This is an optimization exercise on Yosys and OpenROAD, whose aim is a short achievable clock period and few clock cycles, not a production implementation. At most, simulation tests tie the RTL to the original design; equivalence was not proved. The series may have gaps, and a smaller design here may also do less where the tests do not look. The RTL of runs 3, 4 and 6 was laid out without a check of its function.

$ cat flow/run.sh
#!/bin/bash
# synth_recipe.tcl (not shown) runs the flow's synth.tcl, then flattens the netlist and writes it again
# the make line also repeats each setting of config.mk as NAME=value (left out here)
make -C /OpenROAD-flow-scripts/flow DESIGN_CONFIG=/design/flow/config.mk WORK_HOME=/design/flow/orfs CLKGATE_MAP_FILE= SYNTH_SCRIPT=/design/flow/synth_recipe.tcl finish
$ cat flow/design.v
module Mux2to1 #(
    parameter DATA_WIDTH = 32   
)(
    input [DATA_WIDTH-1:0] in0,   
    input [DATA_WIDTH-1:0] in1,   
    input sel,                    
    output reg [DATA_WIDTH-1:0] out  
);
    always @(*) begin
        out = (sel == 1'b0) ? in0 : in1;
    end
endmodule
module Adder (
    input  [31:0]  a,
    input  [31:0]  b, 
    output [31:0] out
);
	reg [31:0] result;
	always@(*) begin
		result = a + b;     
	end
	assign out = result;
endmodule
module pc_incrementer (
    input [31:0] pc_in,
    output [31:0] pc_out
);
    assign pc_out = pc_in + 32'd1;  
endmodule
module branch_mux (
    input branch_taken,           
    input [31:0] branch_address,  
    input [31:0] next_pc,         
    output reg [31:0] pc_out      
);
    always @(*) begin
        if (branch_taken) begin
            pc_out = branch_address;  
        end else begin
            pc_out = next_pc;         
        end
    end
endmodule
module program_counter (
    input clk,                 
    input reset,               
    input freeze,              
    input [31:0] next_address,  
    output reg [31:0] pc        
);
    always @(posedge clk or posedge reset) begin
        if (reset) begin
            pc <= 32'b0;  
        end else if (!freeze) begin
            pc <= next_address;  
        end
    end
endmodule
module IF_Stage (
    input clk,                      
    input rst,                      
    input freeze,                   
    input Branch_taken,             
    input [31:0] BranchAddr,        
    input [31:0] imem_data,         
    output [31:0] PC,               
    output [31:0] Instruction       
);
    wire [31:0] next_address;        
    wire [31:0] selected_address;    
    program_counter pc_module (
        .clk(clk),
        .reset(rst),
        .freeze(freeze & ~Branch_taken),  
        .next_address(selected_address),  
        .pc(PC)
    );
    pc_incrementer pc_inc (
        .pc_in(PC),
        .pc_out(next_address)
    );
    branch_mux branch_selector (
        .branch_taken(Branch_taken),
        .branch_address(BranchAddr),
        .next_pc(next_address),
        .pc_out(selected_address)
    );
    assign Instruction = imem_data;
endmodule
module IF_Stage_Reg (
    input clk,                      
    input rst,                      
    input freeze,                   
    input flush,                    
    input [31:0] PC_in,             
    input [31:0] Instruction_in,    
    output reg [31:0] PC,           
    output reg [31:0] Instruction   
);
    always @(posedge clk or posedge rst) begin
        if (rst) begin
            PC <= 32'b0;
            Instruction <= 32'b0;
        end else if (flush) begin
            PC <= 32'b0;
            Instruction <= 32'b0;
        end else if (!freeze) begin
            PC <= PC_in;
            Instruction <= Instruction_in;
        end
    end
endmodule
module ConditionCheck(
    input [3:0] condition,
    input [3:0] status,
    output reg result
);
    wire n, z, c, v;
    assign {z, c, n, v} = status;
always @(condition, n, z, c, v) begin
        result = 1'b0;
        case (condition)
            4'b0000: result = z;              
            4'b0001: result = ~z;             
            4'b0010: result = c;              
            4'b0011: result = ~c;             
            4'b0100: result = n;              
            4'b0101: result = ~n;             
            4'b0110: result = v;              
            4'b0111: result = ~v;             
            4'b1000: result = c & ~z;         
            4'b1001: result = ~c | z;         
            4'b1010: result = (n == v);       
            4'b1011: result = (n != v);       
            4'b1100: result = ~z & (n == v);  
            4'b1101: result = z & (n != v);   
            4'b1110: result = 1'b1;           
            default: result = 1'b0;
        endcase
    end
endmodule
module ControlUnit(
    input [1:0] mode,
    input [3:0] opcode,
    input sIn,
    output reg [3:0] aluCmd,
    output reg memRead, memWrite,
    output reg wbEn, branch, sOut
);
    always @(mode, opcode, sIn) begin
        aluCmd = 4'd0;
        {memRead, memWrite} = 2'd0;
        {wbEn, branch, sOut} = 3'd0;
        case (opcode)
            4'b1101: aluCmd = 4'b0001;  
            4'b1111: aluCmd = 4'b1001;  
            4'b0100: aluCmd = 4'b0010;  
            4'b0101: aluCmd = 4'b0011;  
            4'b0010: aluCmd = 4'b0100;  
            4'b0110: aluCmd = 4'b0101;  
            4'b0000: aluCmd = 4'b0110;  
            4'b1100: aluCmd = 4'b0111;  
            4'b0001: aluCmd = 4'b1000;  
            4'b1010: aluCmd = 4'b0100;  
            4'b1000: aluCmd = 4'b0110;  
            default: aluCmd = 4'b0001;
        endcase
        case (mode)
            2'b00: begin
                sOut = sIn;
                wbEn = (opcode == 4'b1010 || opcode == 4'b1000) ? 1'b0 : 1'b1;
            end
            2'b01: begin
                wbEn = sIn;
                memRead = sIn;
                memWrite = ~sIn;
            end
            2'b10: branch = 1'b1;
            default:;
        endcase
    end
endmodule
module RegisterFile (
    input clk, rst,
    input [3:0] src1, src2, Dest_wb,
    input [31:0] Result_WB,
    input writeBackEn,
    output [31:0] Val_Rn,Val_Rm 
);
    reg [31:0] register_array [15:0];
    assign Val_Rn = register_array[src1];
    assign Val_Rm = register_array[src2];
    integer i;
    always @(negedge clk) begin
        if (rst) begin
            for (i = 0; i < 16; i = i + 1) begin
                register_array[i] <= 32'b0;
            end
        end else if (writeBackEn) begin
            register_array[Dest_wb] <= Result_WB;
        end
    end
endmodule
module ID_Stage (
    input clk,                
    input rst,                
    input [31:0] Instruction,  
    input [31:0] Result_WB,    
    input writeBackEn,         
    input [3:0] Dest_wb,       
    input hazard,              
    input [3:0] SR,            
    output WB_EN,              
    output MEM_R_EN,           
    output MEM_W_EN,           
    output [3:0] EXE_CMD,      
    output [31:0] Val_Rn,      
    output [31:0] Val_Rm,      
    output imm,                
    output [11:0] Shift_operand,  
    output signed [23:0] Signed_imm_24,  
    output [3:0] Dest,         
    output [3:0] src1,         
    output [3:0] src2,         
    output B,
    output S,
    output Two_src             
);
    wire [3:0] cond_code;           
    wire [1:0] mode;                
    wire [3:0] opcode;              
    wire cond_result;               
    wire ctrl_wbEn, ctrl_memRead, ctrl_memWrite, ctrl_branch, ctrl_s;
    wire [3:0] reg_src2;            
    wire [3:0] ctrl_aluCmd;         
    wire cond_final;                
    assign cond_code = Instruction[31:28];
    assign mode = Instruction[27:26];
    assign opcode = Instruction[24:21];
    assign imm = Instruction[25];
    assign Shift_operand = Instruction[11:0];
    assign Signed_imm_24 = Instruction[23:0];
    assign Dest = Instruction[15:12];
    assign src1 = Instruction[19:16];
    assign Two_src = ~imm | ctrl_memWrite;
    ConditionCheck condition_check(
        .condition(cond_code),
        .status(SR),
        .result(cond_result)
    );
    ControlUnit control_unit(
        .mode(mode),
        .opcode(opcode),
        .sIn(Instruction[20]),
        .aluCmd(ctrl_aluCmd),
        .memRead(ctrl_memRead),
        .memWrite(ctrl_memWrite),
        .wbEn(ctrl_wbEn),
        .branch(ctrl_branch),
        .sOut(ctrl_s)
    );
    RegisterFile rf(
        .clk(clk),
        .rst(rst),
        .src1(Instruction[19:16]),
        .src2(reg_src2),
        .Dest_wb(Dest_wb),
        .Result_WB(Result_WB),
        .writeBackEn(writeBackEn),
        .Val_Rn(Val_Rn),
        .Val_Rm(Val_Rm)
    );
    Mux2to1 #(.DATA_WIDTH(4)) mux_regSrc2(
        .in0(Instruction[3:0]),
        .in1(Instruction[15:12]),
        .sel(ctrl_memWrite),
        .out(reg_src2)
    );
    assign cond_final = ~cond_result | hazard;
    assign src2 = reg_src2;
    Mux2to1 #(.DATA_WIDTH(9)) mux_ctrlSignals(
        .in0({ctrl_aluCmd, ctrl_memRead, ctrl_memWrite, ctrl_wbEn, ctrl_branch, ctrl_s}),
        .in1(9'd0),
        .sel(cond_final),
        .out({EXE_CMD, MEM_R_EN, MEM_W_EN, WB_EN, B, S})
    );
endmodule
module ID_Stage_Reg (
    input clk,                
    input rst,                
    input flush,              
    input WB_EN_IN,           
    input MEM_R_EN_IN,        
    input MEM_W_EN_IN,        
    input B_in,               
    input S_in,               
    input [3:0] EXE_CMD_IN,   
    input [31:0] PC_IN,       
    input [31:0] Val_Rn_IN,   
    input [31:0] Val_Rm_IN,   
    input imm_IN,             
    input signed [11:0] Shift_operand_IN,  
    input [23:0] Signed_imm_24_IN,         
    input [3:0] Dest_IN,      
    input [3:0] SR_in,
    output reg WB_EN,         
    output reg MEM_R_EN,      
    output reg MEM_W_EN,      
    output reg [3:0] EXE_CMD,  
    output reg [31:0] PC,     
    output reg [31:0] Val_Rn,  
    output reg [31:0] Val_Rm,  
    output reg imm,           
    output reg [11:0] Shift_operand,  
    output reg [23:0] Signed_imm_24,  
    output reg [3:0] Dest,     
    output reg B_out,
    output reg S_out,
    output reg [3:0] SR_out
);
    always @(posedge clk or posedge rst) begin
        if (rst) begin
            WB_EN <= 1'b0;
            MEM_R_EN <= 1'b0;
            MEM_W_EN <= 1'b0;
            B_out <= 1'b0;
            S_out <= 1'b0;
            EXE_CMD <= 4'b0;
            PC <= 32'b0;
            Val_Rn <= 32'b0;
            Val_Rm <= 32'b0;
            imm <= 1'b0;
            Shift_operand <= 12'b0;
            Signed_imm_24 <= 24'b0;
            Dest <= 4'b0;
            SR_out <= 4'b0;
        end else if (flush) begin
            WB_EN <= 1'b0;
            MEM_R_EN <= 1'b0;
            MEM_W_EN <= 1'b0;
            B_out <= 1'b0;
            S_out <= 1'b0;
            EXE_CMD <= 4'b0;
            PC <= 32'b0;
            Val_Rn <= 32'b0;
            Val_Rm <= 32'b0;
            imm <= 1'b0;
            Shift_operand <= 12'b0;
            Signed_imm_24 <= 24'b0;
            Dest <= 4'b0;
            SR_out <= 4'b0;
        end else begin
            WB_EN <= WB_EN_IN;
            MEM_R_EN <= MEM_R_EN_IN;
            MEM_W_EN <= MEM_W_EN_IN;
            B_out <= B_in;
            S_out <= S_in;
            EXE_CMD <= EXE_CMD_IN;
            PC <= PC_IN;
            Val_Rn <= Val_Rn_IN;
            Val_Rm <= Val_Rm_IN;
            imm <= imm_IN;
            Shift_operand <= Shift_operand_IN;
            Signed_imm_24 <= Signed_imm_24_IN;
            Dest <= Dest_IN;
            SR_out <= SR_in;
        end
    end
endmodule
module Val2_Generator
(
    input       [11:0]    shifter_operand,
    input                           imm, is_for_memory,
    input   [31:0]       val_Rm,
    output reg [31:0]   val2_out
);
    reg [31:0]  _32bit_immd_temp;
    always @(*) begin
        _32bit_immd_temp = {24'b0, shifter_operand[7:0]};
        if(is_for_memory == 1'b1)
            val2_out = {20'b0, shifter_operand};
        else if(imm == 1'b1) begin
            val2_out = (_32bit_immd_temp >> {shifter_operand[11:8], 1'b0}) |
                       (_32bit_immd_temp << (6'd32 - {shifter_operand[11:8], 1'b0}));
        end
        else begin
            case (shifter_operand[6:5])
                00: begin
                    val2_out = val_Rm << shifter_operand[11:7];
                end
                01: begin
                    val2_out = val_Rm >> shifter_operand[11:7];
                end
                10: begin
                    val2_out = val_Rm >>> shifter_operand[11:7];
                end
                11: begin
                    val2_out = (val_Rm >> shifter_operand[11:7]) |
                               (val_Rm << (6'd32 - shifter_operand[11:7]));
                end
                default:begin
                    val2_out = val_Rm << shifter_operand[11:7];
                end
            endcase
        end
    end
endmodule
module ALU
(
    input       [31:0]   val1, val2,
    input                           carry,
    input       [3:0]               EX_command,
    output  [31:0]   res,
    output  [3:0]               SR
);
    reg V1, C1;
    wire N1, Z1;
    reg [32:0] temp_res;
    assign res = temp_res[31:0];
    assign SR = {Z1, C1, N1, V1};
    assign N1 = res[31];
    assign Z1 = |res ? 0:1;
    always @(*) begin
        V1 = 1'b0;
        C1 = 1'b0;
        case (EX_command)
            4'b0001: begin
                temp_res = val2;
            end
            4'b1001: begin
                temp_res = ~val2;
            end
            4'b0010: begin
                temp_res = val1 + val2;
                C1 = temp_res[32];
                V1 = (val1[31] ~^ val2[31]) & (temp_res[31] ^ val1[31]);
            end
            4'b0011: begin
                temp_res = val1 + val2 + carry;
                C1 = temp_res[32];
                V1 = (val1[31] ~^ val2[31]) & (temp_res[31] ^ val1[31]);
            end
            4'b0100: begin
                temp_res = {val1[31], val1} - {val2[31], val2};
                C1 = temp_res[32];
                V1 = (val1[31] ^ val2[31]) & (temp_res[31] ^ val1[31]);
            end
            4'b0101: begin
                temp_res = val1 - val2 - {31'b0,~carry}; 
                C1 = temp_res[32];
                V1 = (val1[31] ^ val2[31]) & (temp_res[31] ^ val1[31]);
            end
            4'b0110: begin
                temp_res = val1 & val2;
            end
            4'b0111: begin
                temp_res = val1 | val2;
            end
            4'b1000: begin
                temp_res = val1 ^ val2;
            end
            4'b1100: begin
                temp_res = {val1[31], val1} - {val2[31], val2};
                C1 = temp_res[32];
                V1 = (val1[31] ^ val2[31]) & (temp_res[31] ^ val1[31]);
            end
            4'b1110: begin
                temp_res = val1 & val2;
            end
            4'b1010: begin
                temp_res = val1 + val2;
            end
            4'b1010: begin
                temp_res = val1 - val2;
            end
            default:
                temp_res = 32'b0;
        endcase
    end
endmodule
module EXE_Stage
(
  input                    clk,
  input                    rst,
  input  [31:0] pc_in,
  input  [23:0] signed_immediate,
  input  [3:0] EX_command,
  input  [3:0] SR_in,
  input  [11:0] shifter_operand,
  input  [3:0] dst_in,
  input  mem_read_in, mem_write_in, imm, WB_en_in, B_in,
  input  [31:0] val_Rn_in, val_Rm_in,
  output [3:0] dst_out,
  output [3:0] SR_out,
  output [31:0] ALU_res,
  output [31:0] val_Rm_out,
  output [31:0] branch_address,
  output mem_read_out, mem_write_out, WB_en_out, B_out,
  output [31:0] pc 
);
  wire [31:0] val2;
  wire is_for_memory;
  Adder Adder_Inst(
    .a(pc_in + 1'b1),
    .b({{(8){signed_immediate[23]}}, signed_immediate}),
    .out(branch_address)
  );
  wire [31:0] alu_src1;
  wire [31:0] alu_src2;
  Val2_Generator Val2_Generator_Inst(
    .val_Rm(val_Rm_in),
    .shifter_operand(shifter_operand),
    .imm(imm),
    .is_for_memory(is_for_memory),
    .val2_out(val2)
	);
  ALU ALU_Inst(
    .val1(val_Rn_in),
    .val2(val2),
    .EX_command(EX_command),
    .carry(SR_in[2]),
    .res(ALU_res),
    .SR(SR_out)
  );
  assign is_for_memory = mem_read_in | mem_write_in;
  assign pc = pc_in;
  assign dst_out = dst_in;
	assign mem_read_out = mem_read_in;
	assign mem_write_out = mem_write_in;
  assign WB_en_out = WB_en_in;
  assign B_out = B_in;
  assign val_Rm_out = val_Rm_in;
endmodule
module EXE_Stage_Reg
(
  input                    clk,
  input                    rst,
  input  [31:0] pc_in,
  input  [3:0] dst_in,
  input  mem_read_in, mem_write_in, WB_en_in,
  input  [31:0] val_Rm_in,
  input [31:0] ALU_res_in,
  output reg [3:0] dst_out,
  output reg [31:0] ALU_res_out,
  output reg [31:0] val_Rm_out,
  output reg mem_read_out, mem_write_out, WB_en_out,
  output reg [31:0] pc 
);
always @(posedge clk, posedge rst) begin
    if(rst) begin
      pc <= 0;
      dst_out <=  0;
      ALU_res_out <= 0;
      val_Rm_out <= 0;
      mem_read_out <= 0;
      mem_write_out <= 0;
      WB_en_out <= 0;
    end
    else begin
      pc <= pc_in;
      dst_out <= dst_in;
      ALU_res_out <= ALU_res_in;
      val_Rm_out <= val_Rm_in;
      mem_read_out <= mem_read_in;
      mem_write_out <= mem_write_in;
      WB_en_out <= WB_en_in;
    end
end
endmodule
module MEM_Reg
(
    input                       clk,
    input                       rst,
    input [3:0] dst,
    input [31:0] ALU_res,
    input [31:0] mem,
    input mem_read, WB_en,
    output reg [3:0] dst_out,
    output reg [31:0] ALU_res_out,
    output reg [31:0] mem_out,
    output reg mem_read_out, WB_en_out
);
always @(posedge clk, posedge rst) begin
    if(rst) begin
        dst_out <= 0;
        ALU_res_out <= 0;
        mem_out <= 0;
        mem_read_out <= 0;
        WB_en_out <= 0;
    end
    else begin
        dst_out <= dst;
        ALU_res_out <= ALU_res;
        mem_out <= mem;
        mem_read_out <= mem_read;
        WB_en_out <= WB_en;
    end
end
endmodule
module WB_Stage
(
    input                    clk,
    input                    rst,
    input [3:0] dst,
    input [31:0] ALU_res,
    input [31:0] mem,
    input mem_read, WB_en,
    output [3:0] WB_Dest,
    output WB_en_out,
    output [31:0] WB_Value
);
assign WB_Dest = dst;
assign WB_en_out = WB_en;
Mux2to1 #(.DATA_WIDTH(32)) MUX_2_to_1_Reg_File (
		.in0(ALU_res), .in1(mem),
		.sel(mem_read),
		.out(WB_Value)
	);
endmodule
module Status_Reg
(
    input            clk,
    input            rst,
    input            load,
    input      [3:0] status_in,
    output reg [3:0] status
);
    always @(negedge clk or posedge rst) begin
  if(rst) begin
    status <= 0;
  end  
  else if(load) begin
    status <= status_in;
  end
  else begin
    status <= status;
  end    
 end
endmodule
module HazardUnit(
    input [3:0] rn, rdm,
    input twoSrc,
    input [3:0] destEx, destMem,
    input wbEnEx, wbEnMem,  
    output reg hazard
);
   always @(*) begin
        hazard = 1'b0;
        if (wbEnEx) begin
            if ((rn == destEx) || (twoSrc && (rdm == destEx))) begin
                hazard = 1'b1;
            end
        end
        if (wbEnMem) begin
            if ((rn == destMem) || (twoSrc && (rdm == destMem))) begin
                hazard = 1'b1;
            end
        end
    end
endmodule
module arm_core (
    input         clk,
    input         rst,
    output [7:0]  imem_addr,
    input  [31:0] imem_data,
    output [5:0]  dmem_addr,
    output [31:0] dmem_wdata,
    output        dmem_we,
    input  [31:0] dmem_rdata,
    output        wb_en,
    output [3:0]  wb_dest,
    output [31:0] wb_value
);
  wire [31:0] IF_stage_pc_out;
  wire [31:0] IF_stage_instruction_out;
  wire [31:0] branch_address;
  wire EXE_stage_B_out;
  wire hazard_detected;
  IF_Stage IF_Stage_Inst (
    .clk(clk),
    .rst(rst),
    .freeze(hazard_detected),
    .Branch_taken(EXE_stage_B_out),
    .BranchAddr(branch_address),
    .imem_data(imem_data),
    .PC(IF_stage_pc_out),
    .Instruction(IF_stage_instruction_out)
  );
  assign imem_addr = IF_stage_pc_out[7:0];
  wire [31:0] IF_reg_pc_out;
  wire [31:0] IF_reg_instruction_out;
  IF_Stage_Reg IF_Reg_Inst (
    .clk(clk),
    .rst(rst),
    .freeze(hazard_detected),
    .flush(EXE_stage_B_out),
    .PC_in(IF_stage_pc_out),
    .Instruction_in(IF_stage_instruction_out),
    .PC(IF_reg_pc_out),
    .Instruction(IF_reg_instruction_out)
  );
  wire [3:0]  ID_stage_reg_file_dst;
  wire [3:0]  ID_stage_reg_file_src1, ID_stage_reg_file_src2;
  wire [31:0] ID_stage_val_Rn, ID_stage_val_Rm;
  wire [23:0] ID_stage_signed_immediate;
  wire [11:0] ID_stage_shifter_operand;
  wire [3:0]  ID_stage_EX_command_out;
  wire [3:0]  status;
  wire ID_stage_mem_read_out, ID_stage_mem_write_out, ID_stage_WB_en_out,
       ID_stage_Imm_out, ID_stage_B_out, ID_stage_SR_update_out;
  wire [3:0]  WB_Stage_dst_out;
  wire [31:0] WB_Value;
  wire WB_Stage_WB_en_out;
  wire has_src1;
  ID_Stage ID_Stage_Inst (
    .clk(clk),
    .rst(rst),
    .hazard(hazard_detected),
    .Instruction(IF_reg_instruction_out),
    .Dest_wb(WB_Stage_dst_out),
    .Result_WB(WB_Value),
    .writeBackEn(WB_Stage_WB_en_out),
    .SR(status),
    .Dest(ID_stage_reg_file_dst),
    .Val_Rn(ID_stage_val_Rn), .Val_Rm(ID_stage_val_Rm),
    .Signed_imm_24(ID_stage_signed_immediate),
    .Shift_operand(ID_stage_shifter_operand),
    .EXE_CMD(ID_stage_EX_command_out),
    .MEM_R_EN(ID_stage_mem_read_out), .MEM_W_EN(ID_stage_mem_write_out),
    .WB_EN(ID_stage_WB_en_out),
    .imm(ID_stage_Imm_out),
    .B(ID_stage_B_out),
    .S(ID_stage_SR_update_out),
    .Two_src(has_src1),
    .src1(ID_stage_reg_file_src1),
    .src2(ID_stage_reg_file_src2)
  );
  wire [31:0] ID_reg_pc_out;
  wire [3:0]  ID_reg_reg_file_dst_out;
  wire [31:0] ID_reg_val_Rn_out, ID_reg_val_Rm_out;
  wire [23:0] ID_reg_signed_immediate_out;
  wire [11:0] ID_reg_shifter_operand_out;
  wire [3:0]  ID_reg_SR_out, ID_reg_EX_command_out;
  wire ID_reg_mem_read_out, ID_reg_mem_write_out, ID_reg_WB_en_out,
       ID_reg_Imm_out, ID_reg_B_out, ID_reg_SR_update_out;
  ID_Stage_Reg ID_Reg_Inst (
    .clk(clk),
    .rst(rst),
    .flush(EXE_stage_B_out),
    .PC_IN(IF_reg_pc_out),
    .Dest_IN(ID_stage_reg_file_dst),
    .Val_Rn_IN(ID_stage_val_Rn), .Val_Rm_IN(ID_stage_val_Rm),
    .Signed_imm_24_IN(ID_stage_signed_immediate),
    .Shift_operand_IN(ID_stage_shifter_operand),
    .EXE_CMD_IN(ID_stage_EX_command_out),
    .MEM_R_EN_IN(ID_stage_mem_read_out), .MEM_W_EN_IN(ID_stage_mem_write_out),
    .WB_EN_IN(ID_stage_WB_en_out),
    .imm_IN(ID_stage_Imm_out),
    .B_in(ID_stage_B_out),
    .S_in(ID_stage_SR_update_out),
    .PC(ID_reg_pc_out),
    .Dest(ID_reg_reg_file_dst_out),
    .Val_Rn(ID_reg_val_Rn_out), .Val_Rm(ID_reg_val_Rm_out),
    .Signed_imm_24(ID_reg_signed_immediate_out),
    .Shift_operand(ID_reg_shifter_operand_out),
    .EXE_CMD(ID_reg_EX_command_out),
    .MEM_R_EN(ID_reg_mem_read_out), .MEM_W_EN(ID_reg_mem_write_out),
    .WB_EN(ID_reg_WB_en_out),
    .imm(ID_reg_Imm_out),
    .B_out(ID_reg_B_out),
    .S_out(ID_reg_SR_update_out),
    .SR_in(status),
    .SR_out(ID_reg_SR_out)
  );
  wire [31:0] EXE_stage_pc_out;
  wire [3:0]  EXE_stage_reg_file_dst_out;
  wire [31:0] EXE_stage_val_Rm_out;
  wire [3:0]  EXE_stage_SR_out;
  wire [31:0] ALU_res;
  wire EXE_stage_mem_read_out, EXE_stage_mem_write_out, EXE_stage_WB_en_out;
  EXE_Stage EXE_Stage_Inst (
    .clk(clk),
    .rst(rst),
    .pc_in(ID_reg_pc_out),
    .signed_immediate(ID_reg_signed_immediate_out),
    .EX_command(ID_reg_EX_command_out),
    .SR_in(ID_reg_SR_out),
    .shifter_operand(ID_reg_shifter_operand_out),
    .dst_in(ID_reg_reg_file_dst_out),
    .mem_read_in(ID_reg_mem_read_out), .mem_write_in(ID_reg_mem_write_out),
    .imm(ID_reg_Imm_out),
    .WB_en_in(ID_reg_WB_en_out),
    .B_in(ID_reg_B_out),
    .val_Rn_in(ID_reg_val_Rn_out), .val_Rm_in(ID_reg_val_Rm_out),
    .dst_out(EXE_stage_reg_file_dst_out),
    .SR_out(EXE_stage_SR_out),
    .ALU_res(ALU_res),
    .val_Rm_out(EXE_stage_val_Rm_out),
    .branch_address(branch_address),
    .mem_read_out(EXE_stage_mem_read_out), .mem_write_out(EXE_stage_mem_write_out),
    .WB_en_out(EXE_stage_WB_en_out),
    .B_out(EXE_stage_B_out),
    .pc(EXE_stage_pc_out)
  );
  wire [31:0] EXE_reg_pc_out;
  wire [3:0]  EXE_reg_dst_out;
  wire [31:0] EXE_reg_ALU_res_out;
  wire [31:0] EXE_reg_val_Rm_out;
  wire EXE_reg_mem_read_out, EXE_reg_mem_write_out, EXE_reg_WB_en_out;
  EXE_Stage_Reg EXE_Reg_Inst (
    .clk(clk),
    .rst(rst),
    .pc_in(EXE_stage_pc_out),
    .dst_in(EXE_stage_reg_file_dst_out),
    .mem_read_in(EXE_stage_mem_read_out), .mem_write_in(EXE_stage_mem_write_out),
    .WB_en_in(EXE_stage_WB_en_out),
    .val_Rm_in(EXE_stage_val_Rm_out),
    .ALU_res_in(ALU_res),
    .dst_out(EXE_reg_dst_out),
    .ALU_res_out(EXE_reg_ALU_res_out),
    .val_Rm_out(EXE_reg_val_Rm_out),
    .mem_read_out(EXE_reg_mem_read_out), .mem_write_out(EXE_reg_mem_write_out),
    .WB_en_out(EXE_reg_WB_en_out),
    .pc(EXE_reg_pc_out)
  );
  wire [31:0] Mem_Stage_mem_out;
  assign dmem_addr  = EXE_reg_ALU_res_out[7:2];
  assign dmem_wdata = EXE_reg_val_Rm_out;
  assign dmem_we    = EXE_reg_mem_write_out;
  assign Mem_Stage_mem_out = EXE_reg_mem_read_out ? dmem_rdata : 32'b0;
  wire [3:0]  Mem_Reg_dst_out;
  wire [31:0] Mem_Reg_ALU_res_out;
  wire [31:0] Mem_Reg_mem_out;
  wire Mem_Reg_read_out, Mem_Reg_WB_en_out;
  MEM_Reg Mem_Reg_Inst (
    .clk(clk),
    .rst(rst),
    .dst(EXE_reg_dst_out),
    .ALU_res(EXE_reg_ALU_res_out),
    .mem(Mem_Stage_mem_out),
    .mem_read(EXE_reg_mem_read_out),
    .WB_en(EXE_reg_WB_en_out),
    .dst_out(Mem_Reg_dst_out),
    .ALU_res_out(Mem_Reg_ALU_res_out),
    .mem_out(Mem_Reg_mem_out),
    .mem_read_out(Mem_Reg_read_out),
    .WB_en_out(Mem_Reg_WB_en_out)
  );
  WB_Stage WB_Stage_Inst (
    .clk(clk),
    .rst(rst),
    .dst(Mem_Reg_dst_out),
    .ALU_res(Mem_Reg_ALU_res_out),
    .mem(Mem_Reg_mem_out),
    .mem_read(Mem_Reg_read_out),
    .WB_en(Mem_Reg_WB_en_out),
    .WB_Dest(WB_Stage_dst_out),
    .WB_en_out(WB_Stage_WB_en_out),
    .WB_Value(WB_Value)
  );
  assign wb_en    = WB_Stage_WB_en_out;
  assign wb_dest  = WB_Stage_dst_out;
  assign wb_value = WB_Value;
  Status_Reg Status_Reg_Inst (
    .clk(clk),
    .rst(rst),
    .load(ID_reg_SR_update_out),
    .status_in(EXE_stage_SR_out),
    .status(status)
  );
  HazardUnit Hazard_Detection_Unit_Inst (
    .rn(ID_stage_reg_file_src1),
    .rdm(ID_stage_reg_file_src2),
    .destEx(ID_reg_reg_file_dst_out),
    .destMem(EXE_reg_dst_out),
    .wbEnEx(ID_reg_WB_en_out),
    .wbEnMem(EXE_reg_WB_en_out),
    .twoSrc(has_src1),
    .hazard(hazard_detected)
  );
endmodule
$ cat flow/constraint.sdc
create_clock -name core_clock -period 16.0 [get_ports {clk}]
set_input_delay 3.2000 -clock core_clock [delete_from_list [all_inputs] [get_ports {clk}]]
set_output_delay 3.2000 -clock core_clock [all_outputs]
set_load 0.01 [all_outputs]
$ cat flow/config.mk
export PLATFORM = sky130hd
export DESIGN_NAME = arm_core
export DESIGN_NICKNAME = arm_core
export VERILOG_FILES = /design/flow/design.v
export SDC_FILE = /design/flow/constraint.sdc
export NUM_CORES = 4
export LEC_CHECK = 0
export CAP_MARGIN = 20
export CORE_MARGIN = 2
export CORE_UTILIZATION = 40
export PLACE_DENSITY = 0.6
export SLEW_MARGIN = 20
### Placement by cell class, run 1

Fill, decap, tap and diode cells in grey.
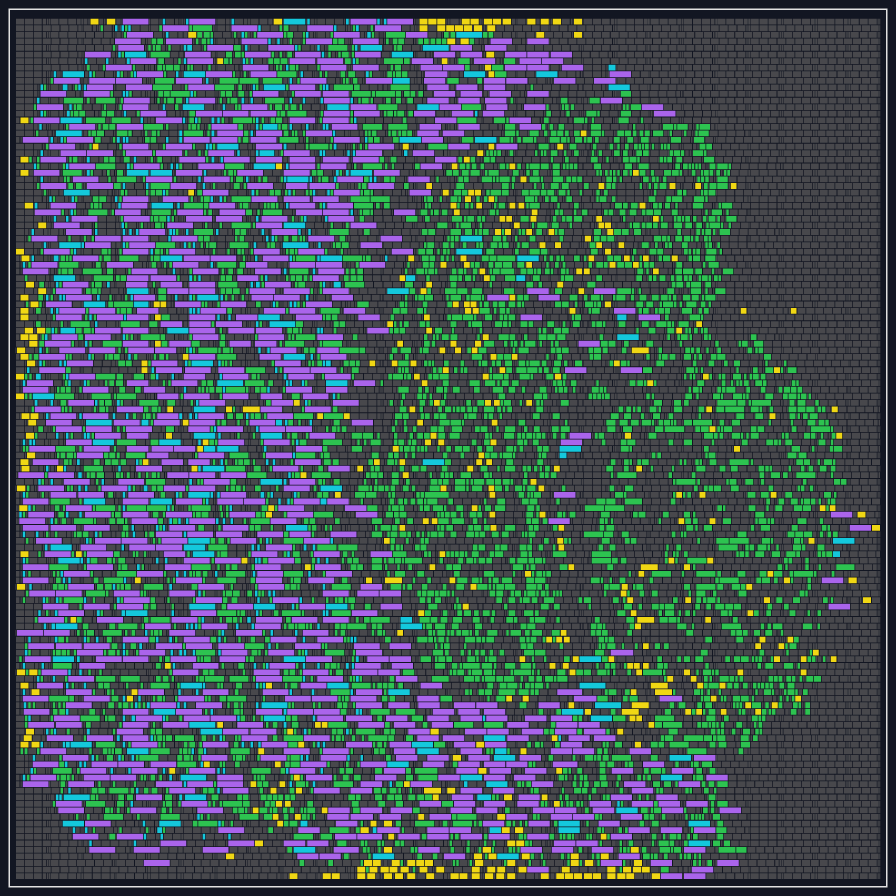
legend:
  registers:
    colour: purple
    cells: 804
    share_of_their_area: 38%
  remaining buffers and delay cells:
    colour: yellow
    cells: 461
    share_of_their_area: 6.7%
  remaining logic cells:
    colour: green
    cells: 3,945
    share_of_their_area: 46%
  clock drivers and dummy loads:
    colour: cyan
    cells: 686
    share_of_their_area: 9.0%
row count: 131
core area: 127,500 um^2
Core Util, Final: 0.4824
Seq area share: 0.3691
fin area: 61,510 um^2

### The clock network, run 1

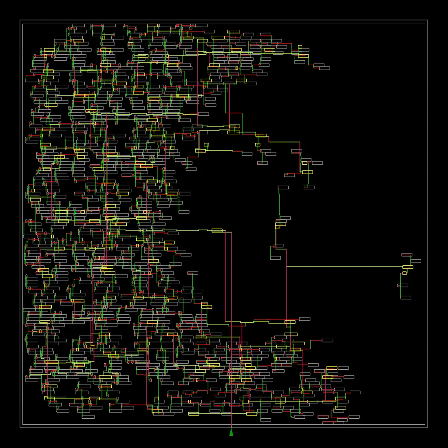
num sequential: 804
CTS sink count: 804
CTS Buf Count: 92

### Clock tree branches, run 1

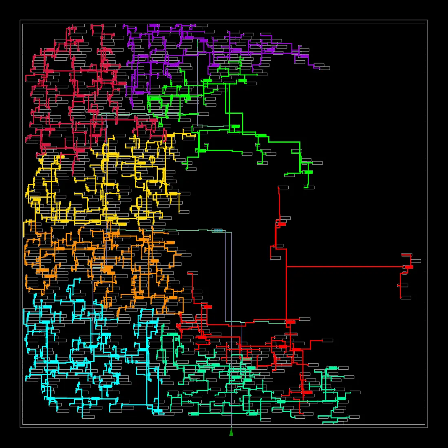
H-tree levels: 3
clk root buf: clkbuf_16

### Metal 3, run 1

Scale bar: 100 um.
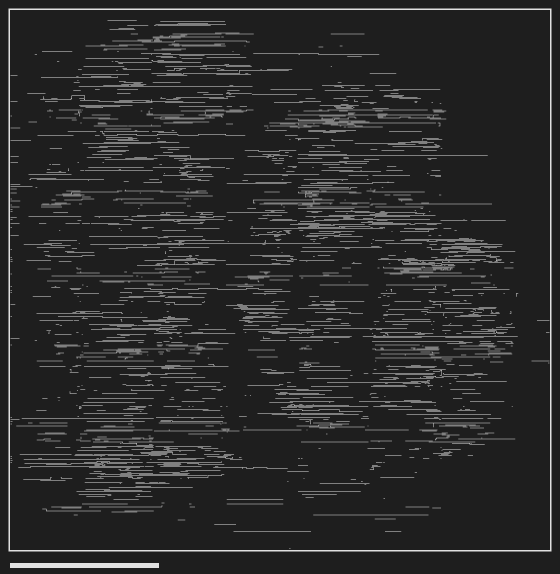
main direction: horizontal
share of all routed wire: 9.4%
nets with wire on the layer: 743
longest straight run: 120 um

==> impl_metrics.ini, run 1 <==
[routing]
drtAntennaViolNets = 0
drtIter0Drc = 6348
wl_mm = 222.2
vias_per_cell = 6.221
wire_per_inst_um = 29.38
dr_wl_met3_mm = 20.79
firstDrtPassIters = 7
drcViolationCount = 0
top_layer = met5
route.met2.wl_mm = 101.7
wl_met1_mm = 85.58
vias = 47050

[worst_setup_path]
startpoint_type = flip-flop
critPathKind = flip-flop to flip-flop
crit_required_ns = 8.65
r2r_cells = 25
crit_path_max_incr_delay_ns = 0.72
crit_slowest_cell = dfrtp_4
endpoint_kind = flip-flop
worstPathArrival_ns = 8.22
cp_max_fo = 39

[floorplan]
die_h_um = 362.5
die-area_um2 = 131400
io_pins = 150
die_x_um = 362.5
initial_core_util = 0.4032

[synthesis]
yosys.area_share.simple = 0.1726
synth_cells = 5166
synth_top_area_share = 0.2991
synth_top_area_cell = edfxtp_1
synth_common_cells = nor2_1, nand2_1, edfxtp_1
async_reset_ff_frac = 0.3632
synthAdderAreaFrac = 0.04278
synth_area_per_cell_um2 = 9.952
synth_flop_cell = edfxtp_1
synthMuxAreaShare = 0.1160
synth_top_family_by_area = simple AND/OR/NAND/NOR gates
synth-edff-count = 512
seq_area_frac_synth = 0.4412
synth_most_common_cell = nor2_1
synth_compound_area_frac = 0.1593
synth_xor_area_frac = 0.02181
synth-seq-cells = 804
yosysUniqueCellTypes = 112
synth.area.top_cells = edfxtp_1, dfrtp_1, mux4_2, nor2_1, nand2_1
yosysWarnings = 17
syn-cell-area_um2 = 51410

[clock_network]
ctsHoldBuffers = 0
cts_max_path_buffers = 3
cts_setup_buffers = 0
tritoncts = done
clk_pin_slew_worst_paths_ns = 0.07
insertion_delay_ns = 0.73
cts.repair.resized = 0

[sta]
worst_pin_slew_ns = 1.112
drv_slew = 0
setup_viol = 0
slew_headroom = 0.2437
grt_setup_unrepaired = no
timing.hold.ws_ns = 0.3437
fin_setup_tns_ns = 0
finalHoldViolations = 0
skew_ns = 0.08136

[worst_hold_path]
hold_path.class = flip-flop to flip-flop
min_delay_path_depth = 0

[global_route]
grt.overflow.total = 0
antenna_found_initial = 18
grt.total_usage = 0.3320
use_met1 = 0.4244
met2_usage = 0.5230
grt_max_degree = 143
grt-busiest-layer = met2
grtUsageMet3 = 0.06639
grt_pass1_vias = 46720
grt_pass1_wl_mm = 319.8

[finish]
final_common_cell = nor2_1
nets = 6050
most-common-layout-cells = nor2_1, inv_1, nand2_1, edfxtp_1, buf_4
area_growth_pct = 19.65
drive_above_1_share = 0.1394

[job]
cap_violations = 0

[placement]
dp_hpwl_mm = 149.4
io_buffer_count = 149
gp_congestion = 1.028

[run_status]
status = finished clean
Testbench counts for the RTL of run 1, summed over its fixed seeds: cycles 41,983.
[run 1: cell type report]
type                       instances  area, um^2
fill                           11850       66010
multi-input combinational       3765       26730
sequential                       804       22700
timing repair buffer             461        3959
clock inverter                   575        2754
clock buffer                     111        2584
tap                             1662        2079
inverter                         180       685.7
antenna                            5       12.51
[run 1: final timing paths]
| path | endpoint | startpoint | slack [ns] |
|---|---|---|---|
| max | Status_Reg_Inst.status[3]$_DFFE_NP0P_ | ID_Reg_Inst.Signed_imm_24[7]$_DFF_PP0_ | 0.43 |
| min | Mem_Reg_Inst.ALU_res_out[11]$_DFF_PP0_ | EXE_Reg_Inst.ALU_res_out[11]$_DFF_PP0_ | 0.34 |
| max reg2reg | Status_Reg_Inst.status[3]$_DFFE_NP0P_ | ID_Reg_Inst.Signed_imm_24[7]$_DFF_PP0_ | 0.43 |
| min reg2reg | Mem_Reg_Inst.ALU_res_out[11]$_DFF_PP0_ | EXE_Reg_Inst.ALU_res_out[11]$_DFF_PP0_ | 0.34 |
| max in group asynchronous | Status_Reg_Inst.status[2]$_DFFE_NP0P_ | rst | 4.52 |
| min in group asynchronous | Mem_Reg_Inst.ALU_res_out[6]$_DFF_PP0_ | rst | 3.00 |
[run 1: critical path: cells and delay by family, from the launching register on]
family / cells / cell delay (ns)
xor gates and xnor gates: 1 / 0.16
and+or+nand+nor: 10 / 2.69
AOI/OAI and AO/OA: 6 / 1.56
buffers and inverters: 3 / 0.58
DFF: 1 / 0.72
muxes: 2 / 0.71
adders and majority gates: 3 / 1.03
[run 1: stage by stage]
step,setup slack (ns),instance area (um^2),utilization,cells
2_1_floorplan,0.2587,51420,-,5166
3_3_place_gp,0.6629,56080,0.4397,6871
3_5_place_dp,0.6393,56110,0.4400,6873
4_1_cts,0.5239,61440,0.4818,7558
5_1_grt,0.07838,61500,0.4823,7558
6_report,0.4269,61510,0.4824,7563
[run 1: flip-flops by register name, summed over array words and instances, names as in the netlist, 13 cells and up]
name and flops:
EXE_Reg_Inst.ALU_res_out 32, EXE_Reg_Inst.val_Rm_out 32, IF_Reg_Inst.Instruction 32, Mem_Reg_Inst.mem_out 32, ID_Reg_Inst.Val_Rn 32, ID_Stage_Inst.rf.register_array 512, ID_Reg_Inst.Signed_imm_24 13, ID_Reg_Inst.Val_Rm 32
Mem_Reg_Inst.ALU_res_out 32
==> run 2: a larger rewrite; changed files in full <==
==> flow/design.v <==
module arm_core (
    input         clk,
    input         rst,
    output [7:0]  imem_addr,
    input  [31:0] imem_data,
    output [5:0]  dmem_addr,
    output [31:0] dmem_wdata,
    output        dmem_we,
    input  [31:0] dmem_rdata,
    output        wb_en,
    output [3:0]  wb_dest,
    output [31:0] wb_value
);
  localparam OP_MOV = 4'd0, OP_MVN = 4'd1, OP_ADD = 4'd2, OP_ADC = 4'd3,
             OP_SUB = 4'd4, OP_SBC = 4'd5, OP_AND = 4'd6, OP_ORR = 4'd7,
             OP_EOR = 4'd8;
  function cond_pass;
    input [3:0] c;
    input n, z, cf, v;
    begin
      case (c)
        4'b0000: cond_pass = z;
        4'b0001: cond_pass = ~z;
        4'b0010: cond_pass = cf;
        4'b0011: cond_pass = ~cf;
        4'b0100: cond_pass = n;
        4'b0101: cond_pass = ~n;
        4'b0110: cond_pass = v;
        4'b0111: cond_pass = ~v;
        4'b1000: cond_pass = cf & ~z;
        4'b1001: cond_pass = ~cf | z;
        4'b1010: cond_pass = (n == v);
        4'b1011: cond_pass = (n != v);
        4'b1100: cond_pass = ~z & (n == v);
        4'b1101: cond_pass = z & (n != v);
        4'b1110: cond_pass = 1'b1;
        default: cond_pass = 1'b0;
      endcase
    end
  endfunction
  reg  [7:0]  pc;
  reg         ir_valid;
  reg  [31:0] ir;
  reg  [7:0]  ir_pc;
  reg         ir_pred;
  reg         de_valid;
  reg  [3:0]  de_cond;
  reg         de_S, de_wb, de_ld, de_st, de_br, de_pred;
  reg  [3:0]  de_op;
  reg  [3:0]  de_dest;
  reg  [31:0] de_a, de_b, de_sd;
  reg         de_fa_em, de_fa_mw, de_fb_em, de_fb_mw, de_fs_em, de_fs_mw;
  reg  [7:0]  de_target, de_fall;
  reg         em_wen, em_ld, em_st;
  reg  [3:0]  em_dest;
  reg  [31:0] em_val, em_sd;
  reg         mw_wen;
  reg  [3:0]  mw_dest;
  reg  [31:0] mw_val;
  reg         fN, fZ, fC, fV;
  reg  [31:0] rf [0:15];
  wire [31:0] opA = (de_fa_em & em_wen) ? em_val : de_fa_mw ? mw_val : de_a;
  wire [31:0] opB = (de_fb_em & em_wen) ? em_val : de_fb_mw ? mw_val : de_b;
  wire [31:0] opS = (de_fs_em & em_wen) ? em_val : de_fs_mw ? mw_val : de_sd;
  wire e_cond = cond_pass(de_cond, fN, fZ, fC, fV);
  wire e_act  = de_valid & e_cond;
  wire e_sub  = (de_op == OP_SUB) | (de_op == OP_SBC);
  wire e_cin  = (de_op == OP_SUB) ? 1'b1 :
                ((de_op == OP_ADC) | (de_op == OP_SBC)) ? fC : 1'b0;
  wire [31:0] bx  = e_sub ? ~opB : opB;
  wire [32:0] sum = {1'b0, opA} + {1'b0, bx} + {32'b0, e_cin};
  reg  [31:0] res;
  always @(*) begin
    case (de_op)
      OP_MOV:  res = opB;
      OP_MVN:  res = ~opB;
      OP_AND:  res = opA & opB;
      OP_ORR:  res = opA | opB;
      OP_EOR:  res = opA ^ opB;
      OP_ADD, OP_ADC, OP_SUB, OP_SBC: res = sum[31:0];
      default: res = 32'b0;
    endcase
  end
  wire arith = (de_op == OP_ADD) | (de_op == OP_ADC) | (de_op == OP_SUB) | (de_op == OP_SBC);
  wire nN = res[31];
  wire nZ = ~|res;
  wire nC = ~arith ? 1'b0 :
            (de_op == OP_SUB) ? (opA[31] ^ ~opB[31] ^ sum[32]) :
            (de_op == OP_SBC) ? ~sum[32] : sum[32];
  wire nV = arith & (opA[31] ~^ bx[31]) & (res[31] ^ opA[31]);
  wire e_taken    = e_act & de_br;
  wire e_redirect = de_valid & de_br & (e_taken != de_pred);
  wire [7:0] e_rpc = e_taken ? de_target : de_fall;
  wire [3:0] d_cond = ir[31:28];
  wire [1:0] d_mode = ir[27:26];
  wire       d_I    = ir[25];
  wire [3:0] d_opc  = ir[24:21];
  wire       d_Sb   = ir[20];
  wire [3:0] d_rn   = ir[19:16];
  wire [3:0] d_rd   = ir[15:12];
  wire [3:0] d_rm   = ir[3:0];
  wire [4:0] d_sha  = ir[11:7];
  reg  [3:0] d_op;
  reg        d_usea;
  always @(*) begin
    d_usea = 1'b1;
    case (d_opc)
      4'b1101: begin d_op = OP_MOV; d_usea = 1'b0; end
      4'b1111: begin d_op = OP_MVN; d_usea = 1'b0; end
      4'b0100: d_op = OP_ADD;
      4'b0101: d_op = OP_ADC;
      4'b0010: d_op = OP_SUB;
      4'b0110: d_op = OP_SBC;
      4'b0000: d_op = OP_AND;
      4'b1100: d_op = OP_ORR;
      4'b0001: d_op = OP_EOR;
      4'b1010: d_op = OP_SUB;
      4'b1000: d_op = OP_AND;
      default: begin d_op = OP_MOV; d_usea = 1'b0; end
    endcase
  end
  wire d_dp  = (d_mode == 2'b00);
  wire d_mem = (d_mode == 2'b01);
  wire d_ld  = d_mem & d_Sb;
  wire d_st  = d_mem & ~d_Sb;
  wire d_br  = (d_mode == 2'b10);
  wire d_wb  = (d_dp & ~(d_opc == 4'b1010 || d_opc == 4'b1000)) | d_ld;
  wire d_S   = d_dp & d_Sb;
  wire d_use_a  = (d_dp | d_mem) & d_usea;
  wire d_use_m  = d_dp & ~d_I;                
  wire d_shift  = d_use_m & (d_sha != 5'd0);  
  wire d_braw   = d_use_m & (d_sha == 5'd0);  
  wire d_use_s  = d_st;                       
  wire mw_hit_n = mw_wen & (mw_dest == d_rn);
  wire mw_hit_m = mw_wen & (mw_dest == d_rm);
  wire mw_hit_d = mw_wen & (mw_dest == d_rd);
  wire em_hit_m = em_wen & (em_dest == d_rm);
  wire [31:0] rd_n = mw_hit_n ? mw_val : rf[d_rn];
  wire [31:0] rd_d = mw_hit_d ? mw_val : rf[d_rd];
  wire [31:0] rd_m = em_hit_m ? em_val : mw_hit_m ? mw_val : rf[d_rm];
  wire [31:0] imm8 = {24'b0, ir[7:0]};
  wire [4:0]  rot  = {ir[11:8], 1'b0};
  wire [31:0] imm_rot = (imm8 >> rot) | (imm8 << (6'd32 - {1'b0, rot}));
  wire [31:0] shifted = (ir[6:5] == 2'b01) ? (rd_m >> d_sha) : (rd_m << d_sha);
  wire [31:0] d_b = d_mem ? {20'b0, ir[11:0]} : d_I ? imm_rot : shifted;
  wire de_wpot = de_valid & de_wb;
  wire hz_ld = de_wpot & de_ld &
               ((d_use_a & (de_dest == d_rn)) |
                (d_braw  & (de_dest == d_rm)) |
                (d_use_s & (de_dest == d_rd)));
  wire hz_sh = d_shift & ((de_wpot & (de_dest == d_rm)) |
                          (em_wen & em_ld & (em_dest == d_rm)));
  wire d_stall = ir_valid & (hz_ld | hz_sh);
  wire f_a_em = de_wpot & (de_dest == d_rn);
  wire f_a_mw = em_wen & (em_dest == d_rn);
  wire f_b_em = d_braw & de_wpot & (de_dest == d_rm);
  wire f_b_mw = d_braw & em_wen & (em_dest == d_rm);
  wire f_s_em = de_wpot & (de_dest == d_rd);
  wire f_s_mw = em_wen & (em_dest == d_rd);
  wire [3:0] f_cond = imem_data[31:28];
  wire       f_br   = (imem_data[27:25] == 3'b101);
  wire       ir_setter = ir_valid & (ir[27:26] == 2'b00) & ir[20];
  wire       f_flagsafe = ~ir_setter & ~(de_valid & de_S);
  wire       f_pred = f_br & ((f_cond == 4'b1110) |
                      ((f_cond != 4'b1111) &
                       (f_flagsafe ? cond_pass(f_cond, fN, fZ, fC, fV) : imem_data[23])));
  wire [7:0] pc1      = pc + 8'd1;
  wire [7:0] f_target = pc1 + imem_data[7:0];
  assign imem_addr = pc;
  always @(posedge clk or posedge rst) begin
    if (rst) begin
      pc <= 8'd0;
      ir_valid <= 1'b0; ir <= 32'b0; ir_pc <= 8'd0; ir_pred <= 1'b0;
    end else if (e_redirect) begin
      pc <= e_rpc;
      ir_valid <= 1'b0;
    end else if (!d_stall) begin
      pc <= f_pred ? f_target : pc1;
      ir_valid <= 1'b1; ir <= imem_data; ir_pc <= pc; ir_pred <= f_pred;
    end
  end
  always @(posedge clk or posedge rst) begin
    if (rst) begin
      de_valid <= 1'b0; de_cond <= 4'b0; de_S <= 1'b0; de_wb <= 1'b0;
      de_ld <= 1'b0; de_st <= 1'b0; de_br <= 1'b0; de_pred <= 1'b0;
      de_op <= 4'b0; de_dest <= 4'b0;
      de_a <= 32'b0; de_b <= 32'b0; de_sd <= 32'b0;
      de_fa_em <= 1'b0; de_fa_mw <= 1'b0; de_fb_em <= 1'b0; de_fb_mw <= 1'b0;
      de_fs_em <= 1'b0; de_fs_mw <= 1'b0;
      de_target <= 8'd0; de_fall <= 8'd0;
    end else begin
      de_valid <= ir_valid & ~d_stall & ~e_redirect & (d_dp | d_mem | d_br);
      de_cond <= d_cond; de_S <= d_S; de_wb <= d_wb;
      de_ld <= d_ld; de_st <= d_st; de_br <= d_br; de_pred <= ir_pred;
      de_op <= d_op; de_dest <= d_rd;
      de_a <= rd_n; de_b <= d_b; de_sd <= rd_d;
      de_fa_em <= f_a_em; de_fa_mw <= f_a_mw;
      de_fb_em <= f_b_em; de_fb_mw <= f_b_mw;
      de_fs_em <= f_s_em; de_fs_mw <= f_s_mw;
      de_target <= ir_pc + 8'd1 + ir[7:0];
      de_fall <= ir_pc + 8'd1;
    end
  end
  always @(posedge clk or posedge rst) begin
    if (rst) begin
      em_wen <= 1'b0; em_ld <= 1'b0; em_st <= 1'b0; em_dest <= 4'b0;
      em_val <= 32'b0; em_sd <= 32'b0;
      mw_wen <= 1'b0; mw_dest <= 4'b0; mw_val <= 32'b0;
      fN <= 1'b0; fZ <= 1'b0; fC <= 1'b0; fV <= 1'b0;
    end else begin
      em_wen <= e_act & de_wb;
      em_ld  <= e_act & de_ld;
      em_st  <= e_act & de_st;
      em_dest <= de_dest;
      em_val <= res;
      em_sd  <= opS;
      if (e_act & de_S) begin
        fN <= nN; fZ <= nZ; fC <= nC; fV <= nV;
      end
      mw_wen <= em_wen;
      mw_dest <= em_dest;
      mw_val <= em_ld ? dmem_rdata : em_val;
    end
  end
  integer i;
  always @(posedge clk or posedge rst) begin
    if (rst) begin
      for (i = 0; i < 16; i = i + 1) rf[i] <= 32'b0;
    end else if (mw_wen) begin
      rf[mw_dest] <= mw_val;
    end
  end
  assign dmem_addr  = em_val[7:2];
  assign dmem_wdata = em_sd;
  assign dmem_we    = em_st;
  assign wb_en    = mw_wen;
  assign wb_dest  = mw_dest;
  assign wb_value = mw_val;
endmodule
### Metal 3, run 2

Scale bar: 100 um.
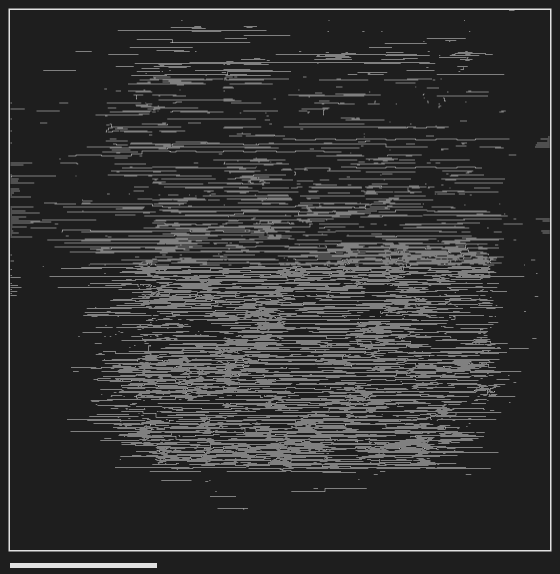
longest straight run: 163 um
nets with wire on the layer: 988

### The clock network, run 2

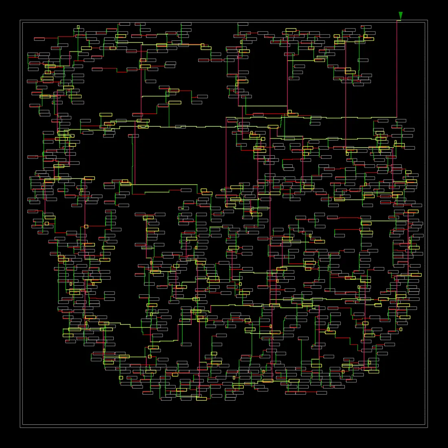
CTS Buf Count: 95
num sequential: 811
CTS sink count: 811

==> impl_metrics.ini, run 2 <==
[global_route]
grt_pass1_vias = 49110
grt_max_degree = 165
grt_pass1_wl_mm = 377.2
antenna_found_initial = 25
grt.total_usage = 0.3883
grt.overflow.total = 0

[finish]
most-common-layout-cells = dfrtp_1, mux2_2, a22oi_1, nand2_1, nor2_1
fillers = 12400
largest_reg_flops = 512
regMostFlops = rf
area_growth_pct = 12.86
nets = 5494
final_common_cell = dfrtp_1
drive_above_1_share = 0.2072
multi_input_area_um2 = 30190

[placement]
io_buffer_count = 149
gp_congestion = 1.018
dp_hpwl_mm = 173.6
place_ws_ns = 9.569

[synthesis]
synth_most_common_cell = dfrtp_1
yosysUniqueCellTypes = 101
synth_top_area_share = 0.3856
synth_top_area_cell = dfrtp_1
synth_area_per_cell_um2 = 9.765
async_reset_ff_frac = 1.000
synth.area.top_cells = dfrtp_1, mux2_2, a22oi_1, mux2i_1, ha_1
seq_area_frac_synth = 0.3856
synth-seq-cells = 811
yosysWarnings = 2
synth_flop_cell = dfrtp_1
synth-edff-count = 0
syn-cell-area_um2 = 52630
synth_common_cells = dfrtp_1, mux2_2, a22oi_1
synth_cells = 5389

[routing]
drcViolationCount = 0
route.met2.wl_mm = 105.7
top_layer = met5
dr_wl_met3_mm = 40.12
wl_met1_mm = 103.4
wire_per_inst_um = 37.73
vias = 51590
drtAntennaViolNets = 0
wl_mm = 269.9
firstDrtPassIters = 10
vias_per_cell = 7.212
drtIter0Drc = 9503

[worst_setup_path]
timing.rr.end = fZ$_DFFE_PP0P_
critPathKind = flip-flop to flip-flop
rr_startpoint = em_wen$_DFF_PP0_
startpoint_type = flip-flop
cp-endpoint = fZ$_DFFE_PP0P_
worstPathArrival_ns = 6.68
endpoint_kind = flip-flop
regToRegSetupSlack_ns = 9.95
crit_required_ns = 16.63
cp_max_fo = 60
cp-startpoint = em_wen$_DFF_PP0_
r2r_cells = 18

[floorplan]
die_x_um = 366.7
io_pins = 150
num_rows = 133
die_h_um = 366.7
initial_core_util = 0.4018
die-area_um2 = 134500
core_area_um2 = 131000

[sta]
period_needed_ns = 6.049
worst_pin_slew_ns = 1.332
fin_setup_tns_ns = 0
finalHoldViolations = 0
fmax_ghz = 0.1653
skew_ns = 0.04345
slew_headroom = 0.1035
fin_crit_sh = 0.3781
setup_viol = 0
worst_slack_ns = 9.951
grt_setup_unrepaired = no
drv_slew = 0

[clock_network]
clk_pin_slew_worst_paths_ns = 0.06
cts_setup_buffers = 0
tritoncts = done
cts.repair.resized = 0
h-tree-depth = 3
root_buffer = clkbuf_16
cts_max_path_buffers = 3
insertion_delay_ns = 0.77
ctsHoldBuffers = 0

[worst_hold_path]
worstHoldStart = ir[31]$_DFFE_PP0P_
hold_path.class = flip-flop to flip-flop

[run_status]
status = finished clean

[job]
cap_violations = 0
Testbench counts for the RTL of run 2, summed over its fixed seeds: cycles 29,786.
### Register map, names as in the netlist, run 2

Scale bar: 100 um. Other sequential cells in the stronger grey, the rest of the logic in the fainter grey.
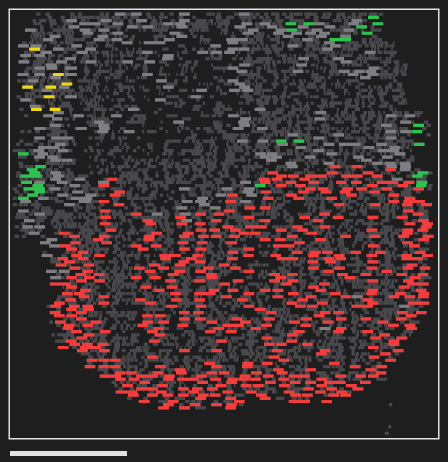
legend:
  rf:
    colour: red
    placed_flops: 512
  em_sd:
    colour: green
    placed_flops: 32
  de_fall:
    colour: yellow
    placed_flops: 8
    where: north-west
not coloured: 259
FF+latch area: 20,320 um^2
Seq area share: 0.3421
Core Util, Final: 0.4535

## run 2: layout make-up
| cell class | instances | area share |
|---|---|---|
| repair buffers | 327 | 0.04799 |
| well taps | 1755 | 0.03697 |
| clock inverters | 39 | 0.01089 |
| multi-input cells | 3959 | 0.5084 |
| inverters | 114 | 0.007268 |
| diodes | 16 | 0.0006741 |
| flip-flops and latches | 811 | 0.3421 |
| clock buffers | 132 | 0.04573 |
## run 2: layer usage
layer  GRT usage  vias up
li1            -    20260
met1      0.5097    25560
met2      0.5199     4479
met3      0.1682     1264
met4      0.2374       26
met5    0.005698        -
## run 2: cell families (layout without fill, tap and decap cells)
family,count (synthesis),in the layout,synth area share
xor+xnor,139,139,0.02328
fa+ha+maj,120,120,0.02910
other cells,0,16,0
mux,889,889,0.1883
simple gates,1153,1153,0.1052
buf+inv,619,612,0.04822
flops,811,811,0.3856
compound gates,1658,1658,0.2203
## run 2: worst min path at each step
| stage | endpoint | cells after the start |
|---|---|---|
| global route | de_cond[3]$_DFF_PP0_ | 0 |
| CTS | de_cond[3]$_DFF_PP0_ | 0 |
| finish | de_cond[3]$_DFF_PP0_ | 0 |
| detailed placement | de_cond[3]$_DFF_PP0_ | 0 |
| floorplan | de_cond[0]$_DFF_PP0_ | 0 |
| global placement | de_pred$_DFF_PP0_ | 0 |
## run 2: worst max-delay path, stage by stage (launching register included)
cell      delay [ns]
dfrtp_1         0.86
and2_2          0.27
buf_4           0.50
o21ai_1         0.29
xnor2_1         0.21
fa_1            0.49
fa_1            0.47
nor2b_1         0.17
o221a_2         0.26
o211ai_1        0.15
o21ai_1         0.15
buf_4           0.19
a21oi_1         0.08
a31oi_1         0.42
nor2_1          0.10
a211o_1         0.32
or3_1           0.38
or3_1           0.36
o41ai_1         0.24
## run 2: through the flow
| step | hold slack, ns | instance area, um^2 | instances | util |
|---|---|---|---|---|
| 2_1_floorplan | 0.3486 | 52630 | 5389 | - |
| 3_3_place_gp | 0.3606 | 55960 | 6964 | 0.4273 |
| 3_5_place_dp | 0.3636 | 55960 | 6964 | 0.4273 |
| 4_1_cts | 0.3767 | 59330 | 7135 | 0.4530 |
| 5_1_grt | 0.3819 | 59360 | 7139 | 0.4532 |
| 6_report | 0.3730 | 59390 | 7153 | 0.4535 |
--- run 3 (changed files replaced; the others as in run 2) ---
removed: flow/run.sh
==> flow/design.v <==
module arm_core (
    input         clk,
    input         rst,
    output [7:0]  imem_addr,
    input  [31:0] imem_data,
    output [5:0]  dmem_addr,
    output [31:0] dmem_wdata,
    output        dmem_we,
    input  [31:0] dmem_rdata,
    output        wb_en,
    output [3:0]  wb_dest,
    output [31:0] wb_value
);
  localparam OP_MOV = 4'd0, OP_MVN = 4'd1, OP_ADD = 4'd2, OP_ADC = 4'd3,
             OP_SUB = 4'd4, OP_SBC = 4'd5, OP_AND = 4'd6, OP_ORR = 4'd7,
             OP_EOR = 4'd8;
  function cond_pass;
    input [3:0] c;
    input n, z, cf, v;
    begin
      case (c)
        4'b0000: cond_pass = z;
        4'b0001: cond_pass = ~z;
        4'b0010: cond_pass = cf;
        4'b0011: cond_pass = ~cf;
        4'b0100: cond_pass = n;
        4'b0101: cond_pass = ~n;
        4'b0110: cond_pass = v;
        4'b0111: cond_pass = ~v;
        4'b1000: cond_pass = cf & ~z;
        4'b1001: cond_pass = ~cf | z;
        4'b1010: cond_pass = (n == v);
        4'b1011: cond_pass = (n != v);
        4'b1100: cond_pass = ~z & (n == v);
        4'b1101: cond_pass = z & (n != v);
        4'b1110: cond_pass = 1'b1;
        default: cond_pass = 1'b0;
      endcase
    end
  endfunction
  reg  [7:0]  pc;
  reg         ir_valid;
  reg  [31:0] ir;
  reg  [7:0]  ir_pc;
  reg         ir_pred;
  reg         de_valid;
  reg  [3:0]  de_cond;
  reg         de_S, de_wb, de_ld, de_st, de_br, de_pred;
  reg         de_arith, de_sub, de_cin1, de_cinc, de_csub, de_csbc;
  reg         de_and, de_orr, de_eor, de_mov, de_mvn;
  reg  [3:0]  de_dest;
  reg  [31:0] de_a, de_b, de_sd;
  reg         de_sa_em, de_sa_mw, de_sa_de, de_sb_em, de_sb_mw, de_sb_de;
  reg         de_ss_em, de_ss_mw, de_ss_de;
  reg  [7:0]  de_target, de_fall;
  reg         em_wen, em_ld, em_st;
  reg  [3:0]  em_dest;
  reg  [31:0] em_val, em_sd;
  reg         mw_wen;
  reg  [3:0]  mw_dest;
  reg  [31:0] mw_val;
  reg         fN, fZ, fC, fV;
  reg  [31:0] rf [0:15];
  wire [31:0] opA = ({32{de_sa_em}} & em_val) | ({32{de_sa_mw}} & mw_val) | ({32{de_sa_de}} & de_a);
  wire [31:0] opB = ({32{de_sb_em}} & em_val) | ({32{de_sb_mw}} & mw_val) | ({32{de_sb_de}} & de_b);
  wire [31:0] opS = ({32{de_ss_em}} & em_val) | ({32{de_ss_mw}} & mw_val) | ({32{de_ss_de}} & de_sd);
  wire e_cond = cond_pass(de_cond, fN, fZ, fC, fV);
  wire e_act  = de_valid & e_cond;
  wire e_cin  = de_cin1 | (de_cinc & fC);
  wire [31:0] bx  = {32{de_sub}} ^ opB;
  wire [32:0] sum = {1'b0, opA} + {1'b0, bx} + {32'b0, e_cin};
  wire [31:0] lres = ({32{de_and}} & (opA & opB)) | ({32{de_orr}} & (opA | opB)) |
                     ({32{de_eor}} & (opA ^ opB)) | ({32{de_mov}} & opB) |
                     ({32{de_mvn}} & ~opB);
  wire [31:0] res  = de_arith ? sum[31:0] : lres;
  wire [31:0] zx = opA ^ bx;
  wire [31:0] zk = {opA[30:0] | bx[30:0], e_cin};
  wire zsum = &(zx ~^ zk);
  wire nN = res[31];
  wire nZ = de_arith ? zsum : ~|lres;
  wire nC = de_arith & (de_csub ? (opA[31] ^ ~opB[31] ^ sum[32]) :
                        de_csbc ? ~sum[32] : sum[32]);
  wire nV = de_arith & (opA[31] ~^ bx[31]) & (sum[31] ^ opA[31]);
  wire e_wen      = e_act & de_wb;
  wire e_taken    = e_act & de_br;
  wire e_redirect = de_valid & de_br & (e_taken != de_pred);
  wire [7:0] e_rpc = e_taken ? de_target : de_fall;
  wire [3:0] d_cond = ir[31:28];
  wire [1:0] d_mode = ir[27:26];
  wire       d_I    = ir[25];
  wire [3:0] d_opc  = ir[24:21];
  wire       d_Sb   = ir[20];
  wire [3:0] d_rn   = ir[19:16];
  wire [3:0] d_rd   = ir[15:12];
  wire [3:0] d_rm   = ir[3:0];
  wire [4:0] d_sha  = ir[11:7];
  reg  [3:0] d_op;
  reg        d_usea;
  always @(*) begin
    d_usea = 1'b1;
    case (d_opc)
      4'b1101: begin d_op = OP_MOV; d_usea = 1'b0; end
      4'b1111: begin d_op = OP_MVN; d_usea = 1'b0; end
      4'b0100: d_op = OP_ADD;
      4'b0101: d_op = OP_ADC;
      4'b0010: d_op = OP_SUB;
      4'b0110: d_op = OP_SBC;
      4'b0000: d_op = OP_AND;
      4'b1100: d_op = OP_ORR;
      4'b0001: d_op = OP_EOR;
      4'b1010: d_op = OP_SUB;
      4'b1000: d_op = OP_AND;
      default: begin d_op = OP_MOV; d_usea = 1'b0; end
    endcase
  end
  wire d_dp  = (d_mode == 2'b00);
  wire d_mem = (d_mode == 2'b01);
  wire d_ld  = d_mem & d_Sb;
  wire d_st  = d_mem & ~d_Sb;
  wire d_br  = (d_mode == 2'b10);
  wire d_wb  = (d_dp & ~(d_opc == 4'b1010 || d_opc == 4'b1000)) | d_ld;
  wire d_S   = d_dp & d_Sb;
  wire d_use_a  = (d_dp | d_mem) & d_usea;
  wire d_use_m  = d_dp & ~d_I;                
  wire d_shift  = d_use_m & (d_sha != 5'd0);  
  wire d_braw   = d_use_m & (d_sha == 5'd0);  
  wire d_use_s  = d_st;                       
  wire mw_hit_n = mw_wen & (mw_dest == d_rn);
  wire mw_hit_m = mw_wen & (mw_dest == d_rm);
  wire mw_hit_d = mw_wen & (mw_dest == d_rd);
  wire em_hit_m = em_wen & (em_dest == d_rm);
  wire [31:0] rd_n = mw_hit_n ? mw_val : (rf[d_rn] & {32{rf_v[d_rn]}});
  wire [31:0] rd_d = mw_hit_d ? mw_val : (rf[d_rd] & {32{rf_v[d_rd]}});
  wire [31:0] rd_m = em_hit_m ? em_val : mw_hit_m ? mw_val : (rf[d_rm] & {32{rf_v[d_rm]}});
  wire [31:0] imm8 = {24'b0, ir[7:0]};
  wire [4:0]  rot  = {ir[11:8], 1'b0};
  wire [31:0] imm_rot = (imm8 >> rot) | (imm8 << (6'd32 - {1'b0, rot}));
  wire [31:0] shifted = (ir[6:5] == 2'b01) ? (rd_m >> d_sha) : (rd_m << d_sha);
  wire [31:0] d_b = d_mem ? {20'b0, ir[11:0]} : d_I ? imm_rot : shifted;
  wire [7:0] d_pc1 = ir_pc + 8'd1;
  wire [7:0] d_tgt = d_pc1 + ir[7:0];
  wire d_tk = cond_pass(d_cond, fN, fZ, fC, fV);
  wire d_known = ir_valid & d_br & ~(de_valid & de_S);
  wire d_redirect = d_known & (d_tk != ir_pred);
  wire d_pred = d_known ? d_tk : ir_pred;
  wire d_redirect_kill = 1'b0;
  wire de_wpot = de_valid & de_wb;
  wire hz_ld = de_wpot & de_ld &
               ((d_use_a & (de_dest == d_rn)) |
                (d_braw  & (de_dest == d_rm)) |
                (d_use_s & (de_dest == d_rd)));
  wire hz_sh = d_shift & ((de_wpot & (de_dest == d_rm)) |
                          (em_wen & em_ld & (em_dest == d_rm)));
  wire d_stall = ir_valid & (hz_ld | hz_sh);
  wire f_a_em = e_wen & (de_dest == d_rn);
  wire f_a_mw = ~f_a_em & em_wen & (em_dest == d_rn);
  wire f_b_em = d_braw & e_wen & (de_dest == d_rm);
  wire f_b_mw = ~f_b_em & d_braw & em_wen & (em_dest == d_rm);
  wire f_s_em = e_wen & (de_dest == d_rd);
  wire f_s_mw = ~f_s_em & em_wen & (em_dest == d_rd);
  wire [3:0] f_cond = imem_data[31:28];
  wire       f_br   = (imem_data[27:25] == 3'b101);
  wire       ir_setter = ir_valid & (ir[27:26] == 2'b00) & ir[20];
  wire       f_flagsafe = ~ir_setter & ~(de_valid & de_S);
  reg  [15:0] pv_fwd, pv_bwd;
  integer k;
  always @(*) begin
    for (k = 0; k < 16; k = k + 1) begin
      pv_fwd[k] = (k == 14) | ((k != 15) & f_flagsafe & cond_pass(k[3:0], fN, fZ, fC, fV));
      pv_bwd[k] = (k == 14) | ((k != 15) & (~f_flagsafe | cond_pass(k[3:0], fN, fZ, fC, fV)));
    end
  end
  wire       f_pred = f_br & (imem_data[23] ? pv_bwd[f_cond] : pv_fwd[f_cond]);
  wire [7:0] pc1      = pc + 8'd1;
  wire [7:0] f_target = pc1 + imem_data[7:0];
  assign imem_addr = pc;
  always @(posedge clk or posedge rst) begin
    if (rst) begin
      pc <= 8'd0;
      ir_valid <= 1'b0;
    end else if (e_redirect) begin
      pc <= e_rpc;
      ir_valid <= 1'b0;
    end else if (d_redirect) begin
      pc <= d_tk ? d_tgt : d_pc1;
      ir_valid <= 1'b0;
    end else if (!d_stall) begin
      pc <= f_pred ? f_target : pc1;
      ir_valid <= 1'b1;
    end
  end
  always @(posedge clk) begin
    if (!d_stall) begin
      ir <= imem_data; ir_pc <= pc; ir_pred <= f_pred;
    end
  end
  always @(posedge clk or posedge rst) begin
    if (rst) de_valid <= 1'b0;
    else     de_valid <= ir_valid & ~d_stall & ~e_redirect & ~d_redirect_kill & (d_dp | d_mem | d_br);
  end
  always @(posedge clk) begin
      de_cond <= d_cond; de_S <= d_S; de_wb <= d_wb;
      de_ld <= d_ld; de_st <= d_st; de_br <= d_br; de_pred <= d_pred;
      de_arith <= (d_op == OP_ADD) | (d_op == OP_ADC) | (d_op == OP_SUB) | (d_op == OP_SBC);
      de_sub   <= (d_op == OP_SUB) | (d_op == OP_SBC);
      de_cin1  <= (d_op == OP_SUB);
      de_cinc  <= (d_op == OP_ADC) | (d_op == OP_SBC);
      de_csub  <= (d_op == OP_SUB);
      de_csbc  <= (d_op == OP_SBC);
      de_and <= (d_op == OP_AND); de_orr <= (d_op == OP_ORR); de_eor <= (d_op == OP_EOR);
      de_mov <= (d_op == OP_MOV); de_mvn <= (d_op == OP_MVN);
      de_dest <= d_rd;
      de_a <= rd_n; de_b <= d_b; de_sd <= rd_d;
      de_sa_em <= f_a_em; de_sa_mw <= f_a_mw; de_sa_de <= ~f_a_em & ~f_a_mw;
      de_sb_em <= f_b_em; de_sb_mw <= f_b_mw; de_sb_de <= ~f_b_em & ~f_b_mw;
      de_ss_em <= f_s_em; de_ss_mw <= f_s_mw; de_ss_de <= ~f_s_em & ~f_s_mw;
      de_target <= d_tgt;
      de_fall <= d_pc1;
  end
  always @(posedge clk or posedge rst) begin
    if (rst) begin
      em_wen <= 1'b0; em_ld <= 1'b0; em_st <= 1'b0;
      mw_wen <= 1'b0;
      fN <= 1'b0; fZ <= 1'b0; fC <= 1'b0; fV <= 1'b0;
    end else begin
      em_wen <= e_wen;
      em_ld  <= e_act & de_ld;
      em_st  <= e_act & de_st;
      if (e_act & de_S) begin
        fN <= nN; fZ <= nZ; fC <= nC; fV <= nV;
      end
      mw_wen <= em_wen;
    end
  end
  always @(posedge clk) begin
    em_dest <= de_dest;
    em_val  <= res;
    em_sd   <= opS;
    mw_dest <= em_dest;
    mw_val  <= em_ld ? dmem_rdata : em_val;
  end
  reg [15:0] rf_v;
  always @(posedge clk or posedge rst) begin
    if (rst) rf_v <= 16'b0;
    else if (mw_wen) rf_v[mw_dest] <= 1'b1;
  end
  always @(posedge clk) begin
    if (mw_wen) rf[mw_dest] <= mw_val;
  end
  assign dmem_addr  = em_val[7:2];
  assign dmem_wdata = em_sd;
  assign dmem_we    = em_st;
  assign wb_en    = mw_wen;
  assign wb_dest  = mw_dest;
  assign wb_value = mw_val;
endmodule
==> flow/flow/run.sh <==
#!/bin/bash
set -euo pipefail
cd "$(dirname "$0")/.."
bash standard.sh SETUP_SLACK_MARGIN=${MARGIN:-11.6} GPL_TIMING_DRIVEN=1 finish > standard.log 2>&1
==> flow/standard.sh <==
#!/bin/bash
# synth_recipe.tcl (not shown) runs the flow's synth.tcl, then flattens the netlist and writes it again
# the make line also repeats each setting of config.mk as NAME=value (left out here)
make -C /OpenROAD-flow-scripts/flow DESIGN_CONFIG=/design/flow/config.mk WORK_HOME=/design/flow/orfs CLKGATE_MAP_FILE= SYNTH_SCRIPT=/design/flow/synth_recipe.tcl "${@:-finish}"
### The clock network, run 3

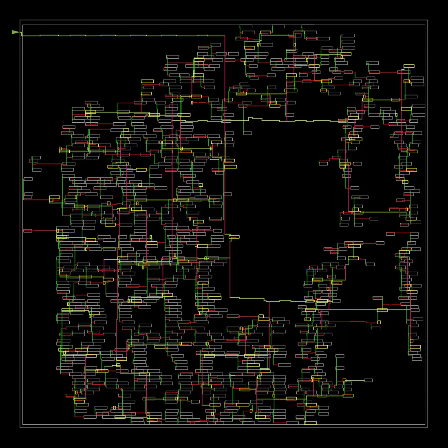
final setup skew: 0.05740 ns
worst-skew pair later-pin latency: 0.75 ns
CTS Buf Count: 96
num sequential: 853

### Placement by cell class, run 3

Fill, decap, tap and diode cells in grey.
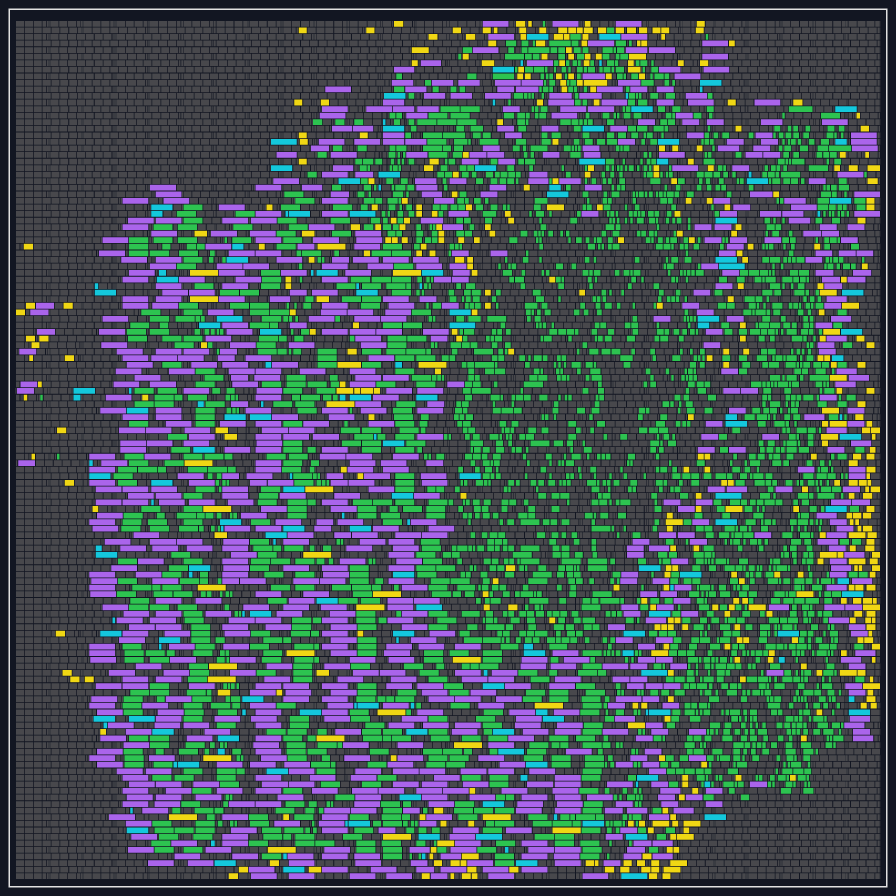
legend:
  registers:
    colour: purple
    cells: 853
    share_of_their_area: 39%
  remaining logic cells:
    colour: green
    cells: 2,792
    share_of_their_area: 47%
  remaining buffers and delay cells:
    colour: yellow
    cells: 472
    share_of_their_area: 8.5%
  clock drivers and dummy loads:
    colour: cyan
    cells: 179
    share_of_their_area: 5.5%
core area: 127,800 um^2
Seq area share: 0.3769

==> impl_metrics.ini, run 3 <==
[clock_network]
cts.repair.resized = 643
tritoncts = done
root_buffer = clkbuf_16
cts_sinks = 853
cts_setup_buffers = 151
ctsHoldBuffers = 0
h-tree-depth = 3
cts_max_path_buffers = 3
clk_pin_slew_worst_paths_ns = 0.06

[job]
cap_violations = 0

[synthesis]
synth-edff-count = 553
seq_area_frac_synth = 0.4409
synth_cells = 3980
synth_top_area_share = 0.3214
synth_top_area_cell = edfxtp_1
synth_common_cells = edfxtp_1, mux4_2, dfxtp_1
synth.area.top_cells = edfxtp_1, mux4_2, dfxtp_1, ha_1, mux2i_1
synth-seq-cells = 853
synth_flop_cell = edfxtp_1
async_reset_ff_frac = 0.03986
synth_area_per_cell_um2 = 12.98
yosysUniqueCellTypes = 99
syn-cell-area_um2 = 51670
yosysWarnings = 1
synth_most_common_cell = edfxtp_1

[routing]
drtAntennaViolNets = 0
drtIter0Drc = 5533
drcViolationCount = 0
firstDrtPassIters = 11
vias_per_cell = 6.609
wire_per_inst_um = 34.16

[sta]
setup_viol = 0
fin_setup_tns_ns = 0
timing.hold.ws_ns = 0.4110
fin_crit_sh = 0.2890
fmax_ghz = 0.2162
grt_setup_unrepaired = yes
drv_slew = 0
finalHoldViolations = 0
worst_pin_slew_ns = 1.202
slew_headroom = 0.1899
period_needed_ns = 4.625

[floorplan]
die-area_um2 = 132100
die_x_um = 363.4
io_pins = 150
die_h_um = 363.4
num_rows = 131
initial_core_util = 0.4042

[worst_setup_path]
cp_max_fo = 5
timing.rr.end = de_b[21]$_SDFF_PP0_
crit_required_ns = 16.55
worstPathArrival_ns = 5.17
crit_path_max_incr_delay_ns = 0.50
crit_family = multiplexers
endpoint_kind = flip-flop
path_buf_inv = 3
regToRegSetupSlack_ns = 11.62
path_cells = buf_8 > mux4_2 > xnor2_1 > nand2_1 > a21oi_2 > a2111oi_4 > buf_6 > buf_8 > or2_4 > a21oi_2 > a21oi_1 > o21ai_1 > mux2i_1
crit_slowest_cell = mux4_2
critPathKind = input pin to flip-flop
r2r_cells = 11
startpoint_type = input pin

[finish]
final_common_cell = edfxtp_1
most-common-layout-cells = edfxtp_1, mux4_2, nand2_1, buf_4, dfxtp_1
largest_reg_flops = 512
nets = 4436
drive_above_1_share = 0.3024
regMostFlops = rf
area_growth_pct = 18.10
fillers = 11220

[run_status]
status = finished clean

[worst_hold_path]
worstHoldStart = em_dest[0]$_DFF_P_
hold-path-endpoint = mw_dest[0]$_DFF_P_
hold_path.class = flip-flop to flip-flop
min_delay_path_depth = 0

[global_route]
grt.overflow.total = 0
grt_pass1_vias = 37950
grt.total_usage = 0.3035
grt_max_degree = 65
grt_pass1_wl_mm = 285.7
antenna_found_initial = 15

[placement]
dp_hpwl_mm = 124.5
gp_congestion = 1.035
io_buffer_count = 149
### Metal 3, run 3

Scale bar: 100 um.
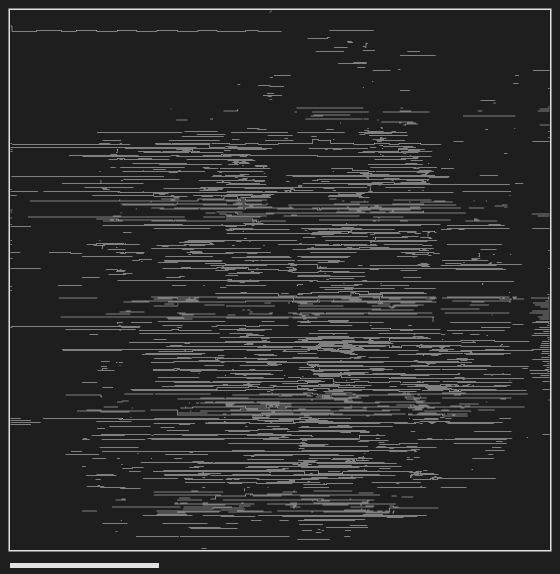
DRT Wirelength: 203.6 mm
total number of vias: 39,400
met3 Use GR: 0.1075

-- run 3: final cells by class --
cell class,instances,area (um^2),share of cell area
diodes,3,7.507,0.0001230
clock buffers,132,2648,0.04338
clock inverters,47,594.3,0.009739
flip-flops and latches,853,23000,0.3769
inverters,166,623.1,0.01021
multi-input cells,2626,27040,0.4431
repair buffers,472,5032,0.08246
well taps,1662,2079,0.03408
-- run 3: logic make-up (layout without fill, tap and decap cells) --
family / after synthesis / in the layout / synth area share
other: 0 / 3 / 0
buffers and inverters: 501 / 817 / 0.04150
DFF: 853 / 853 / 0.4409
adders and majority gates: 156 / 156 / 0.03831
xor gates and xnor gates: 159 / 159 / 0.02722
muxes: 743 / 743 / 0.2639
and+or+nand+nor: 777 / 777 / 0.07613
AOI/OAI and AO/OA: 791 / 791 / 0.1121
-- run 3: through the flow --
stage	utilization	cells	worst slack, ns	area [um^2]
3_5_place_dp	0.4286	5574	9.568	54790
5_1_grt	0.4773	5958	11.25	61020
4_1_cts	0.4745	5932	11.33	60670
2_1_floorplan	-	3980	10.89	51720
6_report	0.4773	5961	11.38	61020
3_3_place_gp	0.4286	5574	9.590	54790
-- run 3: worst max-delay path by stage --
stage | from | to | slack, ns | depth (start not counted)
after floorplan | imem_data[29] | pc[7]$_DFFE_PP0P_ | 10.89 | 9
after global placement | imem_data[29] | pc[7]$_DFFE_PP0P_ | 9.59 | 10
after detailed placement | imem_data[29] | pc[7]$_DFFE_PP0P_ | 9.57 | 10
after CTS | imem_data[29] | pc[5]$_DFFE_PP0P_ | 11.33 | 14
after global routing | imem_data[29] | pc[5]$_DFFE_PP0P_ | 11.25 | 14
final | imem_data[29] | pc[2]$_DFFE_PP0P_ | 11.38 | 13
-- run 3: routing by layer --
layer  part of all wire  global-route usage  vias to the layer above
li1                   -                   -                    16350
met1               0.38              0.4048                    20020
met2               0.44              0.4520                     2522
met3               0.14              0.1075                      480
met4              0.043              0.1184                       20
met5            0.00061                   0                        -
==> run 3 -> run 4 <==
--- a/flow/design.v
+++ b/flow/design.v
@@ -139,11 +139,11 @@
   wire [31:0] d_b = d_mem ? {20'b0, ir[11:0]} : d_I ? imm_rot : shifted;
   wire [7:0] d_pc1 = ir_pc + 8'd1;
   wire [7:0] d_tgt = d_pc1 + ir[7:0];
-  wire d_tk = cond_pass(d_cond, fN, fZ, fC, fV);
-  wire d_known = ir_valid & d_br & ~(de_valid & de_S);
-  wire d_redirect = d_known & (d_tk != ir_pred);
+  wire z_after = (e_act & de_S) ? nZ : fZ;
+  wire d_tk = cond_pass(d_cond, fN, z_after, fC, fV);
+  wire d_known = ir_valid & d_br & (~(de_valid & de_S) | (d_cond[3:1] == 3'b000));
+  wire d_redirect = d_known & (d_tk != ir_pred) & ~e_redirect;
   wire d_pred = d_known ? d_tk : ir_pred;
-  wire d_redirect_kill = 1'b0;
   wire de_wpot = de_valid & de_wb;
   wire hz_ld = de_wpot & de_ld &
                ((d_use_a & (de_dest == d_rn)) |
@@ -170,23 +170,27 @@
       pv_bwd[k] = (k == 14) | ((k != 15) & (~f_flagsafe | cond_pass(k[3:0], fN, fZ, fC, fV)));
     end
   end
-  wire       f_pred = f_br & (imem_data[23] ? pv_bwd[f_cond] : pv_fwd[f_cond]);
-  wire [7:0] pc1      = pc + 8'd1;
-  wire [7:0] f_target = pc1 + imem_data[7:0];
+  wire       f_go = ~e_redirect & ~d_stall;
+  wire       f_pred, f_pred_go;
+  arm_fpred u_fpred (.d(imem_data), .pv_fwd(pv_fwd), .pv_bwd(pv_bwd), .go(f_go),
+                     .pred(f_pred), .pred_go(f_pred_go));
+  wire [7:0] pc1 = pc + 8'd1;
+  wire [7:0] f_target;
+  arm_add8 u_tadd (.a(pc1), .b(imem_data[7:0]), .y(f_target));
+  wire [7:0] pc_alt = e_redirect ? e_rpc : d_stall ? pc : pc1;
+  wire [7:0] pc_f, pc_next;
+  arm_mux8 u_pcsel (.sel(f_pred_go), .a(f_target), .b(pc_alt), .y(pc_f));
+  wire [7:0] d_rpc = ir_pred ? d_pc1 : d_tgt;   
+  arm_mux8 u_pcdsel (.sel(d_redirect), .a(d_rpc), .b(pc_f), .y(pc_next));
   assign imem_addr = pc;
   always @(posedge clk or posedge rst) begin
     if (rst) begin
       pc <= 8'd0;
       ir_valid <= 1'b0;
-    end else if (e_redirect) begin
-      pc <= e_rpc;
-      ir_valid <= 1'b0;
-    end else if (d_redirect) begin
-      pc <= d_tk ? d_tgt : d_pc1;
-      ir_valid <= 1'b0;
-    end else if (!d_stall) begin
-      pc <= f_pred ? f_target : pc1;
-      ir_valid <= 1'b1;
+    end else begin
+      pc <= pc_next;
+      if (e_redirect | d_redirect) ir_valid <= 1'b0;
+      else if (!d_stall) ir_valid <= 1'b1;
     end
   end
   always @(posedge clk) begin
@@ -196,7 +200,7 @@
   end
   always @(posedge clk or posedge rst) begin
     if (rst) de_valid <= 1'b0;
-    else     de_valid <= ir_valid & ~d_stall & ~e_redirect & ~d_redirect_kill & (d_dp | d_mem | d_br);
+    else     de_valid <= ir_valid & ~d_stall & ~e_redirect & (d_dp | d_mem | d_br);
   end
   always @(posedge clk) begin
       de_cond <= d_cond; de_S <= d_S; de_wb <= d_wb;
@@ -254,3 +258,30 @@
   assign wb_dest  = mw_dest;
   assign wb_value = mw_val;
 endmodule
+module arm_fpred (
+    input  [31:0] d,
+    input  [15:0] pv_fwd,
+    input  [15:0] pv_bwd,
+    input         go,
+    output        pred,
+    output        pred_go
+);
+  wire [15:0] v = d[23] ? pv_bwd : pv_fwd;
+  assign pred    = (d[27:25] == 3'b101) & v[d[31:28]];
+  assign pred_go = pred & go;
+endmodule
+module arm_add8 (
+    input  [7:0] a,
+    input  [7:0] b,
+    output [7:0] y
+);
+  assign y = a + b;
+endmodule
+module arm_mux8 (
+    input        sel,
+    input  [7:0] a,
+    input  [7:0] b,
+    output [7:0] y
+);
+  assign y = sel ? a : b;
+endmodule
--- a/flow/config.mk
+++ b/flow/config.mk
@@ -7,6 +7,8 @@
 export LEC_CHECK = 0
 export CAP_MARGIN = 20
 export CORE_MARGIN = 2
-export CORE_UTILIZATION = 40
-export PLACE_DENSITY = 0.6
+export CORE_UTILIZATION = 60
+export PLACE_DENSITY = 0.72
 export SLEW_MARGIN = 20
+export SYNTH_HIERARCHICAL = 1
+export SYNTH_MINIMUM_KEEP_SIZE = 0
==> impl_metrics.ini, run 4 <==
[synthesis]
synth_common_cells = edfxtp_1, mux4_2, nand2_1
synth_most_common_cell = edfxtp_1
synth-seq-cells = 853
synth_top_area_cell = edfxtp_1
syn-cell-area_um2 = 50610
synth_top_area_share = 0.3281
yosysUniqueCellTypes = 94
yosysWarnings = 7
synth.area.top_cells = edfxtp_1, mux4_2, dfxtp_1, mux2i_1, nand2_1
synth_area_per_cell_um2 = 12.55
synth_cells = 4034
synth-edff-count = 553
seq_area_frac_synth = 0.4501
async_reset_ff_frac = 0.03986
synth_flop_cell = edfxtp_1

[floorplan]
die_h_um = 294.4
num_rows = 106
initial_core_util = 0.6057
core_area_um2 = 83560
die-area_um2 = 86690
die_x_um = 294.4
io_pins = 150

[global_route]
antenna_found_initial = 4
grt_pass1_vias = 40110
grt_pass1_wl_mm = 292.6
grt.overflow.total = 0
grt_max_degree = 88
grt.total_usage = 0.4766

[sta]
slew_headroom = 0.09973
grt_setup_unrepaired = yes
drv_slew = 0
fmax_ghz = 0.2084
fin_crit_sh = 0.2999
worst_slack_ns = 11.20
fin_setup_tns_ns = 0
timing.hold.ws_ns = 0.4107
period_needed_ns = 4.798
skew_ns = 0.07317
finalHoldViolations = 0
worst_pin_slew_ns = 1.350
setup_viol = 0

[clock_network]
root_buffer = clkbuf_16
clk_pin_slew_worst_paths_ns = 0.07
tritoncts = done
h-tree-depth = 3
ctsHoldBuffers = 0
insertion_delay_ns = 0.70
cts.repair.resized = 607
cts_setup_buffers = 135
cts_max_path_buffers = 3

[routing]
wire_per_inst_um = 38.18
firstDrtPassIters = 9
vias = 41790
drtIter0Drc = 7096
drtAntennaViolNets = 0
wl_mm = 207.7
drcViolationCount = 0
vias_per_cell = 7.683

[finish]
fillers = 5473
largest_reg_flops = 512
multi_input_area_um2 = 26390
area_growth_pct = 17.66
most-common-layout-cells = edfxtp_1, mux4_2, nand2_1, buf_4, nor2_1
regArea_um2 = 22990
final_common_cell = edfxtp_1
utilization = 0.7127
regMostFlops = rf
instances_no_fill = 5440
fin_area_um2 = 59550
drive_above_1_share = 0.2977
nets = 4405

[worst_setup_path]
crit_slowest_cell = a222oi_1
worstPathArrival_ns = 5.32
endpoint_kind = flip-flop
startpoint_type = flip-flop
cp_max_fo = 32
crit_path_max_incr_delay_ns = 0.99
timing.rr.end = pc[2]$_DFF_PP0_
r2r_cells = 13
crit_required_ns = 16.53
regToRegSetupSlack_ns = 11.20
path_cells = buf_4 > a222oi_1 > ha_1 > xnor2_1 > a2111oi_2 > nand4_1 > a31oi_4 > nor3_1 > a211o_1 > xor2_1 > and3b_2 > buf_12 > mux2_4
rr_startpoint = de_sa_em$_DFF_P_
critPathKind = flip-flop to flip-flop

[worst_hold_path]
worstHoldStart = em_dest[3]$_DFF_P_
hold-path-endpoint = mw_dest[3]$_DFF_P_
hold_path.class = flip-flop to flip-flop
min_delay_path_depth = 0

[placement]
dp.cells = 5059
gp_congestion = 1.086
dp_hpwl_mm = 119.9
io_buffer_count = 149
place_ws_ns = 9.578
placed_area_um2 = 53240

[job]
cap_violations = 0

[run_status]
status = finished clean
[run 4: cell types whose count changed in the layout (fill, tap and decap cells not counted), sizes merged, moves of 23 or more]
cell   change
ha        -93
nor2      +84
inv       -54
o21ai     +45
nand2     +39
nor2b     +30
a21oi     +26
a21o      -25
a221o     +23
[run 4: logic make-up (layout without fill, tap and decap cells)]
kind of cell / after synthesis / in the layout / share of synthesized area
and+or+nand+nor: 932 / 935 / 0.08796
DFF: 853 / 853 / 0.4501
AOI/OAI and AO/OA: 841 / 841 / 0.1167
muxes: 731 / 731 / 0.2652
buffers and inverters: 452 / 767 / 0.03629
xor gates and xnor gates: 162 / 162 / 0.02803
adders and majority gates: 61 / 61 / 0.01553
other: 2 / 10 / 0.0001484
[run 4: worst max-delay path by stage]
stage / startpoint / endpoint / slack (ns)
5_1_grt: de_sb_em$_DFF_P_ / pc[2]$_DFF_PP0_ / 11.20
3_3_place_gp: imem_data[28] / pc[1]$_DFF_PP0_ / 9.67
6_report: de_sa_em$_DFF_P_ / pc[2]$_DFF_PP0_ / 11.20
4_1_cts: imem_data[28] / pc[2]$_DFF_PP0_ / 11.21
3_5_place_dp: imem_data[28] / pc[4]$_DFF_PP0_ / 9.58
2_1_floorplan: imem_data[28] / pc[0]$_DFF_PP0_ / 10.69
[run 4: area by class of cell]
cell class / instances / area share
Inverter: 113 / 0.007228
Tap cell: 1080 / 0.02269
Antenna cell: 6 / 0.0002521
Clock buffer: 122 / 0.04171
Timing Repair Buffer: 487 / 0.08738
Sequential cell: 853 / 0.3861
Multi-Input combinational cell: 2734 / 0.4432
Clock inverter: 45 / 0.01151
[run 4: critical path, delay by kind of cell (launching register included)]
family                     cells  cell delay [ns]
muxes                          1             0.30
DFF                            1             0.30
AOI/OAI and AO/OA              4             2.09
xor gates and xnor gates       2             0.41
buffers and inverters          2             0.39
adders and majority gates      1             0.49
and+or+nand+nor                3             0.64
[run 4: Yosys stat by module, one instance, submodules excluded]
| module | cell area [um^2] | flops+latches |
|---|---|---|
| arm_core | 49660 | 853 |
| arm_fpred | 354.1 | 0 |
| arm_add8 | 331.6 | 0 |
| arm_mux8 | 131.4 | 0 |
[run 4: per-layer routing]
layer  share of wire  up-vias  global-route usage
met2            0.43     3903              0.6917
met1            0.34    20510              0.6080
li1                -    16530                   -
met5         0.00010        -                   0
met3            0.14      850              0.1419
met4           0.094        4              0.3539
### Register map, names as in the netlist, run 4

Scale bar: 100 um. Other sequential cells in the stronger grey, the rest of the logic in the fainter grey.
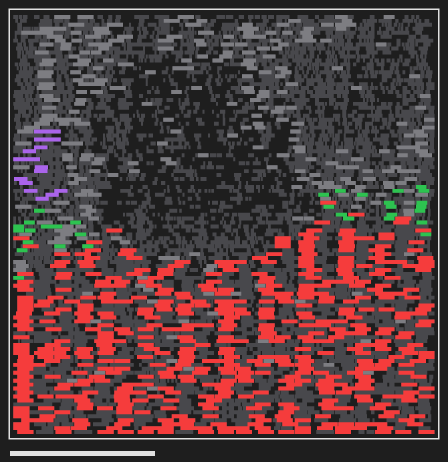
legend:
  em_sd:
    colour: green
    placed_flops: 32
    where: a band across the middle
  rf_v:
    colour: purple
    placed_flops: 16
  rf:
    colour: red
    placed_flops: 512
not coloured: 293

### Clock tree branches, run 4

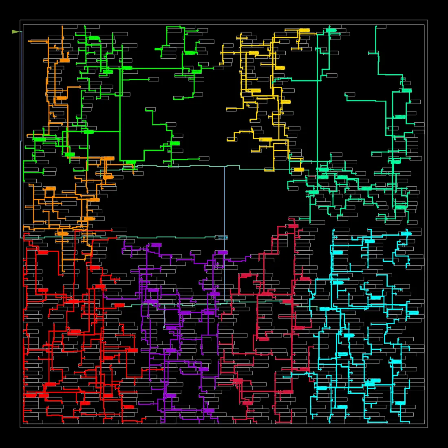
CTS sink count: 853
CTS Buf Count: 89

### Gate-type map, run 4

Scale bar: 100 um.
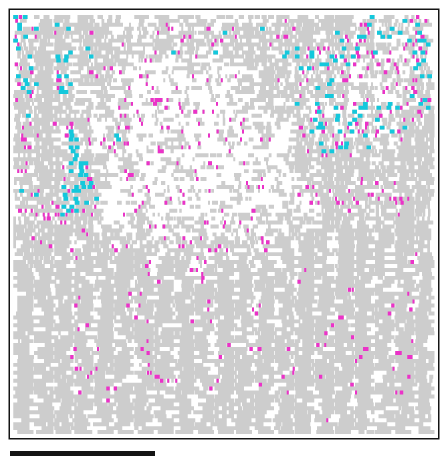
legend:
  nand cells:
    colour: magenta
    cells: 472
    where: widely spread
  xor and xnor cells:
    colour: cyan
    cells: 162

## Run 5: files that changed since run 4, shown whole
==> flow/design.v <==
module arm_core (
    input         clk,
    input         rst,
    output [7:0]  imem_addr,
    input  [31:0] imem_data,
    output [5:0]  dmem_addr,
    output [31:0] dmem_wdata,
    output        dmem_we,
    input  [31:0] dmem_rdata,
    output        wb_en,
    output [3:0]  wb_dest,
    output [31:0] wb_value
);
  localparam OP_MOV = 4'd0, OP_MVN = 4'd1, OP_ADD = 4'd2, OP_ADC = 4'd3,
             OP_SUB = 4'd4, OP_SBC = 4'd5, OP_AND = 4'd6, OP_ORR = 4'd7,
             OP_EOR = 4'd8;
  function cond_pass;
    input [3:0] c;
    input n, z, cf, v;
    begin
      case (c)
        4'b0000: cond_pass = z;
        4'b0001: cond_pass = ~z;
        4'b0010: cond_pass = cf;
        4'b0011: cond_pass = ~cf;
        4'b0100: cond_pass = n;
        4'b0101: cond_pass = ~n;
        4'b0110: cond_pass = v;
        4'b0111: cond_pass = ~v;
        4'b1000: cond_pass = cf & ~z;
        4'b1001: cond_pass = ~cf | z;
        4'b1010: cond_pass = (n == v);
        4'b1011: cond_pass = (n != v);
        4'b1100: cond_pass = ~z & (n == v);
        4'b1101: cond_pass = z & (n != v);
        4'b1110: cond_pass = 1'b1;
        default: cond_pass = 1'b0;
      endcase
    end
  endfunction
  reg  [7:0]  pc;
  reg         ir_valid;
  reg  [31:0] ir;
  reg  [7:0]  ir_pc;
  reg         ir_pred;
  reg  [15:0] ir_n_oh, ir_m_oh, ir_d_oh;
  reg  [3:0]  ir_sh_lo;
  reg  [7:0]  ir_sh_hi;
  reg         ir_lsr;
  reg         de_valid;
  reg  [3:0]  de_cond;
  reg         de_S, de_wb, de_ld, de_st, de_br, de_pred;
  reg         de_arith, de_sub, de_cin1, de_cinc, de_csub, de_csbc;
  reg         de_and, de_orr, de_eor, de_mov, de_mvn;
  reg  [3:0]  de_dest;
  reg  [31:0] de_a, de_b, de_sd;
  reg         de_sa_em, de_sa_mw, de_sa_de, de_sb_em, de_sb_mw, de_sb_de;
  reg         de_ss_em, de_ss_mw, de_ss_de;
  reg  [7:0]  de_target, de_fall;
  reg         em_wen, em_ld, em_st;
  reg  [3:0]  em_dest;
  reg  [31:0] em_val, em_valf, em_sd;
  reg         mw_wen;
  reg  [3:0]  mw_dest;
  reg  [31:0] mw_val;
  reg         fN, fZ, fC, fV;
  reg  [7:0]  pc_o;
  reg  [5:0]  em_addr;
  reg  [31:0] wb_val_o;
  reg  [31:0] rf [0:15];
  reg  [15:0] rf_v;
  wire [31:0] opA = ({32{de_sa_em}} & em_valf) | ({32{de_sa_mw}} & mw_val) | ({32{de_sa_de}} & de_a);
  wire [31:0] opB = ({32{de_sb_em}} & em_valf) | ({32{de_sb_mw}} & mw_val) | ({32{de_sb_de}} & de_b);
  wire [31:0] opS = ({32{de_ss_em}} & em_val) | ({32{de_ss_mw}} & mw_val) | ({32{de_ss_de}} & de_sd);
  wire e_cond = cond_pass(de_cond, fN, fZ, fC, fV);
  wire e_act  = de_valid & e_cond;
  wire e_cin  = de_cin1 | (de_cinc & fC);
  wire [31:0] bx  = {32{de_sub}} ^ opB;
  wire [32:0] sum = {1'b0, opA} + {1'b0, bx} + {32'b0, e_cin};
  wire [31:0] lres = ({32{de_and}} & (opA & opB)) | ({32{de_orr}} & (opA | opB)) |
                     ({32{de_eor}} & (opA ^ opB)) | ({32{de_mov}} & opB) |
                     ({32{de_mvn}} & ~opB);
  wire [31:0] res  = de_arith ? sum[31:0] : lres;
  wire [31:0] zx = opA ^ bx;
  wire [31:0] zk = {opA[30:0] | bx[30:0], e_cin};
  wire zsum = &(zx ~^ zk);
  wire nN = res[31];
  wire nZ = de_arith ? zsum : ~|lres;
  wire nC = de_arith & (de_csub ? (opA[31] ^ ~opB[31] ^ sum[32]) :
                        de_csbc ? ~sum[32] : sum[32]);
  wire nV = de_arith & (opA[31] ~^ bx[31]) & (sum[31] ^ opA[31]);
  wire e_wen      = e_act & de_wb;
  wire e_taken    = e_act & de_br;
  wire e_redirect = de_valid & de_br & (e_taken != de_pred);
  wire [7:0] e_rpc = e_taken ? de_target : de_fall;
  wire [3:0] d_cond = ir[31:28];
  wire [1:0] d_mode = ir[27:26];
  wire       d_I    = ir[25];
  wire [3:0] d_opc  = ir[24:21];
  wire       d_Sb   = ir[20];
  wire [3:0] d_rn   = ir[19:16];
  wire [3:0] d_rd   = ir[15:12];
  wire [3:0] d_rm   = ir[3:0];
  wire [4:0] d_sha  = ir[11:7];
  reg  [3:0] d_op;
  reg        d_usea;
  always @(*) begin
    d_usea = 1'b1;
    case (d_opc)
      4'b1101: begin d_op = OP_MOV; d_usea = 1'b0; end
      4'b1111: begin d_op = OP_MVN; d_usea = 1'b0; end
      4'b0100: d_op = OP_ADD;
      4'b0101: d_op = OP_ADC;
      4'b0010: d_op = OP_SUB;
      4'b0110: d_op = OP_SBC;
      4'b0000: d_op = OP_AND;
      4'b1100: d_op = OP_ORR;
      4'b0001: d_op = OP_EOR;
      4'b1010: d_op = OP_SUB;
      4'b1000: d_op = OP_AND;
      default: begin d_op = OP_MOV; d_usea = 1'b0; end
    endcase
  end
  wire d_dp  = (d_mode == 2'b00);
  wire d_mem = (d_mode == 2'b01);
  wire d_ld  = d_mem & d_Sb;
  wire d_st  = d_mem & ~d_Sb;
  wire d_br  = (d_mode == 2'b10);
  wire d_wb  = (d_dp & ~(d_opc == 4'b1010 || d_opc == 4'b1000)) | d_ld;
  wire d_S   = d_dp & d_Sb;
  wire d_use_a  = (d_dp | d_mem) & d_usea;
  wire d_use_m  = d_dp & ~d_I;                
  wire d_shift  = d_use_m & (d_sha != 5'd0);  
  wire d_braw   = d_use_m & (d_sha == 5'd0);  
  wire d_use_s  = d_st;                       
  wire em_hit_m = em_wen & (em_dest == d_rm);
  wire [511:0] rf_flat;
  genvar gr;
  generate
    for (gr = 0; gr < 16; gr = gr + 1) begin : g_rf
      assign rf_flat[gr*32 +: 32] = rf[gr];
    end
  endgenerate
  wire [31:0] rd_n, rd_d, rd_m0;
  arm_rfread u_rd_n (.sel(ir_n_oh & rf_v), .regs(rf_flat), .y(rd_n));
  arm_rfread u_rd_d (.sel(ir_d_oh & rf_v), .regs(rf_flat), .y(rd_d));
  arm_rfread u_rd_m (.sel(ir_m_oh & rf_v), .regs(rf_flat), .y(rd_m0));
  wire [31:0] rd_m = em_hit_m ? em_val : rd_m0;
  wire [31:0] imm8 = {24'b0, ir[7:0]};
  wire [4:0]  rot  = {ir[11:8], 1'b0};
  wire [31:0] imm_rot = (imm8 >> rot) | (imm8 << (6'd32 - {1'b0, rot}));
  wire [31:0] shifted;
  arm_shift u_shift (.x(rd_m), .lo_l(ir_sh_lo & {4{~ir_lsr}}), .lo_r(ir_sh_lo & {4{ir_lsr}}),
                     .hi_l(ir_sh_hi & {8{~ir_lsr}}), .hi_r(ir_sh_hi & {8{ir_lsr}}), .y(shifted));
  wire [31:0] d_b = d_mem ? {20'b0, ir[11:0]} : d_I ? imm_rot : shifted;
  wire [7:0] d_pc1 = ir_pc + 8'd1;
  wire [7:0] d_tgt = d_pc1 + ir[7:0];
  wire z_after = (e_act & de_S) ? nZ : fZ;
  wire d_tk = cond_pass(d_cond, fN, z_after, fC, fV);
  wire d_known = ir_valid & d_br & (~(de_valid & de_S) | (d_cond[3:1] == 3'b000));
  wire d_redirect = d_known & (d_tk != ir_pred) & ~e_redirect;
  wire d_pred = d_known ? d_tk : ir_pred;
  wire de_wpot = de_valid & de_wb;
  wire hz_ld = de_wpot & de_ld &
               ((d_use_a & (de_dest == d_rn)) |
                (d_braw  & (de_dest == d_rm)) |
                (d_use_s & (de_dest == d_rd)));
  wire hz_sh = d_shift & ((de_wpot & (de_dest == d_rm)) |
                          (em_wen & em_ld & (em_dest == d_rm)));
  wire d_stall = ir_valid & (hz_ld | hz_sh);
  wire f_a_em = e_wen & (de_dest == d_rn);
  wire f_a_mw = ~f_a_em & em_wen & (em_dest == d_rn);
  wire f_b_em = d_braw & e_wen & (de_dest == d_rm);
  wire f_b_mw = ~f_b_em & d_braw & em_wen & (em_dest == d_rm);
  wire f_s_em = e_wen & (de_dest == d_rd);
  wire f_s_mw = ~f_s_em & em_wen & (em_dest == d_rd);
  wire [3:0] f_cond = imem_data[31:28];
  wire       f_br   = (imem_data[27:25] == 3'b101);
  wire       f_go = ~e_redirect & ~d_stall;
  wire       f_pred = f_br & ((f_cond == 4'b1110) | ((f_cond != 4'b1111) & imem_data[23]));
  wire       f_pred_go = f_pred & f_go;
  wire [7:0] pc1 = pc + 8'd1;
  wire [7:0] f_target;
  arm_add8 u_tadd (.a(pc1), .b(imem_data[7:0]), .y(f_target));
  wire [7:0] d_rpc = ir_pred ? d_pc1 : d_tgt;   
  wire [7:0] pc_alt = e_redirect ? e_rpc : d_redirect ? d_rpc : d_stall ? pc : pc1;
  wire       sel_t = f_pred_go & ~d_redirect;
  wire [7:0] pc_next;
  arm_mux8 u_pcsel (.sel(sel_t), .a(f_target), .b(pc_alt), .y(pc_next));
  wire       sel_to = sel_t & ~rst;
  wire [7:0] pc_alt_o = pc_alt & {8{~rst}};
  wire [7:0] pc_next_o;
  arm_mux8 u_pcselo (.sel(sel_to), .a(f_target), .b(pc_alt_o), .y(pc_next_o));
  assign imem_addr = pc_o;
  always @(posedge clk or posedge rst) begin
    if (rst) begin
      pc <= 8'd0;
      ir_valid <= 1'b0;
    end else begin
      pc <= pc_next;
      if (e_redirect | d_redirect) ir_valid <= 1'b0;
      else if (!d_stall) ir_valid <= 1'b1;
    end
  end
  always @(posedge clk) begin
    if (!d_stall) begin
      ir <= imem_data; ir_pc <= pc; ir_pred <= f_pred;
      ir_n_oh  <= 16'b1 << imem_data[19:16];
      ir_m_oh  <= 16'b1 << imem_data[3:0];
      ir_d_oh  <= 16'b1 << imem_data[15:12];
      ir_sh_lo <= 4'b1 << imem_data[8:7];
      ir_sh_hi <= 8'b1 << imem_data[11:9];
      ir_lsr   <= (imem_data[6:5] == 2'b01);
    end
  end
  always @(posedge clk or posedge rst) begin
    if (rst) de_valid <= 1'b0;
    else     de_valid <= ir_valid & ~d_stall & ~e_redirect & (d_dp | d_mem | d_br);
  end
  always @(posedge clk) begin
      de_cond <= d_cond; de_S <= d_S; de_wb <= d_wb;
      de_ld <= d_ld; de_st <= d_st; de_br <= d_br; de_pred <= d_pred;
      de_arith <= (d_op == OP_ADD) | (d_op == OP_ADC) | (d_op == OP_SUB) | (d_op == OP_SBC);
      de_sub   <= (d_op == OP_SUB) | (d_op == OP_SBC);
      de_cin1  <= (d_op == OP_SUB);
      de_cinc  <= (d_op == OP_ADC) | (d_op == OP_SBC);
      de_csub  <= (d_op == OP_SUB);
      de_csbc  <= (d_op == OP_SBC);
      de_and <= (d_op == OP_AND); de_orr <= (d_op == OP_ORR); de_eor <= (d_op == OP_EOR);
      de_mov <= (d_op == OP_MOV); de_mvn <= (d_op == OP_MVN);
      de_dest <= d_rd;
      de_a <= rd_n; de_b <= d_b; de_sd <= rd_d;
      de_sa_em <= f_a_em; de_sa_mw <= f_a_mw; de_sa_de <= ~f_a_em & ~f_a_mw;
      de_sb_em <= f_b_em; de_sb_mw <= f_b_mw; de_sb_de <= ~f_b_em & ~f_b_mw;
      de_ss_em <= f_s_em; de_ss_mw <= f_s_mw; de_ss_de <= ~f_s_em & ~f_s_mw;
      de_target <= d_tgt;
      de_fall <= d_pc1;
  end
  always @(posedge clk or posedge rst) begin
    if (rst) begin
      em_wen <= 1'b0; em_ld <= 1'b0; em_st <= 1'b0;
      mw_wen <= 1'b0;
      fN <= 1'b0; fZ <= 1'b0; fC <= 1'b0; fV <= 1'b0;
    end else begin
      em_wen <= e_wen;
      em_ld  <= e_act & de_ld;
      em_st  <= e_act & de_st;
      if (e_act & de_S) begin
        fN <= nN; fZ <= nZ; fC <= nC; fV <= nV;
      end
      mw_wen <= em_wen;
    end
  end
  always @(posedge clk) begin
    pc_o <= pc_next_o;
    if (e_act & (de_ld | de_st)) em_addr <= res[7:2];
    if (em_wen) wb_val_o <= m_val;
  end
  always @(posedge clk) begin
    em_dest <= de_dest;
    em_valf <= res;
    if (e_act) em_val <= res;
    em_sd   <= opS;
    mw_dest <= em_dest;
    mw_val  <= m_val;
  end
  wire [31:0] m_val = em_ld ? dmem_rdata : em_val;
  always @(posedge clk or posedge rst) begin
    if (rst) rf_v <= 16'b0;
    else if (em_wen) rf_v[em_dest] <= 1'b1;
  end
  always @(posedge clk) begin
    if (em_wen) rf[em_dest] <= m_val;
  end
  assign dmem_addr  = em_addr;
  assign dmem_wdata = em_sd;
  assign dmem_we    = em_st;
  assign wb_en    = mw_wen;
  assign wb_dest  = mw_dest;
  assign wb_value = wb_val_o;
endmodule
module arm_add8 (
    input  [7:0] a,
    input  [7:0] b,
    output [7:0] y
);
  assign y = a + b;
endmodule
module arm_mux8 (
    input        sel,
    input  [7:0] a,
    input  [7:0] b,
    output [7:0] y
);
  assign y = sel ? a : b;
endmodule
module arm_rfread (
    input  [15:0]  sel,
    input  [511:0] regs,
    output [31:0]  y
);
  reg [31:0] acc;
  integer k;
  always @(*) begin
    acc = 32'b0;
    for (k = 0; k < 16; k = k + 1)
      acc = acc | ({32{sel[k]}} & regs[k*32 +: 32]);
  end
  assign y = acc;
endmodule
module arm_shift (
    input  [31:0] x,
    input  [3:0]  lo_l,
    input  [3:0]  lo_r,
    input  [7:0]  hi_l,
    input  [7:0]  hi_r,
    output [31:0] y
);
  reg [31:0] s1, s2;
  integer j;
  always @(*) begin
    s1 = 32'b0;
    for (j = 0; j < 4; j = j + 1)
      s1 = s1 | ({32{lo_l[j]}} & (x << j)) | ({32{lo_r[j]}} & (x >> j));
    s2 = 32'b0;
    for (j = 0; j < 8; j = j + 1)
      s2 = s2 | ({32{hi_l[j]}} & (s1 << (4*j))) | ({32{hi_r[j]}} & (s1 >> (4*j)));
  end
  assign y = s2;
endmodule
==> flow/config.mk <==
export PLATFORM = sky130hd
export DESIGN_NAME = arm_core
export DESIGN_NICKNAME = arm_core
export VERILOG_FILES = /design/flow/design.v
export SDC_FILE = /design/flow/constraint.sdc
export NUM_CORES = 4
export LEC_CHECK = 0
export CAP_MARGIN = 20
export CORE_MARGIN = 2
export CORE_UTILIZATION = 45
export PLACE_DENSITY = 0.62
export SLEW_MARGIN = 20
export SYNTH_HIERARCHICAL = 1
export SYNTH_MINIMUM_KEEP_SIZE = 0
==> impl_metrics.ini, run 5 <==
[finish]
most-common-layout-cells = edfxtp_1, a22o_1, a221oi_1, dfxtp_1, buf_4
regMostFlops = rf
final_common_cell = edfxtp_1
fin_area_um2 = 57030
utilization = 0.5254
area_growth_pct = 16.13
nets = 4368
drive_above_1_share = 0.1960
largest_reg_flops = 512
instances_no_fill = 5755

[global_route]
grt.overflow.total = 0
grt_max_degree = 77
grt_pass1_vias = 39660
grt_pass1_wl_mm = 292.0
use_met1 = 0.4809
antenna_found_initial = 20
met2_usage = 0.5151
grt-busiest-layer = met2
grt.total_usage = 0.3660

[synthesis]
synth-seq-cells = 980
synth_cells = 4030
yosysUniqueCellTypes = 91
synth_common_cells = edfxtp_1, a22o_1, a221oi_1
synth_most_common_cell = edfxtp_1
async_reset_ff_frac = 0.03469
synth.area.top_cells = edfxtp_1, dfxtp_1, a22o_1, a221oi_1, a22oi_1
syn-cell-area_um2 = 49110
synth-edff-count = 684
synth_top_area_share = 0.4183
synth_area_per_cell_um2 = 12.19
synth_flop_cell = edfxtp_1
yosysWarnings = 9
seq_area_frac_synth = 0.5424
synth_top_area_cell = edfxtp_1

[placement]
gp_congestion = 0.9640
place_ws_ns = 9.890
dp.cells = 5391
io_buffer_count = 149
dp_hpwl_mm = 125.5
placed_area_um2 = 51680

[floorplan]
die_x_um = 334.3
num_rows = 121
die_h_um = 334.3
die-area_um2 = 111800
initial_core_util = 0.4524
io_pins = 150
core_area_um2 = 108600

[routing]
drtAntennaViolNets = 0
route.met2.wl_mm = 87.35
firstDrtPassIters = 15
wl_met1_mm = 79.19
drtIter0Drc = 8110
vias_per_cell = 7.437
drcViolationCount = 0
top_layer = met5
wire_per_inst_um = 37.12
dr_wl_met3_mm = 32.43

[worst_setup_path]
critPathKind = flip-flop to flip-flop
worstPathArrival_ns = 5.12
cp_max_fo = 32
crit_required_ns = 16.55
endpoint_kind = flip-flop
startpoint_type = flip-flop

[run_status]
status = finished clean

[clock_network]
ctsHoldBuffers = 0
tritoncts = done
cts_max_path_buffers = 3
clk_pin_slew_worst_paths_ns = 0.06
h-tree-depth = 3
root_buffer = clkbuf_16
insertion_delay_ns = 0.74

[sta]
fin_setup_tns_ns = 0
slew_headroom = 0.2466
fin_crit_sh = 0.2858
setup_viol = 0
drv_slew = 0
period_needed_ns = 4.573
worst_pin_slew_ns = 1.130
worst_slack_ns = 11.43
grt_setup_unrepaired = yes
finalHoldViolations = 0
timing.hold.ws_ns = 0.4172
fmax_ghz = 0.2187

[worst_hold_path]
hold_path.class = flip-flop to flip-flop

[job]
cap_violations = 0
Testbench counts for the RTL of run 5, summed over its fixed seeds: cycles 29,140.
run 5: changes by cell type in the layout (fill, tap and decap cells not counted), moves of 124 or more:
cell,change
a221oi_1,+362
a22o_1,+392
a22oi_1,+183
edfxtp_1,+131
mux2i_1,-124
mux4_2,-466
nand2_1,-177
o21ai_0,-131
run 5: path summary, 6_finish.rpt:
| check | start | endpoint | slack (ns) | cells after the start |
|---|---|---|---|---|
| setup / recovery | ir_m_oh[4]$_SDFFCE_PP0N_ | de_b[17]$_SDFF_PP0_ | 11.43 | 13 |
| hold / removal | ir[12]$_DFFE_PN_ | de_dest[0]$_DFF_P_ | 0.42 | 0 |
| setup reg to reg | ir_m_oh[4]$_SDFFCE_PP0N_ | de_b[17]$_SDFF_PP0_ | 11.43 | 13 |
| hold reg to reg | ir[12]$_DFFE_PN_ | de_dest[0]$_DFF_P_ | 0.42 | 0 |
| max in group asynchronous | rst | em_ld$_DFF_PP0_ | 12.68 | 2 |
| min in group asynchronous | rst | rf_v[6]$_DFFE_PP0P_ | 2.87 | 2 |
run 5: what timing repair did:
action	4_1_cts	5_1_grt
gates cloned	2	4
gates resized for setup	413	116
endpoints found under the setup margin	137	97
buffers inserted	105	44
pin swaps	75	74
run 5: worst max-delay path: stages (launching register included):
cell      delay [ns]
edfxtp_1        0.41
and2_1          0.19
buf_6           0.27
a22o_1          0.27
a221oi_1        0.33
nand4_1         0.48
mux2_4          0.45
buf_4           0.16
a222oi_1        0.34
nand3_2         0.29
a22oi_1         0.23
nand3_1         0.18
a222oi_1        0.61
nor2_2          0.18
run 5: area by class of cell:
cell class,instances,area (um^2)
timing repair buffer,407,3237
timing repair inverter,2,12.51
fill,9366,51520
antenna,5,12.51
clock buffer,144,3033
clock inverter,60,709.4
tap,1414,1769
multi-input combinational,2647,21230
sequential,980,26660
inverter,96,364.1
run 5: cell families (layout without fill, tap and decap cells):
logic type,Yosys count,in the layout,share of synthesized area
xor+xnor,145,145,0.02586
simple gates,810,810,0.08612
flops,980,980,0.5424
mux,155,155,0.03590
buf+inv,404,709,0.04258
compound gates,1475,1476,0.2511
fa+ha+maj,61,61,0.01600
other cells,0,5,0
### Metal 3, run 5

Scale bar: 100 um.
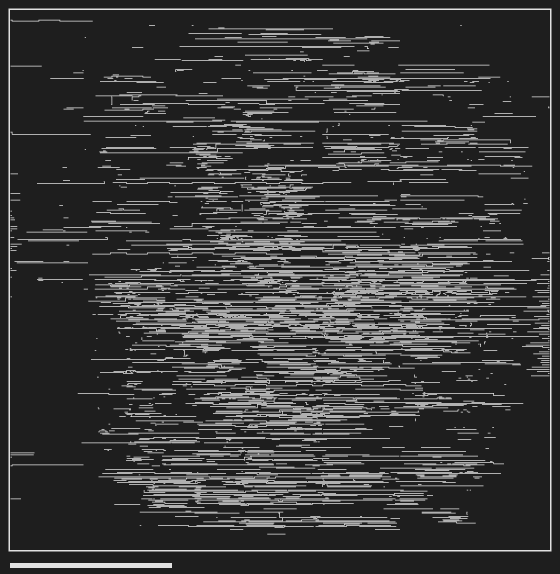
wire length on this layer: 32.4 mm
main direction: horizontal
longest straight run: 128 um
share of all routed wire: 15%
total number of vias: 42,800
DRT Wirelength: 213.6 mm
met3 Use GR: 0.1364

### Clock tree branches, run 5

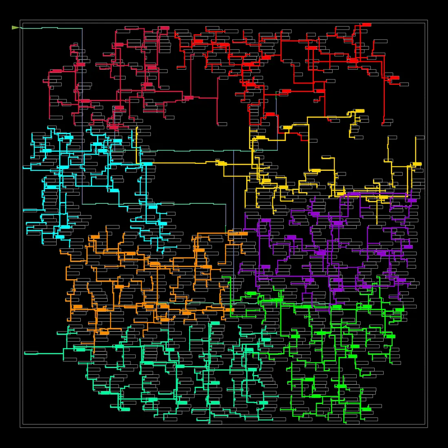
CTS sink count: 980
num sequential: 980
CTS Buf Count: 107

### The clock network, run 5

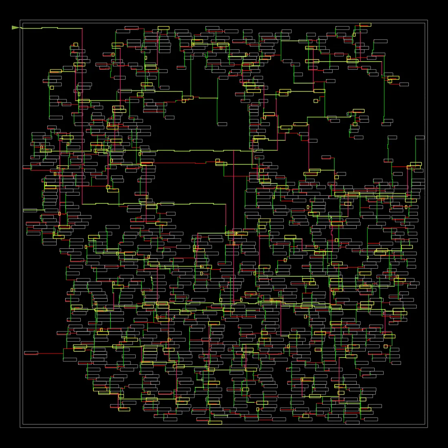
final setup skew: 0.06718 ns
clkbuf count: 144

==> run 6: too many edits to list; what changed since run 5 <==
flow/design.v: 330 -> 378 lines; modules unchanged: 4
  arm_core: edited, 281 -> 305 lines
  arm_fwd: new, 11 lines
  arm_zsel: new, 13 lines
==> module arm_fwd as of run 6 <==
module arm_fwd (
    input         s_em,
    input         s_mw,
    input         s_de,
    input  [31:0] em,
    input  [31:0] mw,
    input  [31:0] de,
    output [31:0] y
);
  assign y = ({32{s_em}} & em) | ({32{s_mw}} & mw) | ({32{s_de}} & de);
endmodule
==> module arm_zsel as of run 6 <==
module arm_zsel (
    input  z,
    input  es,
    input  zq,
    input  r1,
    input  r0,
    output y
);
  wire rq = zq ? r1 : r0;
  wire a1 = es ? r1 : rq;
  wire a0 = es ? r0 : rq;
  assign y = z ? a1 : a0;
endmodule
==> impl_metrics.ini, run 6 <==
[run_status]
status = finished clean

[sta]
finalHoldViolations = 0
period_needed_ns = 4.581
grt_setup_unrepaired = yes
fin_crit_sh = 0.2863
drv_slew = 0
setup_viol = 0
fmax_ghz = 0.2183
fin_setup_tns_ns = 0
worst_pin_slew_ns = 1.240
slew_headroom = 0.1733
skew_ns = 0.03848

[finish]
largest_reg_flops = 512
nets = 4663
regMostFlops = rf
most-common-layout-cells = edfxtp_1, a22o_1, a221oi_1, inv_1, a222oi_1
area_growth_pct = 13.05
final_common_cell = edfxtp_1
fin_area_um2 = 58660
drive_above_1_share = 0.1556

[clock_network]
h-tree-depth = 3
cts_max_path_buffers = 3
insertion_delay_ns = 0.72
tritoncts = done
clk_pin_slew_worst_paths_ns = 0.06
root_buffer = clkbuf_16
cts_sinks = 980

[floorplan]
die_x_um = 343.6
die_h_um = 343.6
initial_core_util = 0.4538
die-area_um2 = 118000
io_pins = 150

[worst_setup_path]
rr_startpoint = de_sb_em$_DFF_P_
path_cells = buf_12 > a222oi_1 > inv_1 > inv_2 > ha_1 > inv_1 > a222oi_1 > nand4_1 > nor4_2 > nand3_1 > o21ai_4 > mux2i_1 > mux2_4 > buf_12 > nor4b_4 > buf_4 > and2_4 > mux2_4
critPathKind = flip-flop to flip-flop
worstPathArrival_ns = 5.15
crit_slowest_cell = a222oi_1
cp_max_fo = 8
startpoint_type = flip-flop
crit_family = simple AND/OR/NAND/NOR gates
cp-startpoint = de_sb_em$_DFF_P_
endpoint_kind = flip-flop
crit_required_ns = 16.57
crit_path_max_incr_delay_ns = 0.46
path_buf_inv = 6

[worst_hold_path]
hold_path.class = flip-flop to flip-flop
worstHoldStart = ir[15]$_DFFE_PN_

[placement]
dp_hpwl_mm = 127.7
placed_area_um2 = 54250
gp_congestion = 0.9673
io_buffer_count = 149

[synthesis]
synth.area.top_cells = edfxtp_1, dfxtp_1, a22o_1, a221oi_1, a222oi_1
synth_area_per_cell_um2 = 11.96
yosysWarnings = 9
synth_cells = 4337
seq_area_frac_synth = 0.5158
synth_flop_cell = edfxtp_1
synth_most_common_cell = edfxtp_1
synth-edff-count = 678
yosysUniqueCellTypes = 86
syn-cell-area_um2 = 51890
synth_top_area_share = 0.3924
synth_top_area_cell = edfxtp_1
async_reset_ff_frac = 0.07347
synth_common_cells = edfxtp_1, a22o_1, a221oi_1
synth-seq-cells = 980

[routing]
drcViolationCount = 0
drtIter0Drc = 7615
wire_per_inst_um = 34.53
vias_per_cell = 7.222
firstDrtPassIters = 15
drtAntennaViolNets = 0
wl_mm = 208.7
vias = 43650

[global_route]
grt_max_degree = 73
antenna_found_initial = 14
grt.total_usage = 0.3398
grt_pass1_vias = 40980
grt_pass1_wl_mm = 289.6
grt.overflow.total = 0

[job]
cap_violations = 0
-- run 6: through the flow --
| step | util | std cells | hold slack (ns) | setup slack [ns] |
|---|---|---|---|---|
| 5_1_grt | 0.5129 | 6042 | 0.4472 | 11.25 |
| 3_3_place_gp | 0.4744 | 5771 | 0.4246 | 10.19 |
| 4_1_cts | 0.5075 | 5998 | 0.4397 | 11.49 |
| 3_5_place_dp | 0.4744 | 5771 | 0.4286 | 10.12 |
| 2_1_floorplan | - | 4337 | 0.3258 | 11.45 |
| 6_report | 0.5130 | 6045 | 0.4368 | 11.42 |
-- run 6: cell type report --
type	count	area [um^2]
Fill cell	9961	55690
Sequential cell	980	26800
Multi-Input combinational cell	2748	22550
Clock buffer	142	2960
Timing Repair Buffer	325	2811
Tap cell	1512	1892
Inverter	285	1077
Clock inverter	50	564.3
Antenna cell	3	7.507
-- run 6: repair_timing --
item | 4_1_cts | 5_1_grt
endpoints found under the setup margin | 229 | 88
hold buffers | 0 | 0
setup buffers | 32 | 40
pin swaps | 35 | 43
resized for setup | 429 | 41
hold endpoints to repair | 0 | 0
gates cloned | 3 | 4
-- run 6: routing by layer --
metal	vias up	wire length (um)	GRT usage
met5	-	15	0
met2	3554	89630	0.5086
met1	21300	76300	0.4354
li1	17920	-	-
met3	882	27920	0.09610
met4	2	14860	0.2102
-- run 6: kinds of logic (layout without fill, tap and decap cells) --
logic type,count (synthesis),in the layout,synth area share
compound gates,1508,1508,0.2428
flops,980,980,0.5158
simple gates,729,730,0.07688
buf+inv,610,802,0.05732
xor+xnor,189,189,0.03190
mux,166,166,0.03735
fa+ha+maj,155,155,0.03796
other cells,0,3,0
-- run 6: final timing paths --
check	to	slack [ns]	cells after the start
min reg2reg	de_dest[3]$_DFF_P_	0.44	0
min	de_dest[3]$_DFF_P_	0.44	0
max	pc_o[0]$_DFF_P_	11.42	18
max reg2reg	pc_o[0]$_DFF_P_	11.42	18
min in group asynchronous	pc[5]$_DFF_PP0_	2.88	2
max in group asynchronous	rf_v[1]$_DFFE_PP0P_	12.31	3
### Placement by cell class, run 6

Fill, decap, tap and diode cells in grey.
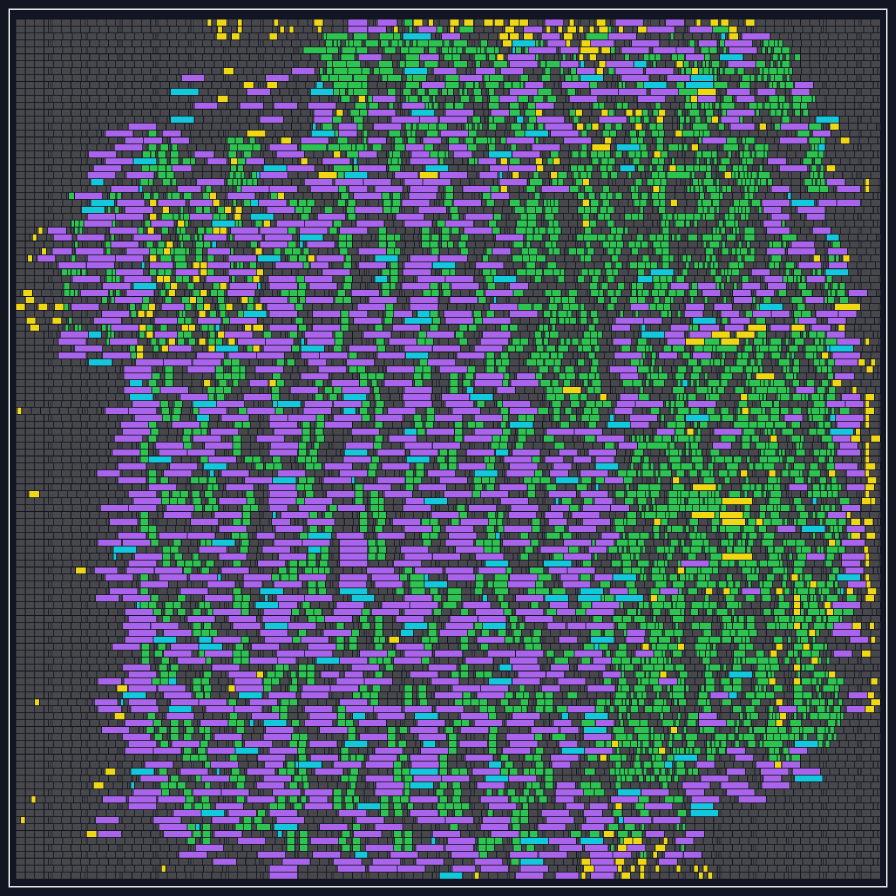
Seq area share: 0.4568
core area: 114,300 um^2
Core Util, Final: 0.5130
row count: 124

### The clock network, run 6

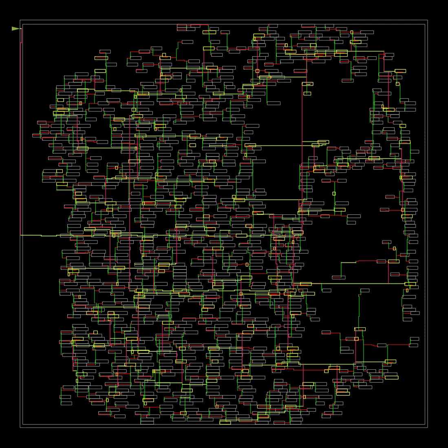
clkbuf count: 142

### Clock tree branches, run 6

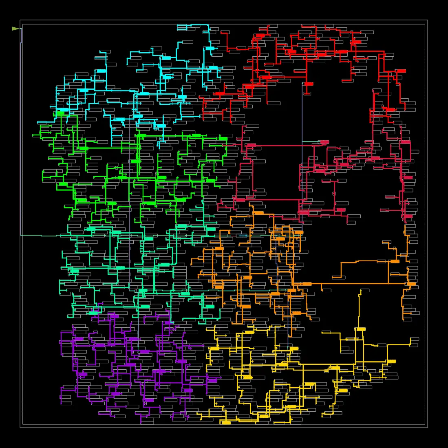
CTS Buf Count: 102


==> gallery <==
Register map, names as in the netlist.
Scale bar: 100 um. Other sequential cells in the stronger grey, the rest of the logic in the fainter grey.
image #1
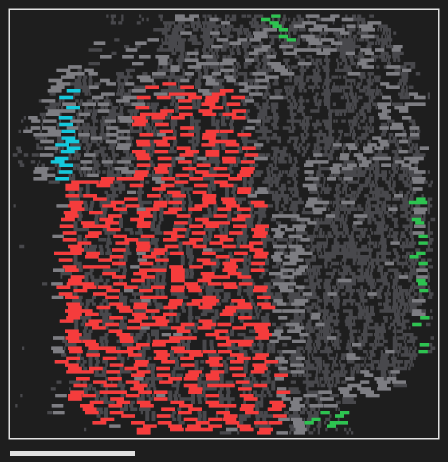
image #2
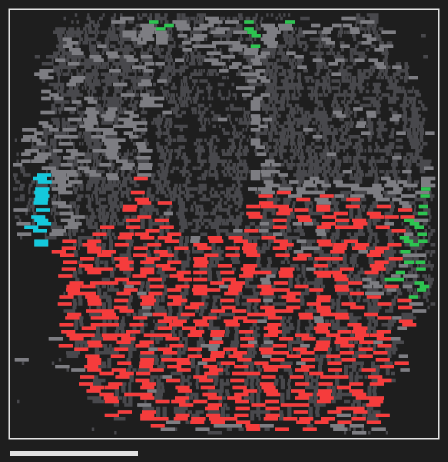
image #3
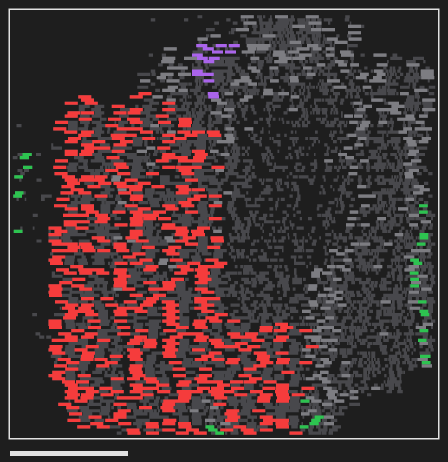
image #4
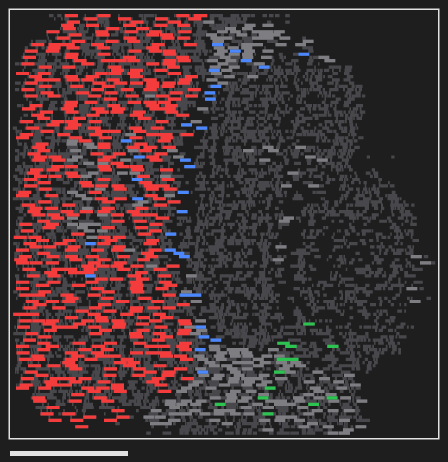
| picture | from |
|---|---|
| image #3 | run 3 |
| image #1 | run 6 |
| image #2 | run 5 |
| image #4 | run 1 |
The one with the most cells is image #4.


==> screenshots <==
Placement by cell class.
Fill, decap, tap and diode cells in grey.
(a)
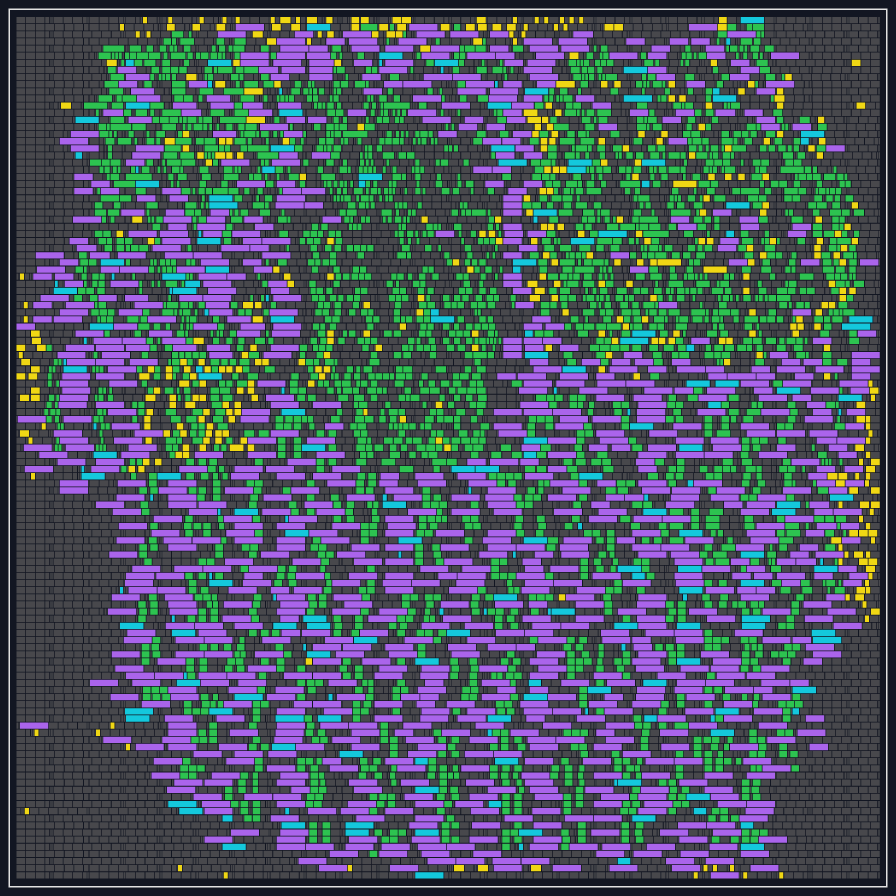
(b)
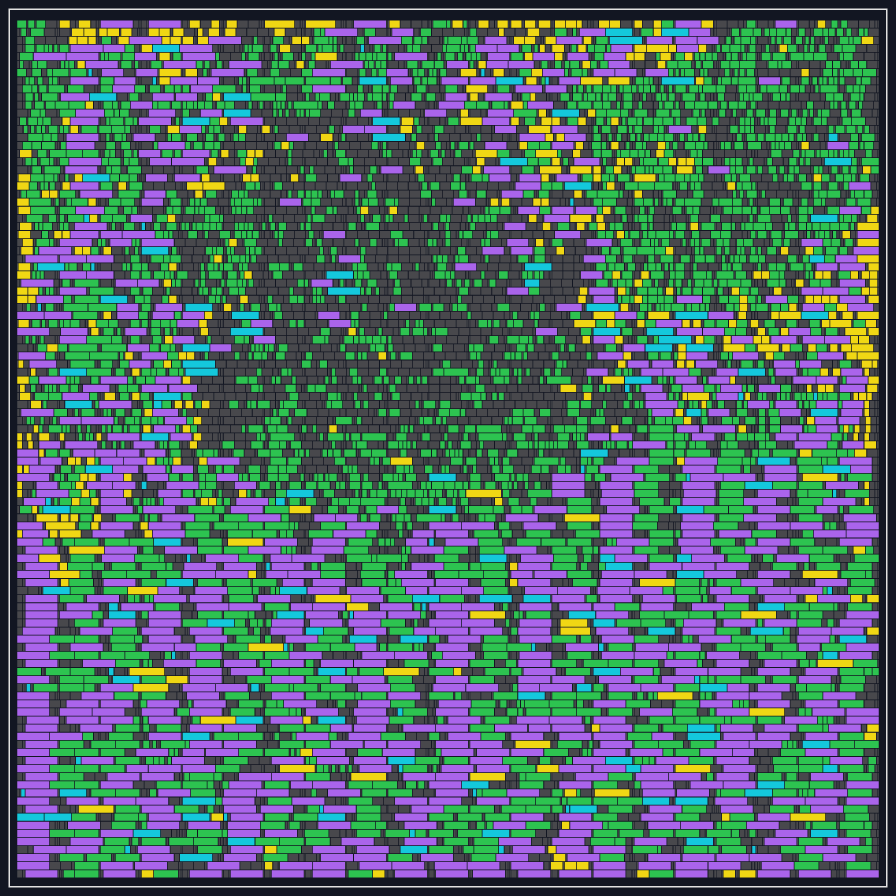
The one with the highest utilization is (b).
(a) -> run 5
(b) -> run 4

re-timing with driven ports:
No port has a modelled driver above. Below, the same layouts with a new extraction and two added sets of constraints.
Step 1 (the two cells are an assumption about what drives the block):
set clk [get_ports {clk}]
set_driving_cell -lib_cell sky130_fd_sc_hd__clkbuf_16 $clk
set_driving_cell -lib_cell sky130_fd_sc_hd__buf_2 [delete_from_list [all_inputs] $clk]
Step 2 moves the port delays by t, midway between the first and last clock arrival at a register: inputs arrive t later, outputs are due t later. That takes back most of the time a late clock gives input paths.
a / b / c = no drivers / after step 1 / after step 2; a / b = the first two.
run	t, ns	slack for setup (ns)	hold slack, ns
run 2	0.828	9.951 / 9.951 / 9.634	0.373 / 0.373 / 0.373
run 3	0.803	11.375 / 11.333 / 10.602	0.411 / 0.411 / 0.411
run 4	0.734	11.202 / 11.202 / 10.476	0.411 / 0.411 / 0.411
run 5	0.792	11.427 / 11.347 / 10.789	0.417 / 0.417 / 0.417
run 6	0.772	11.419 / 11.419 / 10.827	0.437 / 0.437 / 0.437
After both steps setup and hold are still met in every run listed. For run 3, which loses most, drivers alone change the setup slack by -0.042 ns; drivers and shift together by -0.773 ns. Setup slack includes reset recovery checks.
